This is an optimization exercise on Yosys and OpenROAD, whose aim is small area and a short achievable clock period, not a production implementation. RTL that was checked went through simulation tests only; none was proved equivalent to the original. Not every run is shown, and edits may drop behaviour that the tests do not exercise. The RTL of runs 2 to 4 was laid out without a check of its function.

## design.v

```verilog
module div_uu(clk, rst, ena, iready, z, d, q, s, div0, ovf, oready);
	parameter z_width = 64;
	parameter d_width = z_width /2;
	input clk;                
	input rst;                
	input ena;                
	input  [z_width -1:0] z;  
	input  [d_width -1:0] d;  
	output [d_width -1:0] q;  
	output [d_width -1:0] s;  
	input iready;
	output div0;
	output ovf;
	output oready;
	reg [d_width-1:0] q;
	reg [d_width-1:0] s;
	reg div0;
	reg ovf;
	reg oready;
	function [z_width:0] gen_s;
		input [z_width:0] si;
		input [z_width:0] di;
	begin
	  if(si[z_width])
	    gen_s = {si[z_width-1:0], 1'b0} + di;
	  else
	    gen_s = {si[z_width-1:0], 1'b0} - di;
	end
	endfunction
	function [d_width-1:0] gen_q;
		input [d_width-1:0] qi;
		input [z_width:0] si;
	begin
	  gen_q = {qi[d_width-2:0], ~si[z_width]};
	end
	endfunction
	function [d_width-1:0] assign_s;
		input [z_width:0] si;
		input [z_width:0] di;
		reg [z_width:0] tmp;
	begin
	  if(si[z_width])
	    tmp = si + di;
	  else
	    tmp = si;
	  assign_s = tmp[z_width-1:z_width-d_width];
	end
	endfunction
	reg [d_width-1:0] q_pipe  [d_width-1:0];
	reg [z_width:0] s_pipe  [d_width:0];
	reg [z_width:0] d_pipe  [d_width:0];
	reg [0:0] v_pipe [d_width:0];
	reg [d_width:0] div0_pipe, ovf_pipe;
	integer v0, n0, n1, n2, n3;
	always @(posedge clk)
		if (rst)
			v_pipe[0] <= 1'b0;
		else if (ena)
			v_pipe[0] <= iready;
	always @(posedge clk)
		if (rst)
			for(v0=1; v0 < d_width; v0=v0+1)
				v_pipe[v0] <= 1'b0;
		else if (ena)
			for(v0=1; v0 < d_width; v0=v0+1)
				v_pipe[v0] <= v_pipe[v0-1];
	always @(d)
	  d_pipe[0] <= {1'b0, d, {(z_width-d_width){1'b0}} };
	always @(posedge clk)
	  if(ena)
	    for(n0=1; n0 <= d_width; n0=n0+1)
	       d_pipe[n0] <= d_pipe[n0-1];
	always @(z)
	  s_pipe[0] <= z;
	always @(posedge clk)
	  if(ena)
	    for(n1=1; n1 <= d_width; n1=n1+1)
	       s_pipe[n1] <= gen_s(s_pipe[n1-1], d_pipe[n1-1]);
	always @(posedge clk)
	  q_pipe[0] <= 0;
	always @(posedge clk)
	  if(ena)
	    for(n2=1; n2 < d_width; n2=n2+1)
	       q_pipe[n2] <= gen_q(q_pipe[n2-1], s_pipe[n2]);
	always @(z or d)
	begin
	  ovf_pipe[0]  <= !(z[z_width-1:d_width] < d);
	  div0_pipe[0] <= ~|d;
	end
	always @(posedge clk)
	  if(ena)
	    for(n3=1; n3 <= d_width; n3=n3+1)
	    begin
	        ovf_pipe[n3] <= ovf_pipe[n3-1];
	        div0_pipe[n3] <= div0_pipe[n3-1];
	    end
	always @(posedge clk)
	  if(ena)
	    ovf <= ovf_pipe[d_width];
	always @(posedge clk)
	  if(ena)
	    div0 <= div0_pipe[d_width];
	always @(posedge clk) begin
	  if(ena) begin
		oready <= v_pipe[d_width-1];
	    q <= gen_q(q_pipe[d_width-1], s_pipe[d_width]);
	  end
	  if(rst)
		oready <= 1'b0;
	end
	always @(posedge clk)
	  if(ena)
	    s <= assign_s(s_pipe[d_width], d_pipe[d_width]);
endmodule
```

## run.sh

```bash
#!/bin/bash
# synth_recipe.tcl (not shown) runs the flow's synth.tcl, then flattens the netlist and writes it again
# the make line also repeats each setting of config.mk as NAME=value (left out here)
make -C /OpenROAD-flow-scripts/flow DESIGN_CONFIG=/design/flow/config.mk WORK_HOME=/design/flow/orfs CLKGATE_MAP_FILE= SYNTH_SCRIPT=/design/flow/synth_recipe.tcl finish
```

## config.mk

```make
export PLATFORM = sky130hd
export DESIGN_NAME = div_uu
export DESIGN_NICKNAME = div_uu
export VERILOG_FILES = /design/flow/design.v
export SDC_FILE = /design/flow/constraint.sdc
export NUM_CORES = 4
export LEC_CHECK = 0
export CAP_MARGIN = 20
export CORE_MARGIN = 2
export CORE_UTILIZATION = 40
export SLEW_MARGIN = 20
```

## constraint.sdc

```tcl
create_clock -name core_clock -period 5.5 [get_ports {clk}]
set_input_delay 1.1000 -clock core_clock [delete_from_list [all_inputs] [get_ports {clk}]]
set_output_delay 1.1000 -clock core_clock [all_outputs]
set_load 0.01 [all_outputs]
```

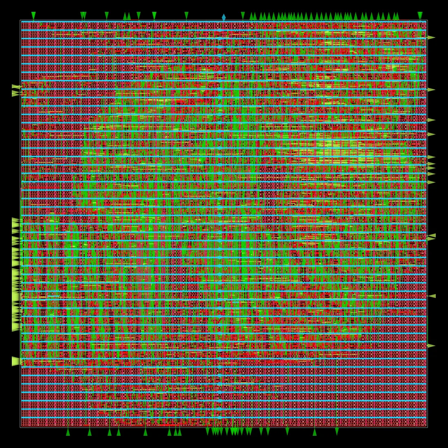
Figure 1: run 1, top view of the die.
WL final: 390000 microns
die height: 658 microns

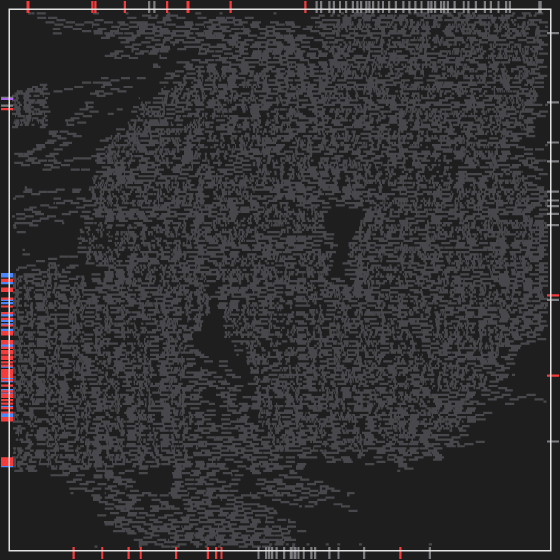
Figure 2: run 1, pin map.
Pins as bars across the die edge, other pins in grey.
legend:
  `d`:
    colour: blue
    pins: 32
    direction: input
    edge: left
  `oready`:
    colour: purple
    pins: 1
    direction: output
    edge: left
  `z`:
    colour: red
    pins: 64
    direction: input
    edge: 43 left, 10 top, 9 bottom, 2 right
all pins by edge: 78 left, 49 top, 27 bottom, 13 right
IO buf count: 166
die width: 658 microns

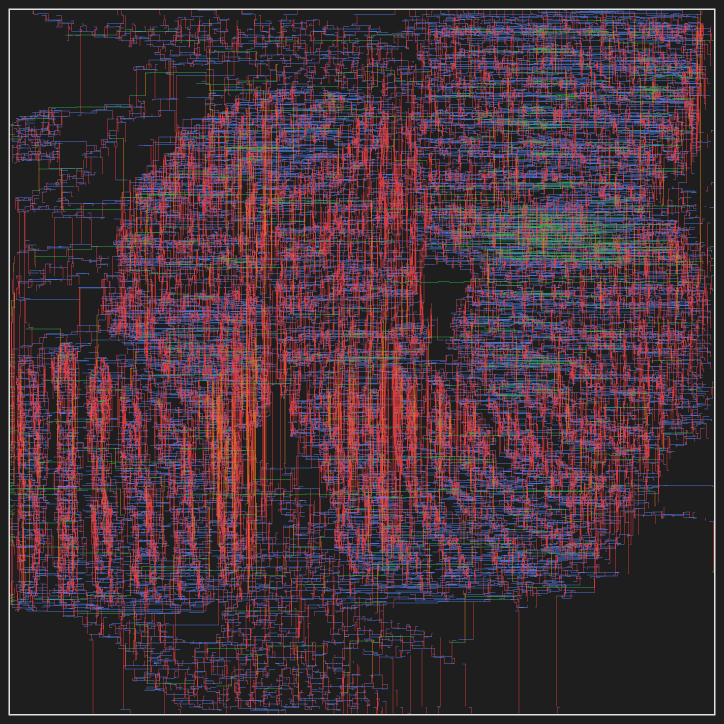
Figure 3: run 1, wiring by layer.
legend:
  met5:
    colour: purple
    wire_length: 23.9 microns
  met1:
    colour: blue
    wire_length: 176 mm
  met3:
    colour: green
    wire_length: 18800 microns
  met2:
    colour: red
    wire_length: 184 mm
  met4:
    colour: orange
    wire_length: 11500 microns
Vias: 110018
DR WL/cell: 18.9 microns
GRT Total Usage: 0.175

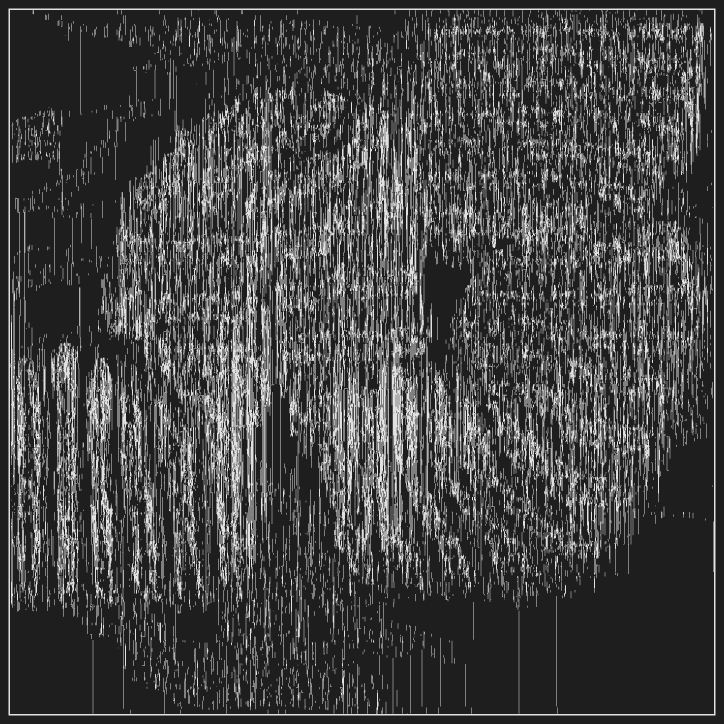
Figure 4: run 1, signal wires on met2.
wire length on this layer: 184 mm
main direction: vertical
met2 Track Usage GR: 0.293

==> flow_summary_export.csv, run 1 <==
group,metric,value,unit
status,status,"finished clean",
sta,hold_viol_final,0,
yosys,avgSynthCellArea,12.1,sq um
global_route,grt_pass1_wl,608000,microns
yosys,synth.most_common_cell,"edfxtp_1",
route,via_per_inst,5.34,
setup_path,crit_path_frequent_cell,"a21o_1",
setup_path,rr_endpoint,"s_pipe[21][61]$_DFFE_PP_",
yosys,ys_seq_area_frac,0.565,
placement,place.gp.congestion,0.904,
run,cap_violations,0,
global_route,grt_pass1_vias,105912,
final_layout,multiInputGateArea,71700,sq um
yosys,synth-async-reset-ratio,0,
route,wl_met3,18800,microns
setup_path,max_stage_delay,0.66,ns
setup_path,cp_top_family,"compound AO/OA/AOI/OAI gates",
yosys,synth.distinct_cells,93,
worst_hold_path,hold_class,"flop to flop",
sta,timing.final.ws_setup,0.453,ns
yosys,ys_warn_count,5,
setup_path,required,6.18,ns
route,top_layer_used,"met5",
yosys,synth_top_cells_by_area,"edfxtp_1, ha_1, xor2_1, xnor2_1, a21oi_1",
setup_path,critPathBufInv,0,
yosys,yosysTopAreaCellShare,0.562,
route,detail-route-antenna-nets,0,
clocking,cts_made_buffers,367,
sta,max_freq,198,MHz
route,m1WireLength,176000,microns
sta,tightest_slew,0.958,ns
floorplanning,row_count,240,
yosys,synth_nets,15375,
route,wl_met2,184000,microns
global_route,antenna_found_initial,18,
setup_path,cp_max_fo,7,
clocking,cts_buffer_depth,4,
sta,max_slew_margin,0.356,
placement,hpwl,292000,microns
setup_path,crit_chain,"or3_1 > nor4b_1 > nand2_1 > nor3b_1 > a21oi_1 > xor2_1 > ha_1 > a21o_1 > a21o_1 > a21o_1 > a21o_1 > a21o_1 > a21o_1 > a221o_1 > a31oi_1 > xnor2_1",
placement,place_ws,0.485,ns
setup_path,critPathLaunchType,"flop",
sta,slew_violations,0,
worst_hold_path,hold_end,"s_pipe[8][31]$_DFFE_PP_",
sta,rsz0062_at_grt,"false",
yosys,yosys.area.top_type,"edfxtp_1",
yosys,netlist_area,171000,sq um
sta,clock_skew,0.0633,ns
yosys,synthCells,14094,
yosys,ys.flop_type,"edfxtp_1",
floorplanning,coreArea,427000,sq um
setup_path,end_kind,"flop",
setup_path,r2r_cells,16,
final_layout,regArea,96800,sq um
floorplanning,ioPinCount,167,
final_layout,n_fill_cell,38808,
yosys,synth-edff-count,3202,
route,drtPass1Iterations,6,
clocking,clockRootBuffer,"clkbuf_16",
final_layout,layout-drive-gt1-share,0.0605,
sta,fin_tns_setup,0,ns
yosys,synth_common_cells,"edfxtp_1, a21oi_1, nor2_1, ha_1, xor2_1",
placement,placed_cell_area,181000,sq um
clocking,hold_buffers,0,
floorplanning,start_util,0.401,
clocking,cts_sinks,3235,
global_route,grt_max_degree,166,
setup_path,slowest_stage,"nor3b_1",
sta,layout_min_cycle_time,5.05,ns
clocking,clk_pin_slew,0.06,ns
clocking,cts_tree,"yes",
final_layout,area_delta_synth_final,12.8,%
final_layout,finalNetCount,15892,
setup_path,regToRegStartpoint,"d_pipe[20][41]$_DFFE_PP_",
sta,setup_viol,0,
setup_path,arrival,5.73,ns
clocking,cts_max_level,5,
worst_hold_path,hold_depth,0,
setup_path,reg2reg_slack,0.45,ns
worst_hold_path,min_from,"s_pipe[7][30]$_DFFE_PP_",
yosys,ys_ff_latch,3235,
floorplanning,dieArea,433000,sq um
setup_path,path_class,"flop to flop",
final_layout,stdcell_area,193000,sq um
clocking,worstSkewPairLatency,0.96,ns
route,drc_errors,0,
global_route,overflow,0,
route,drtIter0Drc,8342,
sta,min_period_over_period,0.918,
==> run 1: cells in the final DEF (no fill, tap or decap), drive strengths merged, types with 171 or more instances in the layout <==
cell type,n
o21ai,512
ha,1148
xnor2,874
clkbuf,428
buf,218
a21o,612
nand2,557
nor2,1194
a21oi,1368
xor2,1000
inv,515
a31oi,184
edfxtp,3202
nand3,177
o21bai,171
nor3,404
==> run 1: metal layers <==
layer | global-route usage | up-vias
met5 | 0 | -
met4 | 0.0513 | 4
met3 | 0.0250 | 566
met2 | 0.293 | 2349
met1 | 0.237 | 52914
li1 | - | 54185
==> run 1: what timing repair did <==
action	in CTS	in global routing
resized for setup	0	2
endpoints found under the setup margin	0	3
buffers inserted	0	0
hold endpoints to repair	0	0
==> run 1: state kept, by name, summed over array words and instances, names as in the netlist <==
register and count:
s_pipe 1552, d_pipe 1024, q_pipe 496, div0_pipe 32, ovf_pipe 32, q 32, s 32, v_pipe 32
div0 1, oready 1, ovf 1
==> run 1: metrics by stage <==
step	std cells	utilization	hold slack (ns)
2_1_floorplan	14094	-	0.400
3_3_place_gp	19929	0.424	0.400
3_5_place_dp	19929	0.424	0.405
4_1_cts	20596	0.453	0.377
5_1_grt	20597	0.453	0.388
6_report	20602	0.453	0.387
==> run 1: layout make-up <==
| type | count | share of cell area |
|---|---|---|
| Tap cell | 5687 | 0.0368 |
| Multi-Input combinational cell | 10128 | 0.371 |
| Inverter | 497 | 0.00966 |
| Timing Repair Buffer | 382 | 0.0190 |
| Clock buffer | 428 | 0.0494 |
| Sequential cell | 3235 | 0.501 |
| Antenna cell | 6 | 0.0000777 |
| Clock inverter | 239 | 0.0129 |
==> run 1: worst register-to-register path: cells and delay by family (launching register included) <==
kind	cells	cell delay, ns
fa+ha+maj	1	0.22
xor+xnor	2	0.27
simple gates	4	1.84
flops	1	0.50
compound gates	9	1.94
==> run 1: worst max-delay path by stage <==
stage / startpoint / cells past startpoint / slack (ns) / endpoint
6_report: d_pipe[20][41]$_DFFE_PP_ / 16 / 0.45 / s_pipe[21][61]$_DFFE_PP_
3_3_place_gp: d[0] / 12 / 0.46 / s_pipe[1][62]$_DFFE_PP_
2_1_floorplan: d_pipe[7][36]$_DFFE_PP_ / 19 / 0.76 / s_pipe[8][64]$_DFFE_PP_
5_1_grt: d_pipe[3][38]$_DFFE_PP_ / 17 / 0.05 / s_pipe[4][58]$_DFFE_PP_
3_5_place_dp: d_pipe[20][41]$_DFFE_PP_ / 16 / 0.48 / s_pipe[21][61]$_DFFE_PP_
4_1_cts: d_pipe[9][33]$_DFFE_PP_ / 21 / 0.40 / s_pipe[10][62]$_DFFE_PP_
==> run 1: logic make-up (layout without fill, tap and decap cells) <==
group           Yosys count  after routing  synth area share
compound gates         3610           3610             0.133
xor+xnor               1874           1874            0.0959
fa+ha+maj              1181           1181            0.0877
buf+inv                 731           1546            0.0161
flops                  3235           3235             0.565
mux                      98             98           0.00612
other cells               0              6                 0
simple gates           3365           3365            0.0959
==> run 2: a larger rewrite; changed files in full <==
==> design.v <==
module div_uu(clk, rst, ena, iready, z, d, q, s, div0, ovf, oready);
  input         clk, rst, ena, iready;
  input  [63:0] z;
  input  [31:0] d;
  output [31:0] q, s;
  output        div0, ovf, oready;
  reg    [31:0] q, s;
  reg           div0, ovf, oready;
  wire [31:0] r0 = z[63:32];
  wire [31:0] x0 = z[31:0];
  wire [31:0] d0 = d;
  wire        o0 = ~(z[63:32] < d);
  wire        v0 = iready;
  reg [31:0] r0q, x0q, d0q;
  reg        o0q, v0q;
  always @(posedge clk) begin
    if (ena) begin
      r0q <= r0; x0q <= x0; d0q <= d0; o0q <= o0;
    end
    if (rst) v0q <= 1'b0;
    else if (ena) v0q <= v0;
  end
  wire [32:0] t1 = {r0q, x0q[31]} - {1'b0, d0q};
  wire [31:0] r1 = t1[32] ? {r0q[30:0], x0q[31]} : t1[31:0];
  wire [31:0] x1 = {x0q[30:0], ~t1[32]};
  wire [31:0] d1 = d0q;
  wire        o1 = o0q;
  wire        v1 = v0q;
  reg [31:0] r1q, x1q, d1q;
  reg        o1q, v1q;
  always @(posedge clk) begin
    if (ena) begin
      r1q <= r1; x1q <= x1; d1q <= d1; o1q <= o1;
    end
    if (rst) v1q <= 1'b0;
    else if (ena) v1q <= v1;
  end
  wire [32:0] t2 = {r1q, x1q[31]} - {1'b0, d1q};
  wire [31:0] r2 = t2[32] ? {r1q[30:0], x1q[31]} : t2[31:0];
  wire [31:0] x2 = {x1q[30:0], ~t2[32]};
  wire [31:0] d2 = d1q;
  wire        o2 = o1q;
  wire        v2 = v1q;
  reg [31:0] r2q, x2q, d2q;
  reg        o2q, v2q;
  always @(posedge clk) begin
    if (ena) begin
      r2q <= r2; x2q <= x2; d2q <= d2; o2q <= o2;
    end
    if (rst) v2q <= 1'b0;
    else if (ena) v2q <= v2;
  end
  wire [32:0] t3 = {r2q, x2q[31]} - {1'b0, d2q};
  wire [31:0] r3 = t3[32] ? {r2q[30:0], x2q[31]} : t3[31:0];
  wire [31:0] x3 = {x2q[30:0], ~t3[32]};
  wire [31:0] d3 = d2q;
  wire        o3 = o2q;
  wire        v3 = v2q;
  reg [31:0] r3q, x3q, d3q;
  reg        o3q, v3q;
  always @(posedge clk) begin
    if (ena) begin
      r3q <= r3; x3q <= x3; d3q <= d3; o3q <= o3;
    end
    if (rst) v3q <= 1'b0;
    else if (ena) v3q <= v3;
  end
  wire [32:0] t4 = {r3q, x3q[31]} - {1'b0, d3q};
  wire [31:0] r4 = t4[32] ? {r3q[30:0], x3q[31]} : t4[31:0];
  wire [31:0] x4 = {x3q[30:0], ~t4[32]};
  wire [31:0] d4 = d3q;
  wire        o4 = o3q;
  wire        v4 = v3q;
  reg [31:0] r4q, x4q, d4q;
  reg        o4q, v4q;
  always @(posedge clk) begin
    if (ena) begin
      r4q <= r4; x4q <= x4; d4q <= d4; o4q <= o4;
    end
    if (rst) v4q <= 1'b0;
    else if (ena) v4q <= v4;
  end
  wire [32:0] t5 = {r4q, x4q[31]} - {1'b0, d4q};
  wire [31:0] r5 = t5[32] ? {r4q[30:0], x4q[31]} : t5[31:0];
  wire [31:0] x5 = {x4q[30:0], ~t5[32]};
  wire [31:0] d5 = d4q;
  wire        o5 = o4q;
  wire        v5 = v4q;
  reg [31:0] r5q, x5q, d5q;
  reg        o5q, v5q;
  always @(posedge clk) begin
    if (ena) begin
      r5q <= r5; x5q <= x5; d5q <= d5; o5q <= o5;
    end
    if (rst) v5q <= 1'b0;
    else if (ena) v5q <= v5;
  end
  wire [32:0] t6 = {r5q, x5q[31]} - {1'b0, d5q};
  wire [31:0] r6 = t6[32] ? {r5q[30:0], x5q[31]} : t6[31:0];
  wire [31:0] x6 = {x5q[30:0], ~t6[32]};
  wire [31:0] d6 = d5q;
  wire        o6 = o5q;
  wire        v6 = v5q;
  reg [31:0] r6q, x6q, d6q;
  reg        o6q, v6q;
  always @(posedge clk) begin
    if (ena) begin
      r6q <= r6; x6q <= x6; d6q <= d6; o6q <= o6;
    end
    if (rst) v6q <= 1'b0;
    else if (ena) v6q <= v6;
  end
  wire [32:0] t7 = {r6q, x6q[31]} - {1'b0, d6q};
  wire [31:0] r7 = t7[32] ? {r6q[30:0], x6q[31]} : t7[31:0];
  wire [31:0] x7 = {x6q[30:0], ~t7[32]};
  wire [31:0] d7 = d6q;
  wire        o7 = o6q;
  wire        v7 = v6q;
  reg [31:0] r7q, x7q, d7q;
  reg        o7q, v7q;
  always @(posedge clk) begin
    if (ena) begin
      r7q <= r7; x7q <= x7; d7q <= d7; o7q <= o7;
    end
    if (rst) v7q <= 1'b0;
    else if (ena) v7q <= v7;
  end
  wire [32:0] t8 = {r7q, x7q[31]} - {1'b0, d7q};
  wire [31:0] r8 = t8[32] ? {r7q[30:0], x7q[31]} : t8[31:0];
  wire [31:0] x8 = {x7q[30:0], ~t8[32]};
  wire [31:0] d8 = d7q;
  wire        o8 = o7q;
  wire        v8 = v7q;
  reg [31:0] r8q, x8q, d8q;
  reg        o8q, v8q;
  always @(posedge clk) begin
    if (ena) begin
      r8q <= r8; x8q <= x8; d8q <= d8; o8q <= o8;
    end
    if (rst) v8q <= 1'b0;
    else if (ena) v8q <= v8;
  end
  wire [32:0] t9 = {r8q, x8q[31]} - {1'b0, d8q};
  wire [31:0] r9 = t9[32] ? {r8q[30:0], x8q[31]} : t9[31:0];
  wire [31:0] x9 = {x8q[30:0], ~t9[32]};
  wire [31:0] d9 = d8q;
  wire        o9 = o8q;
  wire        v9 = v8q;
  reg [31:0] r9q, x9q, d9q;
  reg        o9q, v9q;
  always @(posedge clk) begin
    if (ena) begin
      r9q <= r9; x9q <= x9; d9q <= d9; o9q <= o9;
    end
    if (rst) v9q <= 1'b0;
    else if (ena) v9q <= v9;
  end
  wire [32:0] t10 = {r9q, x9q[31]} - {1'b0, d9q};
  wire [31:0] r10 = t10[32] ? {r9q[30:0], x9q[31]} : t10[31:0];
  wire [31:0] x10 = {x9q[30:0], ~t10[32]};
  wire [31:0] d10 = d9q;
  wire        o10 = o9q;
  wire        v10 = v9q;
  reg [31:0] r10q, x10q, d10q;
  reg        o10q, v10q;
  always @(posedge clk) begin
    if (ena) begin
      r10q <= r10; x10q <= x10; d10q <= d10; o10q <= o10;
    end
    if (rst) v10q <= 1'b0;
    else if (ena) v10q <= v10;
  end
  wire [32:0] t11 = {r10q, x10q[31]} - {1'b0, d10q};
  wire [31:0] r11 = t11[32] ? {r10q[30:0], x10q[31]} : t11[31:0];
  wire [31:0] x11 = {x10q[30:0], ~t11[32]};
  wire [31:0] d11 = d10q;
  wire        o11 = o10q;
  wire        v11 = v10q;
  reg [31:0] r11q, x11q, d11q;
  reg        o11q, v11q;
  always @(posedge clk) begin
    if (ena) begin
      r11q <= r11; x11q <= x11; d11q <= d11; o11q <= o11;
    end
    if (rst) v11q <= 1'b0;
    else if (ena) v11q <= v11;
  end
  wire [32:0] t12 = {r11q, x11q[31]} - {1'b0, d11q};
  wire [31:0] r12 = t12[32] ? {r11q[30:0], x11q[31]} : t12[31:0];
  wire [31:0] x12 = {x11q[30:0], ~t12[32]};
  wire [31:0] d12 = d11q;
  wire        o12 = o11q;
  wire        v12 = v11q;
  reg [31:0] r12q, x12q, d12q;
  reg        o12q, v12q;
  always @(posedge clk) begin
    if (ena) begin
      r12q <= r12; x12q <= x12; d12q <= d12; o12q <= o12;
    end
    if (rst) v12q <= 1'b0;
    else if (ena) v12q <= v12;
  end
  wire [32:0] t13 = {r12q, x12q[31]} - {1'b0, d12q};
  wire [31:0] r13 = t13[32] ? {r12q[30:0], x12q[31]} : t13[31:0];
  wire [31:0] x13 = {x12q[30:0], ~t13[32]};
  wire [31:0] d13 = d12q;
  wire        o13 = o12q;
  wire        v13 = v12q;
  reg [31:0] r13q, x13q, d13q;
  reg        o13q, v13q;
  always @(posedge clk) begin
    if (ena) begin
      r13q <= r13; x13q <= x13; d13q <= d13; o13q <= o13;
    end
    if (rst) v13q <= 1'b0;
    else if (ena) v13q <= v13;
  end
  wire [32:0] t14 = {r13q, x13q[31]} - {1'b0, d13q};
  wire [31:0] r14 = t14[32] ? {r13q[30:0], x13q[31]} : t14[31:0];
  wire [31:0] x14 = {x13q[30:0], ~t14[32]};
  wire [31:0] d14 = d13q;
  wire        o14 = o13q;
  wire        v14 = v13q;
  reg [31:0] r14q, x14q, d14q;
  reg        o14q, v14q;
  always @(posedge clk) begin
    if (ena) begin
      r14q <= r14; x14q <= x14; d14q <= d14; o14q <= o14;
    end
    if (rst) v14q <= 1'b0;
    else if (ena) v14q <= v14;
  end
  wire [32:0] t15 = {r14q, x14q[31]} - {1'b0, d14q};
  wire [31:0] r15 = t15[32] ? {r14q[30:0], x14q[31]} : t15[31:0];
  wire [31:0] x15 = {x14q[30:0], ~t15[32]};
  wire [31:0] d15 = d14q;
  wire        o15 = o14q;
  wire        v15 = v14q;
  reg [31:0] r15q, x15q, d15q;
  reg        o15q, v15q;
  always @(posedge clk) begin
    if (ena) begin
      r15q <= r15; x15q <= x15; d15q <= d15; o15q <= o15;
    end
    if (rst) v15q <= 1'b0;
    else if (ena) v15q <= v15;
  end
  wire [32:0] t16 = {r15q, x15q[31]} - {1'b0, d15q};
  wire [31:0] r16 = t16[32] ? {r15q[30:0], x15q[31]} : t16[31:0];
  wire [31:0] x16 = {x15q[30:0], ~t16[32]};
  wire [31:0] d16 = d15q;
  wire        o16 = o15q;
  wire        v16 = v15q;
  reg [31:0] r16q, x16q, d16q;
  reg        o16q, v16q;
  always @(posedge clk) begin
    if (ena) begin
      r16q <= r16; x16q <= x16; d16q <= d16; o16q <= o16;
    end
    if (rst) v16q <= 1'b0;
    else if (ena) v16q <= v16;
  end
  wire [32:0] t17 = {r16q, x16q[31]} - {1'b0, d16q};
  wire [31:0] r17 = t17[32] ? {r16q[30:0], x16q[31]} : t17[31:0];
  wire [31:0] x17 = {x16q[30:0], ~t17[32]};
  wire [31:0] d17 = d16q;
  wire        o17 = o16q;
  wire        v17 = v16q;
  reg [31:0] r17q, x17q, d17q;
  reg        o17q, v17q;
  always @(posedge clk) begin
    if (ena) begin
      r17q <= r17; x17q <= x17; d17q <= d17; o17q <= o17;
    end
    if (rst) v17q <= 1'b0;
    else if (ena) v17q <= v17;
  end
  wire [32:0] t18 = {r17q, x17q[31]} - {1'b0, d17q};
  wire [31:0] r18 = t18[32] ? {r17q[30:0], x17q[31]} : t18[31:0];
  wire [31:0] x18 = {x17q[30:0], ~t18[32]};
  wire [31:0] d18 = d17q;
  wire        o18 = o17q;
  wire        v18 = v17q;
  reg [31:0] r18q, x18q, d18q;
  reg        o18q, v18q;
  always @(posedge clk) begin
    if (ena) begin
      r18q <= r18; x18q <= x18; d18q <= d18; o18q <= o18;
    end
    if (rst) v18q <= 1'b0;
    else if (ena) v18q <= v18;
  end
  wire [32:0] t19 = {r18q, x18q[31]} - {1'b0, d18q};
  wire [31:0] r19 = t19[32] ? {r18q[30:0], x18q[31]} : t19[31:0];
  wire [31:0] x19 = {x18q[30:0], ~t19[32]};
  wire [31:0] d19 = d18q;
  wire        o19 = o18q;
  wire        v19 = v18q;
  reg [31:0] r19q, x19q, d19q;
  reg        o19q, v19q;
  always @(posedge clk) begin
    if (ena) begin
      r19q <= r19; x19q <= x19; d19q <= d19; o19q <= o19;
    end
    if (rst) v19q <= 1'b0;
    else if (ena) v19q <= v19;
  end
  wire [32:0] t20 = {r19q, x19q[31]} - {1'b0, d19q};
  wire [31:0] r20 = t20[32] ? {r19q[30:0], x19q[31]} : t20[31:0];
  wire [31:0] x20 = {x19q[30:0], ~t20[32]};
  wire [31:0] d20 = d19q;
  wire        o20 = o19q;
  wire        v20 = v19q;
  reg [31:0] r20q, x20q, d20q;
  reg        o20q, v20q;
  always @(posedge clk) begin
    if (ena) begin
      r20q <= r20; x20q <= x20; d20q <= d20; o20q <= o20;
    end
    if (rst) v20q <= 1'b0;
    else if (ena) v20q <= v20;
  end
  wire [32:0] t21 = {r20q, x20q[31]} - {1'b0, d20q};
  wire [31:0] r21 = t21[32] ? {r20q[30:0], x20q[31]} : t21[31:0];
  wire [31:0] x21 = {x20q[30:0], ~t21[32]};
  wire [31:0] d21 = d20q;
  wire        o21 = o20q;
  wire        v21 = v20q;
  reg [31:0] r21q, x21q, d21q;
  reg        o21q, v21q;
  always @(posedge clk) begin
    if (ena) begin
      r21q <= r21; x21q <= x21; d21q <= d21; o21q <= o21;
    end
    if (rst) v21q <= 1'b0;
    else if (ena) v21q <= v21;
  end
  wire [32:0] t22 = {r21q, x21q[31]} - {1'b0, d21q};
  wire [31:0] r22 = t22[32] ? {r21q[30:0], x21q[31]} : t22[31:0];
  wire [31:0] x22 = {x21q[30:0], ~t22[32]};
  wire [31:0] d22 = d21q;
  wire        o22 = o21q;
  wire        v22 = v21q;
  reg [31:0] r22q, x22q, d22q;
  reg        o22q, v22q;
  always @(posedge clk) begin
    if (ena) begin
      r22q <= r22; x22q <= x22; d22q <= d22; o22q <= o22;
    end
    if (rst) v22q <= 1'b0;
    else if (ena) v22q <= v22;
  end
  wire [32:0] t23 = {r22q, x22q[31]} - {1'b0, d22q};
  wire [31:0] r23 = t23[32] ? {r22q[30:0], x22q[31]} : t23[31:0];
  wire [31:0] x23 = {x22q[30:0], ~t23[32]};
  wire [31:0] d23 = d22q;
  wire        o23 = o22q;
  wire        v23 = v22q;
  reg [31:0] r23q, x23q, d23q;
  reg        o23q, v23q;
  always @(posedge clk) begin
    if (ena) begin
      r23q <= r23; x23q <= x23; d23q <= d23; o23q <= o23;
    end
    if (rst) v23q <= 1'b0;
    else if (ena) v23q <= v23;
  end
  wire [32:0] t24 = {r23q, x23q[31]} - {1'b0, d23q};
  wire [31:0] r24 = t24[32] ? {r23q[30:0], x23q[31]} : t24[31:0];
  wire [31:0] x24 = {x23q[30:0], ~t24[32]};
  wire [31:0] d24 = d23q;
  wire        o24 = o23q;
  wire        v24 = v23q;
  reg [31:0] r24q, x24q, d24q;
  reg        o24q, v24q;
  always @(posedge clk) begin
    if (ena) begin
      r24q <= r24; x24q <= x24; d24q <= d24; o24q <= o24;
    end
    if (rst) v24q <= 1'b0;
    else if (ena) v24q <= v24;
  end
  wire [32:0] t25 = {r24q, x24q[31]} - {1'b0, d24q};
  wire [31:0] r25 = t25[32] ? {r24q[30:0], x24q[31]} : t25[31:0];
  wire [31:0] x25 = {x24q[30:0], ~t25[32]};
  wire [31:0] d25 = d24q;
  wire        o25 = o24q;
  wire        v25 = v24q;
  reg [31:0] r25q, x25q, d25q;
  reg        o25q, v25q;
  always @(posedge clk) begin
    if (ena) begin
      r25q <= r25; x25q <= x25; d25q <= d25; o25q <= o25;
    end
    if (rst) v25q <= 1'b0;
    else if (ena) v25q <= v25;
  end
  wire [32:0] t26 = {r25q, x25q[31]} - {1'b0, d25q};
  wire [31:0] r26 = t26[32] ? {r25q[30:0], x25q[31]} : t26[31:0];
  wire [31:0] x26 = {x25q[30:0], ~t26[32]};
  wire [31:0] d26 = d25q;
  wire        o26 = o25q;
  wire        v26 = v25q;
  reg [31:0] r26q, x26q, d26q;
  reg        o26q, v26q;
  always @(posedge clk) begin
    if (ena) begin
      r26q <= r26; x26q <= x26; d26q <= d26; o26q <= o26;
    end
    if (rst) v26q <= 1'b0;
    else if (ena) v26q <= v26;
  end
  wire [32:0] t27 = {r26q, x26q[31]} - {1'b0, d26q};
  wire [31:0] r27 = t27[32] ? {r26q[30:0], x26q[31]} : t27[31:0];
  wire [31:0] x27 = {x26q[30:0], ~t27[32]};
  wire [31:0] d27 = d26q;
  wire        o27 = o26q;
  wire        v27 = v26q;
  reg [31:0] r27q, x27q, d27q;
  reg        o27q, v27q;
  always @(posedge clk) begin
    if (ena) begin
      r27q <= r27; x27q <= x27; d27q <= d27; o27q <= o27;
    end
    if (rst) v27q <= 1'b0;
    else if (ena) v27q <= v27;
  end
  wire [32:0] t28 = {r27q, x27q[31]} - {1'b0, d27q};
  wire [31:0] r28 = t28[32] ? {r27q[30:0], x27q[31]} : t28[31:0];
  wire [31:0] x28 = {x27q[30:0], ~t28[32]};
  wire [31:0] d28 = d27q;
  wire        o28 = o27q;
  wire        v28 = v27q;
  reg [31:0] r28q, x28q, d28q;
  reg        o28q, v28q;
  always @(posedge clk) begin
    if (ena) begin
      r28q <= r28; x28q <= x28; d28q <= d28; o28q <= o28;
    end
    if (rst) v28q <= 1'b0;
    else if (ena) v28q <= v28;
  end
  wire [32:0] t29 = {r28q, x28q[31]} - {1'b0, d28q};
  wire [31:0] r29 = t29[32] ? {r28q[30:0], x28q[31]} : t29[31:0];
  wire [31:0] x29 = {x28q[30:0], ~t29[32]};
  wire [31:0] d29 = d28q;
  wire        o29 = o28q;
  wire        v29 = v28q;
  reg [31:0] r29q, x29q, d29q;
  reg        o29q, v29q;
  always @(posedge clk) begin
    if (ena) begin
      r29q <= r29; x29q <= x29; d29q <= d29; o29q <= o29;
    end
    if (rst) v29q <= 1'b0;
    else if (ena) v29q <= v29;
  end
  wire [32:0] t30 = {r29q, x29q[31]} - {1'b0, d29q};
  wire [31:0] r30 = t30[32] ? {r29q[30:0], x29q[31]} : t30[31:0];
  wire [31:0] x30 = {x29q[30:0], ~t30[32]};
  wire [31:0] d30 = d29q;
  wire        o30 = o29q;
  wire        v30 = v29q;
  reg [31:0] r30q, x30q, d30q;
  reg        o30q, v30q;
  always @(posedge clk) begin
    if (ena) begin
      r30q <= r30; x30q <= x30; d30q <= d30; o30q <= o30;
    end
    if (rst) v30q <= 1'b0;
    else if (ena) v30q <= v30;
  end
  wire [32:0] t31 = {r30q, x30q[31]} - {1'b0, d30q};
  wire [31:0] r31 = t31[32] ? {r30q[30:0], x30q[31]} : t31[31:0];
  wire [31:0] x31 = {x30q[30:0], ~t31[32]};
  wire [31:0] d31 = d30q;
  wire        o31 = o30q;
  wire        v31 = v30q;
  reg [31:0] r31q, x31q, d31q;
  reg        o31q, v31q;
  always @(posedge clk) begin
    if (ena) begin
      r31q <= r31; x31q <= x31; d31q <= d31; o31q <= o31;
    end
    if (rst) v31q <= 1'b0;
    else if (ena) v31q <= v31;
  end
  wire [32:0] t32 = {r31q, x31q[31]} - {1'b0, d31q};
  wire [31:0] r32 = t32[32] ? {r31q[30:0], x31q[31]} : t32[31:0];
  wire [31:0] x32 = {x31q[30:0], ~t32[32]};
  wire [31:0] d32 = d31q;
  wire        o32 = o31q;
  wire        v32 = v31q;
  always @(posedge clk) begin
    if (ena) begin
      q <= x32; s <= r32; ovf <= o32; div0 <= ~|d32;
    end
    if (rst) oready <= 1'b0;
    else if (ena) oready <= v32;
  end
endmodule
==> config.mk <==
export PLATFORM = sky130hd
export DESIGN_NAME = div_uu
export DESIGN_NICKNAME = div_uu
export VERILOG_FILES = /design/flow/design.v
export SDC_FILE = /design/flow/constraint.sdc
export NUM_CORES = 4
export LEC_CHECK = 0
export CAP_MARGIN = 20
export CORE_MARGIN = 2
export CORE_UTILIZATION = 40
export SETUP_SLACK_MARGIN = 2.5
export SLEW_MARGIN = 20
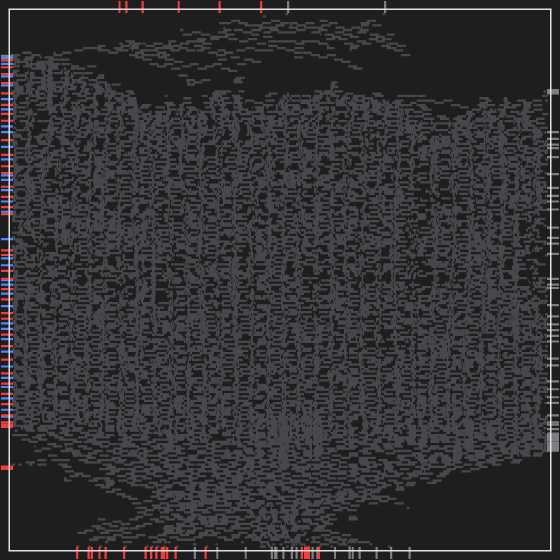
Figure 5: run 2, pin map.
Pins as bars across the die edge, other pins in grey.
die height: 645 microns
die width: 645 microns

==> run 2 against run 1 <==
Non-clock buffer count up 626. Core utilization increased by 4.2 points. Global-route usage decreased by 0.60 points. Synthesized cell count is 9.2% lower.
==> flow_summary_export.csv, run 2 <==
group,metric,value,unit
floorplanning,start_util,0.402,
yosys,synth.distinct_cells,97,
clocking,clockRootBuffer,"clkbuf_16",
yosys,ys_warn_count,1,
yosys,netlist_area,165000,sq um
status,status,"finished clean",
setup_path,r2r_cells,17,
setup_path,arrival,4.82,ns
global_route,grt_use_total,0.169,
sta,min_period_over_period,0.752,
global_route,grt_pass1_vias,107250,
route,drc_errors,0,
sta,layout_min_cycle_time,4.14,ns
floorplanning,dieArea,417000,sq um
worst_hold_path,hold_depth,1,
clocking,worstSkewPairLatency,0.95,ns
floorplanning,row_count,235,
yosys,synth-async-reset-ratio,0,
setup_path,max_stage_delay,0.42,ns
setup_path,cp_max_fo,7,
setup_path,critPathLaunchType,"flop",
final_layout,final_common_cell,"edfxtp_1",
yosys,synthCells,12793,
final_layout,stdcell_area,203000,sq um
yosys,synth_top_family_by_area,"compound AO/OA/AOI/OAI gates",
sta,slew_violations,0,
sta,tightest_slew,1.08,ns
yosys,synth-compound-area-share,0.113,
final_layout,layout-drive-gt1-share,0.208,
sta,max_slew_margin,0.278,
sta,clock_skew,0.0447,ns
yosys,synth_nets,13980,
yosys,avgSynthCellArea,12.9,sq um
clocking,cts_max_level,5,
sta,hold_viol_final,0,
route,avgRoutedWirePerCell,18.5,microns
yosys,synthAdderAreaFrac,0.0841,
setup_path,slowest_stage,"a221o_2",
yosys,synth_mux_area_frac,0.0721,
setup_path,end_kind,"flop",
yosys,ys.flop_type,"edfxtp_1",
global_route,overflow,0,
worst_hold_path,hold_class,"input pin to flop",
global_route,antenna_found_initial,4,
setup_path,critPathBufInv,5,
run,cap_violations,0,
yosys,ys_seq_area_frac,0.582,
setup_path,cp.depth,17,
route,via_per_inst,5.17,
clocking,clk_pin_slew,0.06,ns
sta,rsz0062_at_grt,"true",
yosys,synth-edff-count,3170,
placement,placed_cell_area,177000,sq um
final_layout,finalNetCount,15079,
route,detail-route-antenna-nets,0,
placement,place.gp.congestion,0.874,
placement,hpwl,232000,microns
sta,fin_tns_setup,0,ns
yosys,synth_common_cells,"edfxtp_1, inv_1, ha_1, a21oi_1, mux2_2",
global_route,grt_max_degree,178,
yosys,synth.most_common_cell,"edfxtp_1",
final_layout,area_delta_synth_final,23.1,%
clocking,cts_buffer_depth,4,
sta,setup_viol,0,
setup_path,required,6.18,ns
final_layout,final_cell_mix,"edfxtp_1, inv_1, ha_1",
yosys,yosysTopAreaCellShare,0.578,
yosys,synth-simple-area-share,0.0643,
setup_path,path_class,"flop to flop",
placement,port_buffers,166,
final_layout,n_fill_cell,35072,
floorplanning,ioPinCount,167,
clocking,cts_sinks,3203,
clocking,cts_made_buffers,363,
yosys,synthXorXnorAreaFrac,0.0473,
floorplanning,coreArea,410000,sq um
yosys,synth_top_cells_by_area,"edfxtp_1, ha_1, mux2_2, xnor2_1, inv_1",
yosys,yosys.area.top_type,"edfxtp_1",
setup_path,crit_chain,"inv_2 > ha_4 > nor2b_2 > o21a_1 > o21a_1 > o21a_2 > a221o_2 > a2111oi_4 > nor2_2 > o41ai_4 > buf_4 > o41ai_4 > xor2_4 > buf_12 > buf_12 > buf_16 > mux2_4",
yosys,ys_ff_latch,3203,
route,drtPass1Iterations,6,
global_route,grt_pass1_wl,557000,microns
route,drtIter0Drc,4644,
clocking,cts_tree,"yes",
setup_path,cp_top_family,"compound AO/OA/AOI/OAI gates",
sta,max_freq,242,MHz
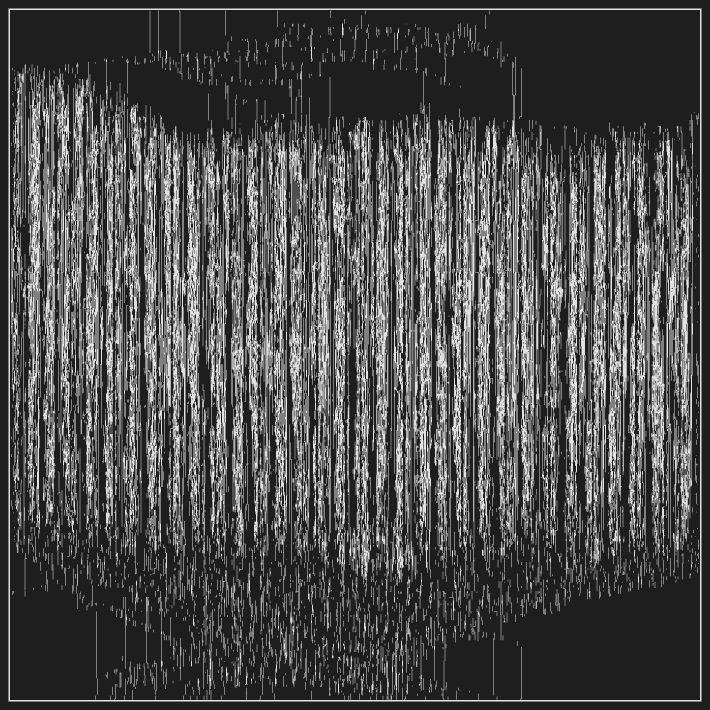
Figure 6: run 2, signal wires on met2.
longest straight run: 319 microns
nets with wire on the layer: 13607
WL final: 363000 microns
met2 Track Usage GR: 0.374
Vias: 101626

-- run 2: cell count changes in the layout (fill, tap and decap cells not counted), moves of 126 or more --
| cell | change |
|---|---|
| buf_4 | +226 |
| o21ai_0 | -126 |
| nor3_1 | -310 |
| buf_6 | +128 |
| inv_1 | +753 |
| xnor2_1 | -277 |
| nor2_1 | -617 |
| ha_1 | -192 |
| mux2_4 | +907 |
| a21oi_1 | -535 |
| xor2_1 | -732 |
-- run 2: kinds of logic after synthesis --
logic type | after synthesis
flops | 3203
fa+ha+maj | 1087
mux | 1057
compound gates | 2860
xor+xnor | 887
simple gates | 2134
buf+inv | 1565
-- run 2: cell type report --
| cell class | count | area [sq um] | area share |
|---|---|---|---|
| multi-input combinational | 8029 | 70500 | 0.348 |
| antenna | 11 | 27.5 | 0.000136 |
| clock inverter | 221 | 2110 | 0.0104 |
| inverter | 1287 | 4830 | 0.0239 |
| sequential | 3203 | 95900 | 0.473 |
| timing repair buffer | 1008 | 13000 | 0.0640 |
| tap | 5451 | 6820 | 0.0337 |
| clock buffer | 444 | 9550 | 0.0471 |
-- run 2: metrics by stage --
stage	setup slack, ns	hold WS (ns)	instances	utilization
after floorplan	1.72	0.400	12793	-
after global placement	0.891	0.400	18259	0.433
after detailed placement	0.912	0.405	18259	0.433
after CTS	1.32	0.389	19499	0.489
after global routing	1.25	0.309	19654	0.495
final	1.36	0.379	19654	0.495
-- run 2: worst reg2reg max path, cell delays in order, from the launching register on --
cell and delay (ns):
edfxtp_1 0.40, inv_2 0.09, ha_4 0.21, nor2b_2 0.15, o21a_1 0.18, o21a_1 0.21
o21a_2 0.24, a221o_2 0.42, a2111oi_4 0.40, nor2_2 0.11, o41ai_4 0.22, buf_4 0.20
o41ai_4 0.09, xor2_4 0.18, buf_12 0.17, buf_12 0.15, buf_16 0.15, mux2_4 0.29
-- run 2: path summary, 6_finish.rpt --
kind	start	end	slack [ns]
min reg2reg	x4q[3]$_DFFE_PP_	x5q[4]$_DFFE_PP_	0.38
min	d[1]	d0q[1]$_DFFE_PP_	0.38
max reg2reg	d0q[2]$_DFFE_PP_	r1q[21]$_DFFE_PP_	1.36
max	d0q[2]$_DFFE_PP_	r1q[21]$_DFFE_PP_	1.36
-- run 2: layer usage --
layer | track usage | up-vias | part of all wire
met5 | 0 | - | 0
met4 | 0.117 | 0 | 0.077
met3 | 0.0201 | 1096 | 0.025
met2 | 0.374 | 1665 | 0.61
met1 | 0.127 | 49117 | 0.29
li1 | - | 49748 | -
-- run 2: what timing repair did --
| item | 4_1_cts | 5_1_grt |
|---|---|---|
| resized for setup | 841 | 260 |
| pin swaps | 211 | 161 |
| hold buffers | 0 | 0 |
| gates cloned | 114 | 3 |
| endpoints found under the setup margin | 1069 | 1059 |
| setup buffers | 461 | 141 |
Figure 7. Wiring by layer (run 2).
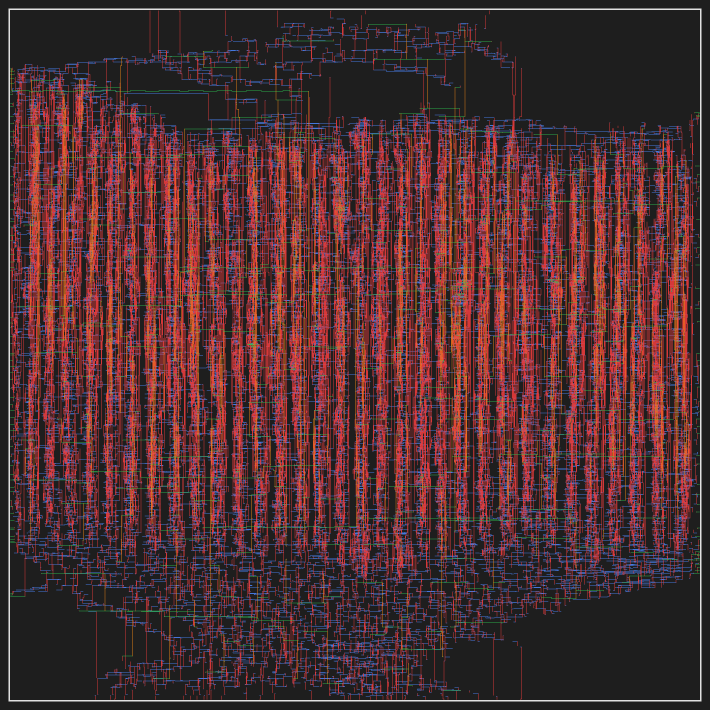

==> run 3: too many edits to list; what changed since run 2 <==
design.v: 501 -> 6725 lines; modules unchanged: 0
  div_uu: edited, 501 -> 6725 lines
--- a/config.mk
+++ b/config.mk
@@ -9,4 +9,4 @@
 export CORE_MARGIN = 2
 export CORE_UTILIZATION = 40
-export SETUP_SLACK_MARGIN = 2.5
+export SETUP_SLACK_MARGIN = 1.0
 export SLEW_MARGIN = 20
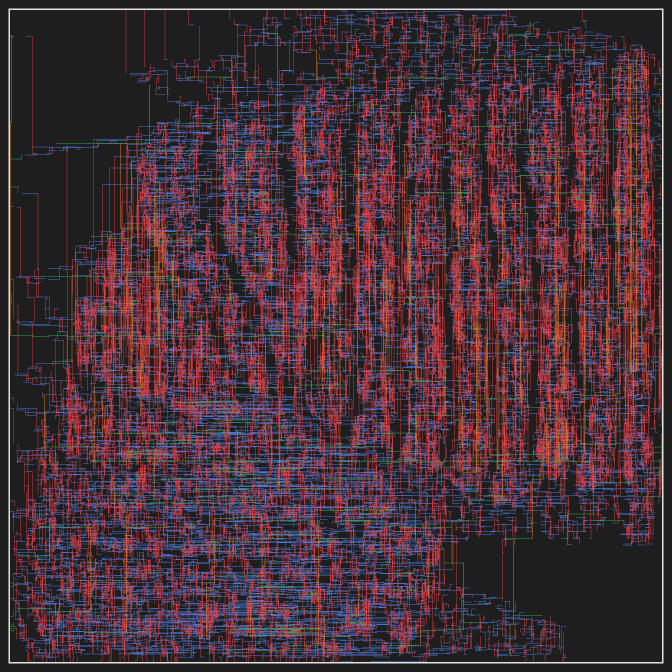
Figure 8: run 3, wiring by layer.
legend:
  met4:
    colour: orange
    wire_length: 9840 microns
  met1:
    colour: blue
    wire_length: 105 mm
  met3:
    colour: green
    wire_length: 7260 microns
  met2:
    colour: red
    wire_length: 132 mm
Vias: 77505
GRT Total Usage: 0.191
DR WL/cell: 16.3 microns
WL final: 254000 microns

==> run 3 against run 2 <==
The layout now fails its checks (negative setup slack). Clock skew rose by 0.029 ns. Design area fell by 30%. Core utilization rose by 6.6 points. Global-route usage rose by 2.2 points. Critical path depth rose by 13. Count of clock-buffer cells in the layout fell by 226. Cell count fell by 21%. Critical path type unchanged.
==> flow_summary_export.csv, run 3 <==
group,metric,value,unit
status,status,"complete, but fails checks",
status,so_faults,"negative setup slack",
placement,place_ws,-1.44,ns
yosys,ys.flop_type,"edfxtp_1",
final_layout,stdcell_area,142000,sq um
clocking,cts_max_level,4,
placement,port_buffers,166,
placement,placed_cell_area,131000,sq um
route,detail-route-antenna-nets,0,
route,drtPass1Iterations,5,
setup_path,cp_top_family,"compound AO/OA/AOI/OAI gates",
sta,hold_viol_final,0,
setup_path,end_kind,"flop",
route,via_per_inst,4.97,
sta,rsz0062_at_grt,"true",
setup_path,critPathLaunchType,"flop",
floorplanning,row_count,185,
floorplanning,ioPinCount,167,
setup_path,path_class,"flop to flop",
yosys,synth.most_common_cell,"edfxtp_1",
global_route,grt_max_degree,171,
clocking,clk_pin_slew,0.06,ns
yosys,ys_warn_count,1,
global_route,overflow,0,
sta,timing.final.ws_setup,-1.17,ns
final_layout,n_fill_cell,20892,
sta,clock_skew,0.0736,ns
yosys,synth-async-reset-ratio,0,
sta,finalHoldWorstSlack,0.375,ns
yosys,ys_ff_latch,1635,
clocking,cts_tree,"yes",
final_layout,final_cell_mix,"buf_4, edfxtp_1, ha_1",
placement,place.gp.congestion,0.897,
yosys,synth_top_cells_by_area,"edfxtp_1, ha_1, mux2_2, xnor2_1, fa_1",
clocking,cts_sinks,1635,
run,cap_violations,0,
sta,slew_violations,0,
setup_path,slowest_stage,"edfxtp_1",
sta,tightest_slew,0.936,ns
setup_path,cp_max_fo,7,
placement,hpwl,191000,microns
sta,setup_viol,528,
floorplanning,coreArea,253000,sq um
sta,max_freq,150,MHz
yosys,netlist_area,102000,sq um
yosys,synthCells,8752,
yosys,synth-edff-count,1618,
yosys,yosysTopAreaCellShare,0.478,
yosys,synth_nets,10035,
final_layout,layout-drive-gt1-share,0.363,
floorplanning,dieArea,258000,sq um
global_route,grt_pass1_wl,403000,microns
floorplanning,start_util,0.401,
yosys,synth_common_cells,"edfxtp_1, ha_1, inv_1, a21oi_1, nor2_1",
final_layout,area_delta_synth_final,39.8,%
yosys,ys_seq_area_frac,0.481,
yosys,synth.distinct_cells,99,
yosys,avgSynthCellArea,11.6,sq um
clocking,cts_buffer_depth,3,
setup_path,arrival,7.25,ns
route,drtIter0Drc,3762,
setup_path,critPathBufInv,7,
global_route,grt_pass1_vias,80581,
setup_path,required,6.08,ns
global_route,antenna_found_initial,1,
final_layout,finalNetCount,13349,
sta,layout_min_cycle_time,6.67,ns
worst_hold_path,hold_class,"flop to flop",
final_layout,final_common_cell,"buf_4",
clocking,clockRootBuffer,"clkbuf_16",
sta,max_slew_margin,0.376,
route,drc_errors,0,
setup_path,max_stage_delay,0.39,ns
yosys,yosys.area.top_type,"edfxtp_1",
sta,min_period_over_period,1.21,
clocking,worstSkewPairLatency,0.83,ns
clocking,cts_made_buffers,188,
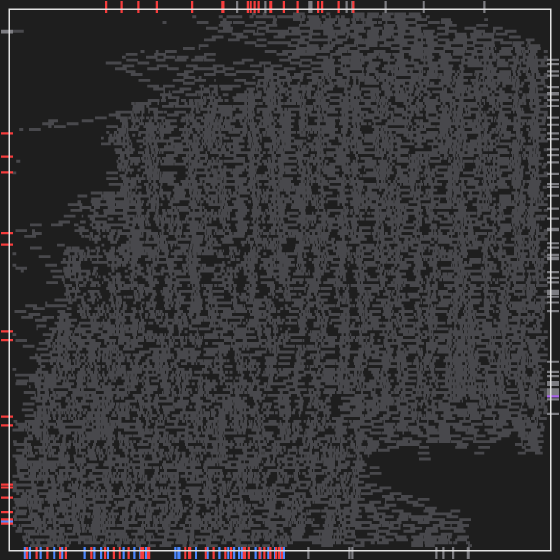
Figure 9: run 3, pin map.
Pins as bars across the die edge, other pins in grey.
legend:
  `d`:
    colour: blue
    pins: 32
    direction: input
    edge: 30 bottom, 2 left
  `z`:
    colour: red
    pins: 64
    direction: input
    edge: 30 bottom, 19 top, 15 left
  `oready`:
    colour: purple
    pins: 1
    direction: output
    edge: right
all pins by edge: 68 bottom, 52 right, 28 top, 19 left
die height: 508 microns
die width: 508 microns

==> run 3: worst paths after layout <==
| kind | start | to | slack (ns) | cells after the start |
|---|---|---|---|---|
| max | x22q[31]$_DFFE_PP_ | r24q[30]$_DFFE_PP_ | -1.17 | 30 |
| min | x8q[26]$_DFFE_PP_ | x10q[28]$_DFFE_PP_ | 0.38 | 0 |
| max reg2reg | x22q[31]$_DFFE_PP_ | r24q[30]$_DFFE_PP_ | -1.17 | 30 |
| min reg2reg | x8q[26]$_DFFE_PP_ | x10q[28]$_DFFE_PP_ | 0.38 | 0 |
==> run 3: what timing repair did <==
| action | in CTS | in global routing |
|---|---|---|
| hold endpoints to repair | 0 | 0 |
| resized for setup | 332 | 347 |
| hold buffers | 0 | 0 |
| setup buffers | 118 | 82 |
| pin swaps | 162 | 173 |
| setup endpoints to repair | 528 | 528 |
| cloned | 16 | 13 |
==> run 3: through the flow <==
| stage | utilization | setup TNS (ns) | std cells |
|---|---|---|---|
| floorplan | - | -133.33 | 8752 |
| global placement | 0.516 | -505.02 | 15013 |
| detailed placement | 0.516 | -555.16 | 15013 |
| CTS | 0.552 | -405.54 | 15493 |
| global route | 0.561 | -527.84 | 15589 |
| finish | 0.561 | -381.81 | 15589 |
==> run 3: metal layers <==
metal | up-vias | GRT usage | wire length, microns
li1 | 38802 | - | -
met1 | 37205 | 0.223 | 105000
met2 | 1052 | 0.357 | 132000
met3 | 446 | 0.0214 | 7260
met4 | 0 | 0.0691 | 9840
met5 | - | 0 | 0
==> run 3: worst reg2reg max path, delay by kind of cell (launching register included) <==
family / cells / cell delay, ns
DFF: 1 / 0.39
buffers and inverters: 7 / 0.84
muxes: 2 / 0.63
adders and majority gates: 3 / 0.72
and+or+nand+nor: 3 / 0.68
AOI/OAI and AO/OA: 15 / 3.16
==> run 3: layout make-up <==
class                           instances  area [sq um]  share of cell area
Multi-Input combinational cell       6163         53000               0.372
Sequential cell                      1635         48900               0.344
Timing Repair Buffer                 3265         26600               0.187
Clock buffer                          218          4840              0.0340
Tap cell                             3366          4210              0.0296
Inverter                              809          3150              0.0222
Clock inverter                        128          1450              0.0102
Timing Repair inverter                  4          73.8            0.000519
Antenna cell                            1          2.50           0.0000176
==> run 3: kinds of logic after synthesis <==
family                     count (synthesis)  share of synthesized area
AOI/OAI and AO/OA                       2019                      0.126
and+or+nand+nor                         1721                     0.0787
DFF                                     1635                      0.481
adders and majority gates               1183                      0.157
buffers and inverters                    954                     0.0365
xor gates and xnor gates                 687                     0.0592
muxes                                    553                     0.0609
Figure 10. Top view of the die (run 3).
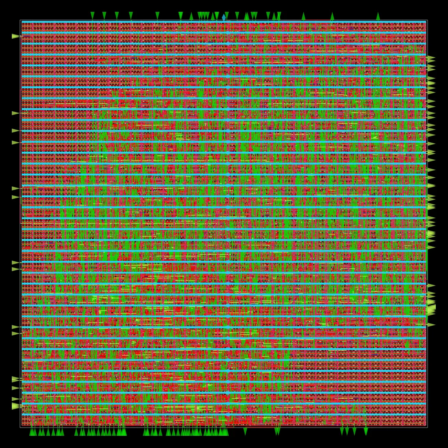

## Run 4: large edit since run 3, in outline
design.v: 6725 -> 11303 lines; modules unchanged: 0
  div_uu: edited, 6725 -> 11218 lines
  g0_ab: new, 5 lines
  g1_ab: new, 5 lines
  g2_abc: new, 5 lines
  g3_ab: new, 5 lines
  g4_a: new, 5 lines
  g5_abc: new, 5 lines
  g6_ab: new, 5 lines
  g7_a: new, 5 lines
  g8_ab: new, 5 lines
  g9_ab: new, 5 lines
  g10_acb: new, 5 lines
  g11_ab: new, 5 lines
  g12_ab: new, 5 lines
  g13_ab: new, 5 lines
  g14_abc: new, 5 lines
  g15_ab: new, 5 lines
  g16_ab: new, 5 lines
==> module g13_ab as of run 4 <==
module g13_ab(a, b, y);
  input a, b;
  output y;
  assign y = (~a ^ ~b);
endmodule
==> module g8_ab as of run 4 <==
module g8_ab(a, b, y);
  input a, b;
  output y;
  assign y = ~((a | b));
endmodule
==> module g9_ab as of run 4 <==
module g9_ab(a, b, y);
  input a, b;
  output y;
  assign y = (a ^ ~b);
endmodule
==> module g11_ab as of run 4 <==
module g11_ab(a, b, y);
  input a, b;
  output y;
  assign y = (a ^ b);
endmodule
==> module g0_ab as of run 4 <==
module g0_ab(a, b, y);
  input a, b;
  output y;
  assign y = ~((a | ~b));
endmodule
==> module g14_abc as of run 4 <==
module g14_abc(a, b, c, y);
  input a, b, c;
  output y;
  assign y = ~((a ? b : c));
endmodule
==> module g10_acb as of run 4 <==
module g10_acb(a, b, c, y);
  input a, b, c;
  output y;
  assign y = ~((a ? c : b));
endmodule
==> module g1_ab as of run 4 <==
module g1_ab(a, b, y);
  input a, b;
  output y;
  assign y = ~((a & ~b));
endmodule
==> module g16_ab as of run 4 <==
module g16_ab(a, b, y);
  input a, b;
  output y;
  assign y = ~((a ^ b));
endmodule
==> module g2_abc as of run 4 <==
module g2_abc(a, b, c, y);
  input a, b, c;
  output y;
  assign y = (~a | (~b & ~c));
endmodule
==> module g6_ab as of run 4 <==
module g6_ab(a, b, y);
  input a, b;
  output y;
  assign y = ~((a & b));
endmodule
==> module g7_a as of run 4 <==
module g7_a(a, y);
  input a;
  output y;
  assign y = ~a;
endmodule
==> module g3_ab as of run 4 <==
module g3_ab(a, b, y);
  input a, b;
  output y;
  assign y = (~a & ~b);
endmodule
==> module g12_ab as of run 4 <==
module g12_ab(a, b, y);
  input a, b;
  output y;
  assign y = (~a | ~b);
endmodule
==> module g5_abc as of run 4 <==
module g5_abc(a, b, c, y);
  input a, b, c;
  output y;
  assign y = ~((a | (b & c)));
endmodule
==> module g15_ab as of run 4 <==
module g15_ab(a, b, y);
  input a, b;
  output y;
  assign y = ~((a ^ ~b));
endmodule
==> module g4_a as of run 4 <==
module g4_a(a, y);
  input a;
  output y;
  assign y = ~(a);
endmodule
--- a/config.mk
+++ b/config.mk
@@ -11,2 +11,4 @@
 export SETUP_SLACK_MARGIN = 1.0
 export SLEW_MARGIN = 20
+export SYNTH_HIERARCHICAL = 1
+export SYNTH_MINIMUM_KEEP_SIZE = 0
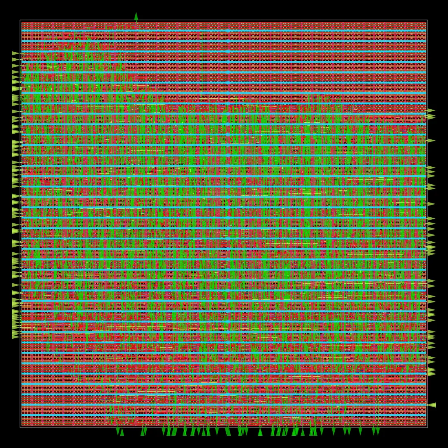
Figure 11: run 4, top view of the die.
FP Rows: 194
I/O pin cnt: 167
die footprint: 285000 sq um
die height: 534 microns

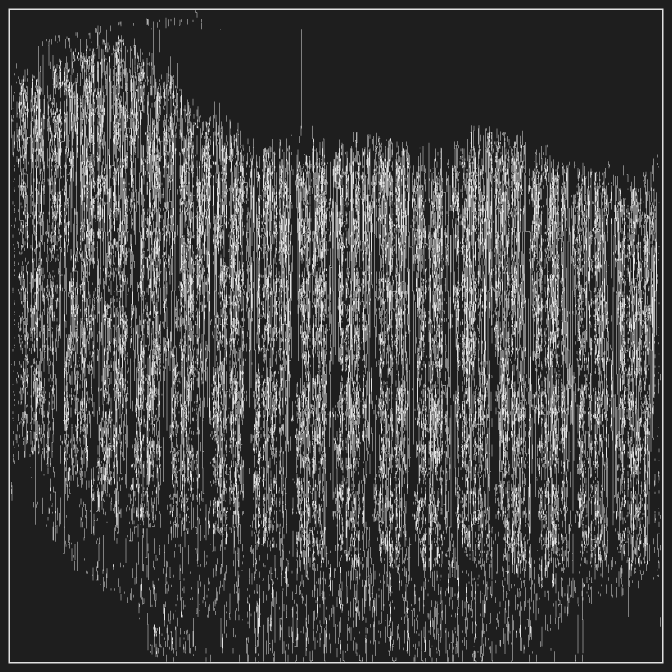
Figure 12: run 4, signal wires on met2.
longest straight run: 195 microns
nets with wire on the layer: 11477
share of all routed wire: 58%
WL final: 250000 microns
Vias: 84631
met2 Track Usage GR: 0.348

==> run 4 against run 3 <==
The run now finishes clean. Core utilization decreased by 6.3 points. Sequential share of layout area shrank 1.3 points. Synthesized cell count grew 43%. Cell count rose by 12%. First-iteration DRC count decreased by 17%. Critical path type unchanged. Highest routed layer unchanged.
==> flow_summary_export.csv, run 4 <==
group,metric,value,unit
status,status,"finished clean",
setup_path,cp_max_fo,9,
clocking,cts_tree,"yes",
run,cap_violations,0,
yosys,synth_nets,12578,
setup_path,worstSetupEndpoint,"R20[28]$_DFFE_PP_",
global_route,grt_max_degree,151,
setup_path,regToRegStartpoint,"D18[0]$_DFFE_PP_",
yosys,ys_ff_latch,1537,
final_layout,n_fill_cell,25539,
route,drtPass1Iterations,6,
sta,layout_min_cycle_time,4.37,ns
yosys,synthAdderAreaFrac,0,
yosys,avgSynthCellArea,8.99,sq um
clocking,clockRootBuffer,"clkbuf_16",
yosys,netlist_area,112000,sq um
floorplanning,start_util,0.402,
setup_path,critPathLaunchType,"flop",
yosys,synthCells,12478,
yosys,synth.distinct_cells,18,
final_layout,area_delta_synth_final,23.8,%
yosys,synth-compound-area-share,0.159,
placement,hpwl,169000,microns
route,detail-route-antenna-nets,0,
sta,max_slew_margin,0.0955,
sta,timing.final.ws_setup,1.13,ns
setup_path,reg2reg_slack,1.13,ns
placement,place.gp.congestion,0.859,
global_route,grt_pass1_wl,390000,microns
sta,min_period_over_period,0.795,
sta,max_freq,229,MHz
sta,setup_viol,0,
yosys,synth.most_common_cell,"nor2_1",
yosys,synth-async-reset-ratio,0,
setup_path,cp_top_family,"compound AO/OA/AOI/OAI gates",
sta,slew_violations,0,
yosys,ys.flop_type,"edfxtp_1",
clocking,cts_buffer_depth,4,
yosys,yosys.area.top_type,"edfxtp_1",
yosys,synth_top_family_by_area,"compound AO/OA/AOI/OAI gates",
setup_path,slowest_stage,"edfxtp_1",
yosys,synth-edff-count,1521,
sta,fin_tns_setup,0,ns
setup_path,critPathLaunch,"D18[0]$_DFFE_PP_",
global_route,antenna_found_initial,2,
clocking,cts_max_level,4,
setup_path,crit_path_frequent_cell,"a21oi_4",
yosys,synth_mux_area_frac,0.0928,
global_route,overflow,0,
yosys,ys_warn_count,7,
final_layout,final_cell_mix,"nand2_1, nor2_1, edfxtp_1",
final_layout,layout-drive-gt1-share,0.232,
setup_path,path_class,"flop to flop",
setup_path,end_kind,"flop",
yosys,synth_common_cells,"nor2_1, nand2_1, inv_1, edfxtp_1, o21ai_1",
clocking,cts_made_buffers,185,
yosys,synth_top_cells_by_area,"edfxtp_1, a21oi_2, mux2i_1, xnor2_1, xor2_1",
worst_hold_path,min_from,"X6[3]$_DFFE_PP_",
setup_path,arrival,4.89,ns
route,avgRoutedWirePerCell,14.3,microns
setup_path,required,6.02,ns
floorplanning,coreArea,279000,sq um
yosys,yosysTopAreaCellShare,0.407,
placement,port_buffers,166,
sta,tightest_slew,1.33,ns
setup_path,max_stage_delay,0.45,ns
yosys,synth-simple-area-share,0.129,
final_layout,multiInputGateArea,66800,sq um
clocking,clk_pin_slew,0.06,ns
worst_hold_path,hold_class,"flop to flop",
final_layout,regArea,46000,sq um
floorplanning,die_w,534,microns
placement,place_ws,0.244,ns
route,drtIter0Drc,3128,
setup_path,r2r_cells,25,
setup_path,cp.depth,25,
yosys,synthXorXnorAreaFrac,0.157,
setup_path,critPathBufInv,9,
final_layout,final_common_cell,"nand2_1",
route,drc_errors,0,
clocking,worstSkewPairLatency,0.86,ns
## run 4: cell types whose count changed after synthesis, moves of 441 or more
cell / change
xnor2_1: +593
mux2i_1: +948
nor2_1: +1268
inv_1: +760
nand2_1: +1329
a21oi_1: -631
ha_1: -1023
o21ai_0: -441
a21oi_2: +1279
o21ai_1: +1301
xor2_1: +736
## run 4: worst min-delay path by stage
stage                              to  slack (ns)  cells past startpoint
global route          X8[5]$_DFFE_PP_        0.38                      0
CTS                   X8[5]$_DFFE_PP_        0.36                      0
global placement    X14[14]$_DFFE_PP_        0.40                      0
floorplan               O10$_DFFE_PP_        0.40                      0
finish                X8[5]$_DFFE_PP_        0.37                      0
detailed placement  X10[13]$_DFFE_PP_        0.40                      0
## run 4: metrics by stage
step | util | cells | cell area (sq um) | hold slack (ns)
after CTS | 0.476 | 17190 | 133000 | 0.363
after global routing | 0.498 | 17533 | 139000 | 0.380
after detailed placement | 0.440 | 16677 | 123000 | 0.405
final | 0.498 | 17533 | 139000 | 0.370
after global placement | 0.440 | 16677 | 123000 | 0.401
after floorplan | - | 12478 | 114000 | 0.400
## run 4: per-layer routing
layer  GRT usage  vias up  part of all wire
met2       0.348      985              0.58
met5           0        -                 0
met4      0.0734        0             0.055
met1       0.150    38976              0.34
met3      0.0190      552             0.023
li1            -    44118                 -
## run 4: cell type report
| class | count | area share |
|---|---|---|
| clock buffer | 225 | 0.0350 |
| clock inverter | 101 | 0.00694 |
| tap | 3724 | 0.0335 |
| sequential | 1537 | 0.331 |
| timing repair buffer | 985 | 0.0701 |
| multi-input combinational | 9402 | 0.481 |
| antenna | 1 | 0.0000180 |
| inverter | 1558 | 0.0425 |
## run 4: cell families after synthesis
| group | count (synthesis) |
|---|---|
| AO/OA/AOI/OAI | 2591 |
| XOR/XNOR | 2016 |
| buffers and inverters | 1562 |
| flip-flops | 1537 |
| multiplexers | 1040 |
| AND/OR/NAND/NOR | 3732 |
## run 4: what timing repair did
item	CTS	global route
cloned	33	24
setup endpoints to repair	478	525
buffers inserted	154	318
pin swaps	70	122
endpoints found under the hold margin	0	0
gates resized for setup	335	581
## run 4: modules after synthesis (local to each module, per instance), a selection
| module | copies in the design | flip-flops and latches |
|---|---|---|
| g11_ab | 240 | 0 |
| g2_abc | 1309 | 0 |
| g14_abc | 512 | 0 |
| g5_abc | 1282 | 0 |
| g12_ab | 512 | 0 |
| g1_ab | 31 | 0 |
| g15_ab | 240 | 0 |

-- what the ideal ports hide --
In the flow no input, the clock included, has a driving cell. The finished layouts below were timed again as built, in two steps. Step 1 (the two cells are an assumption about what drives the block):
set clk [get_ports {clk}]
set_driving_cell -lib_cell sky130_fd_sc_hd__clkbuf_16 $clk
set_driving_cell -lib_cell sky130_fd_sc_hd__buf_2 [delete_from_list [all_inputs] $clk]
Step 2 times the ports against the registers' clock, not the clock port: input delays grow and output delays shrink by t, the midpoint of the rising clock arrivals with the driver on. Slacks: no drivers / after step 1 / after step 2; pairs: no drivers / after step 1.
| run | shift t [ns] | slack for setup (ns) | hold WS [ns] | worst setup path at the end | worst register clock-pin slew, ns |
|---|---|---|---|---|---|
| run 1 | 1.054 | 0.453 / 0.453 / 0.453 | 0.387 / 0.387 / 0.387 | register to register | 0.06 / 0.06 |
| run 2 | 1.038 | 1.363 / 1.363 / 1.363 | 0.379 / 0.292 / 0.380 | register to register | 0.06 / 0.06 |
| run 3 | 0.898 | -1.173 / -1.173 / -1.173 | 0.375 / 0.375 / 0.375 | register to register | 0.06 / 0.06 |
| run 4 | 0.917 | 1.129 / 1.129 / 0.333 | 0.370 / 0.370 / 0.370 | input to register | 0.06 / 0.06 |
The setup slack of run 4, which loses most, moves by 0.000 ns with the drivers and by -0.796 ns with both steps.
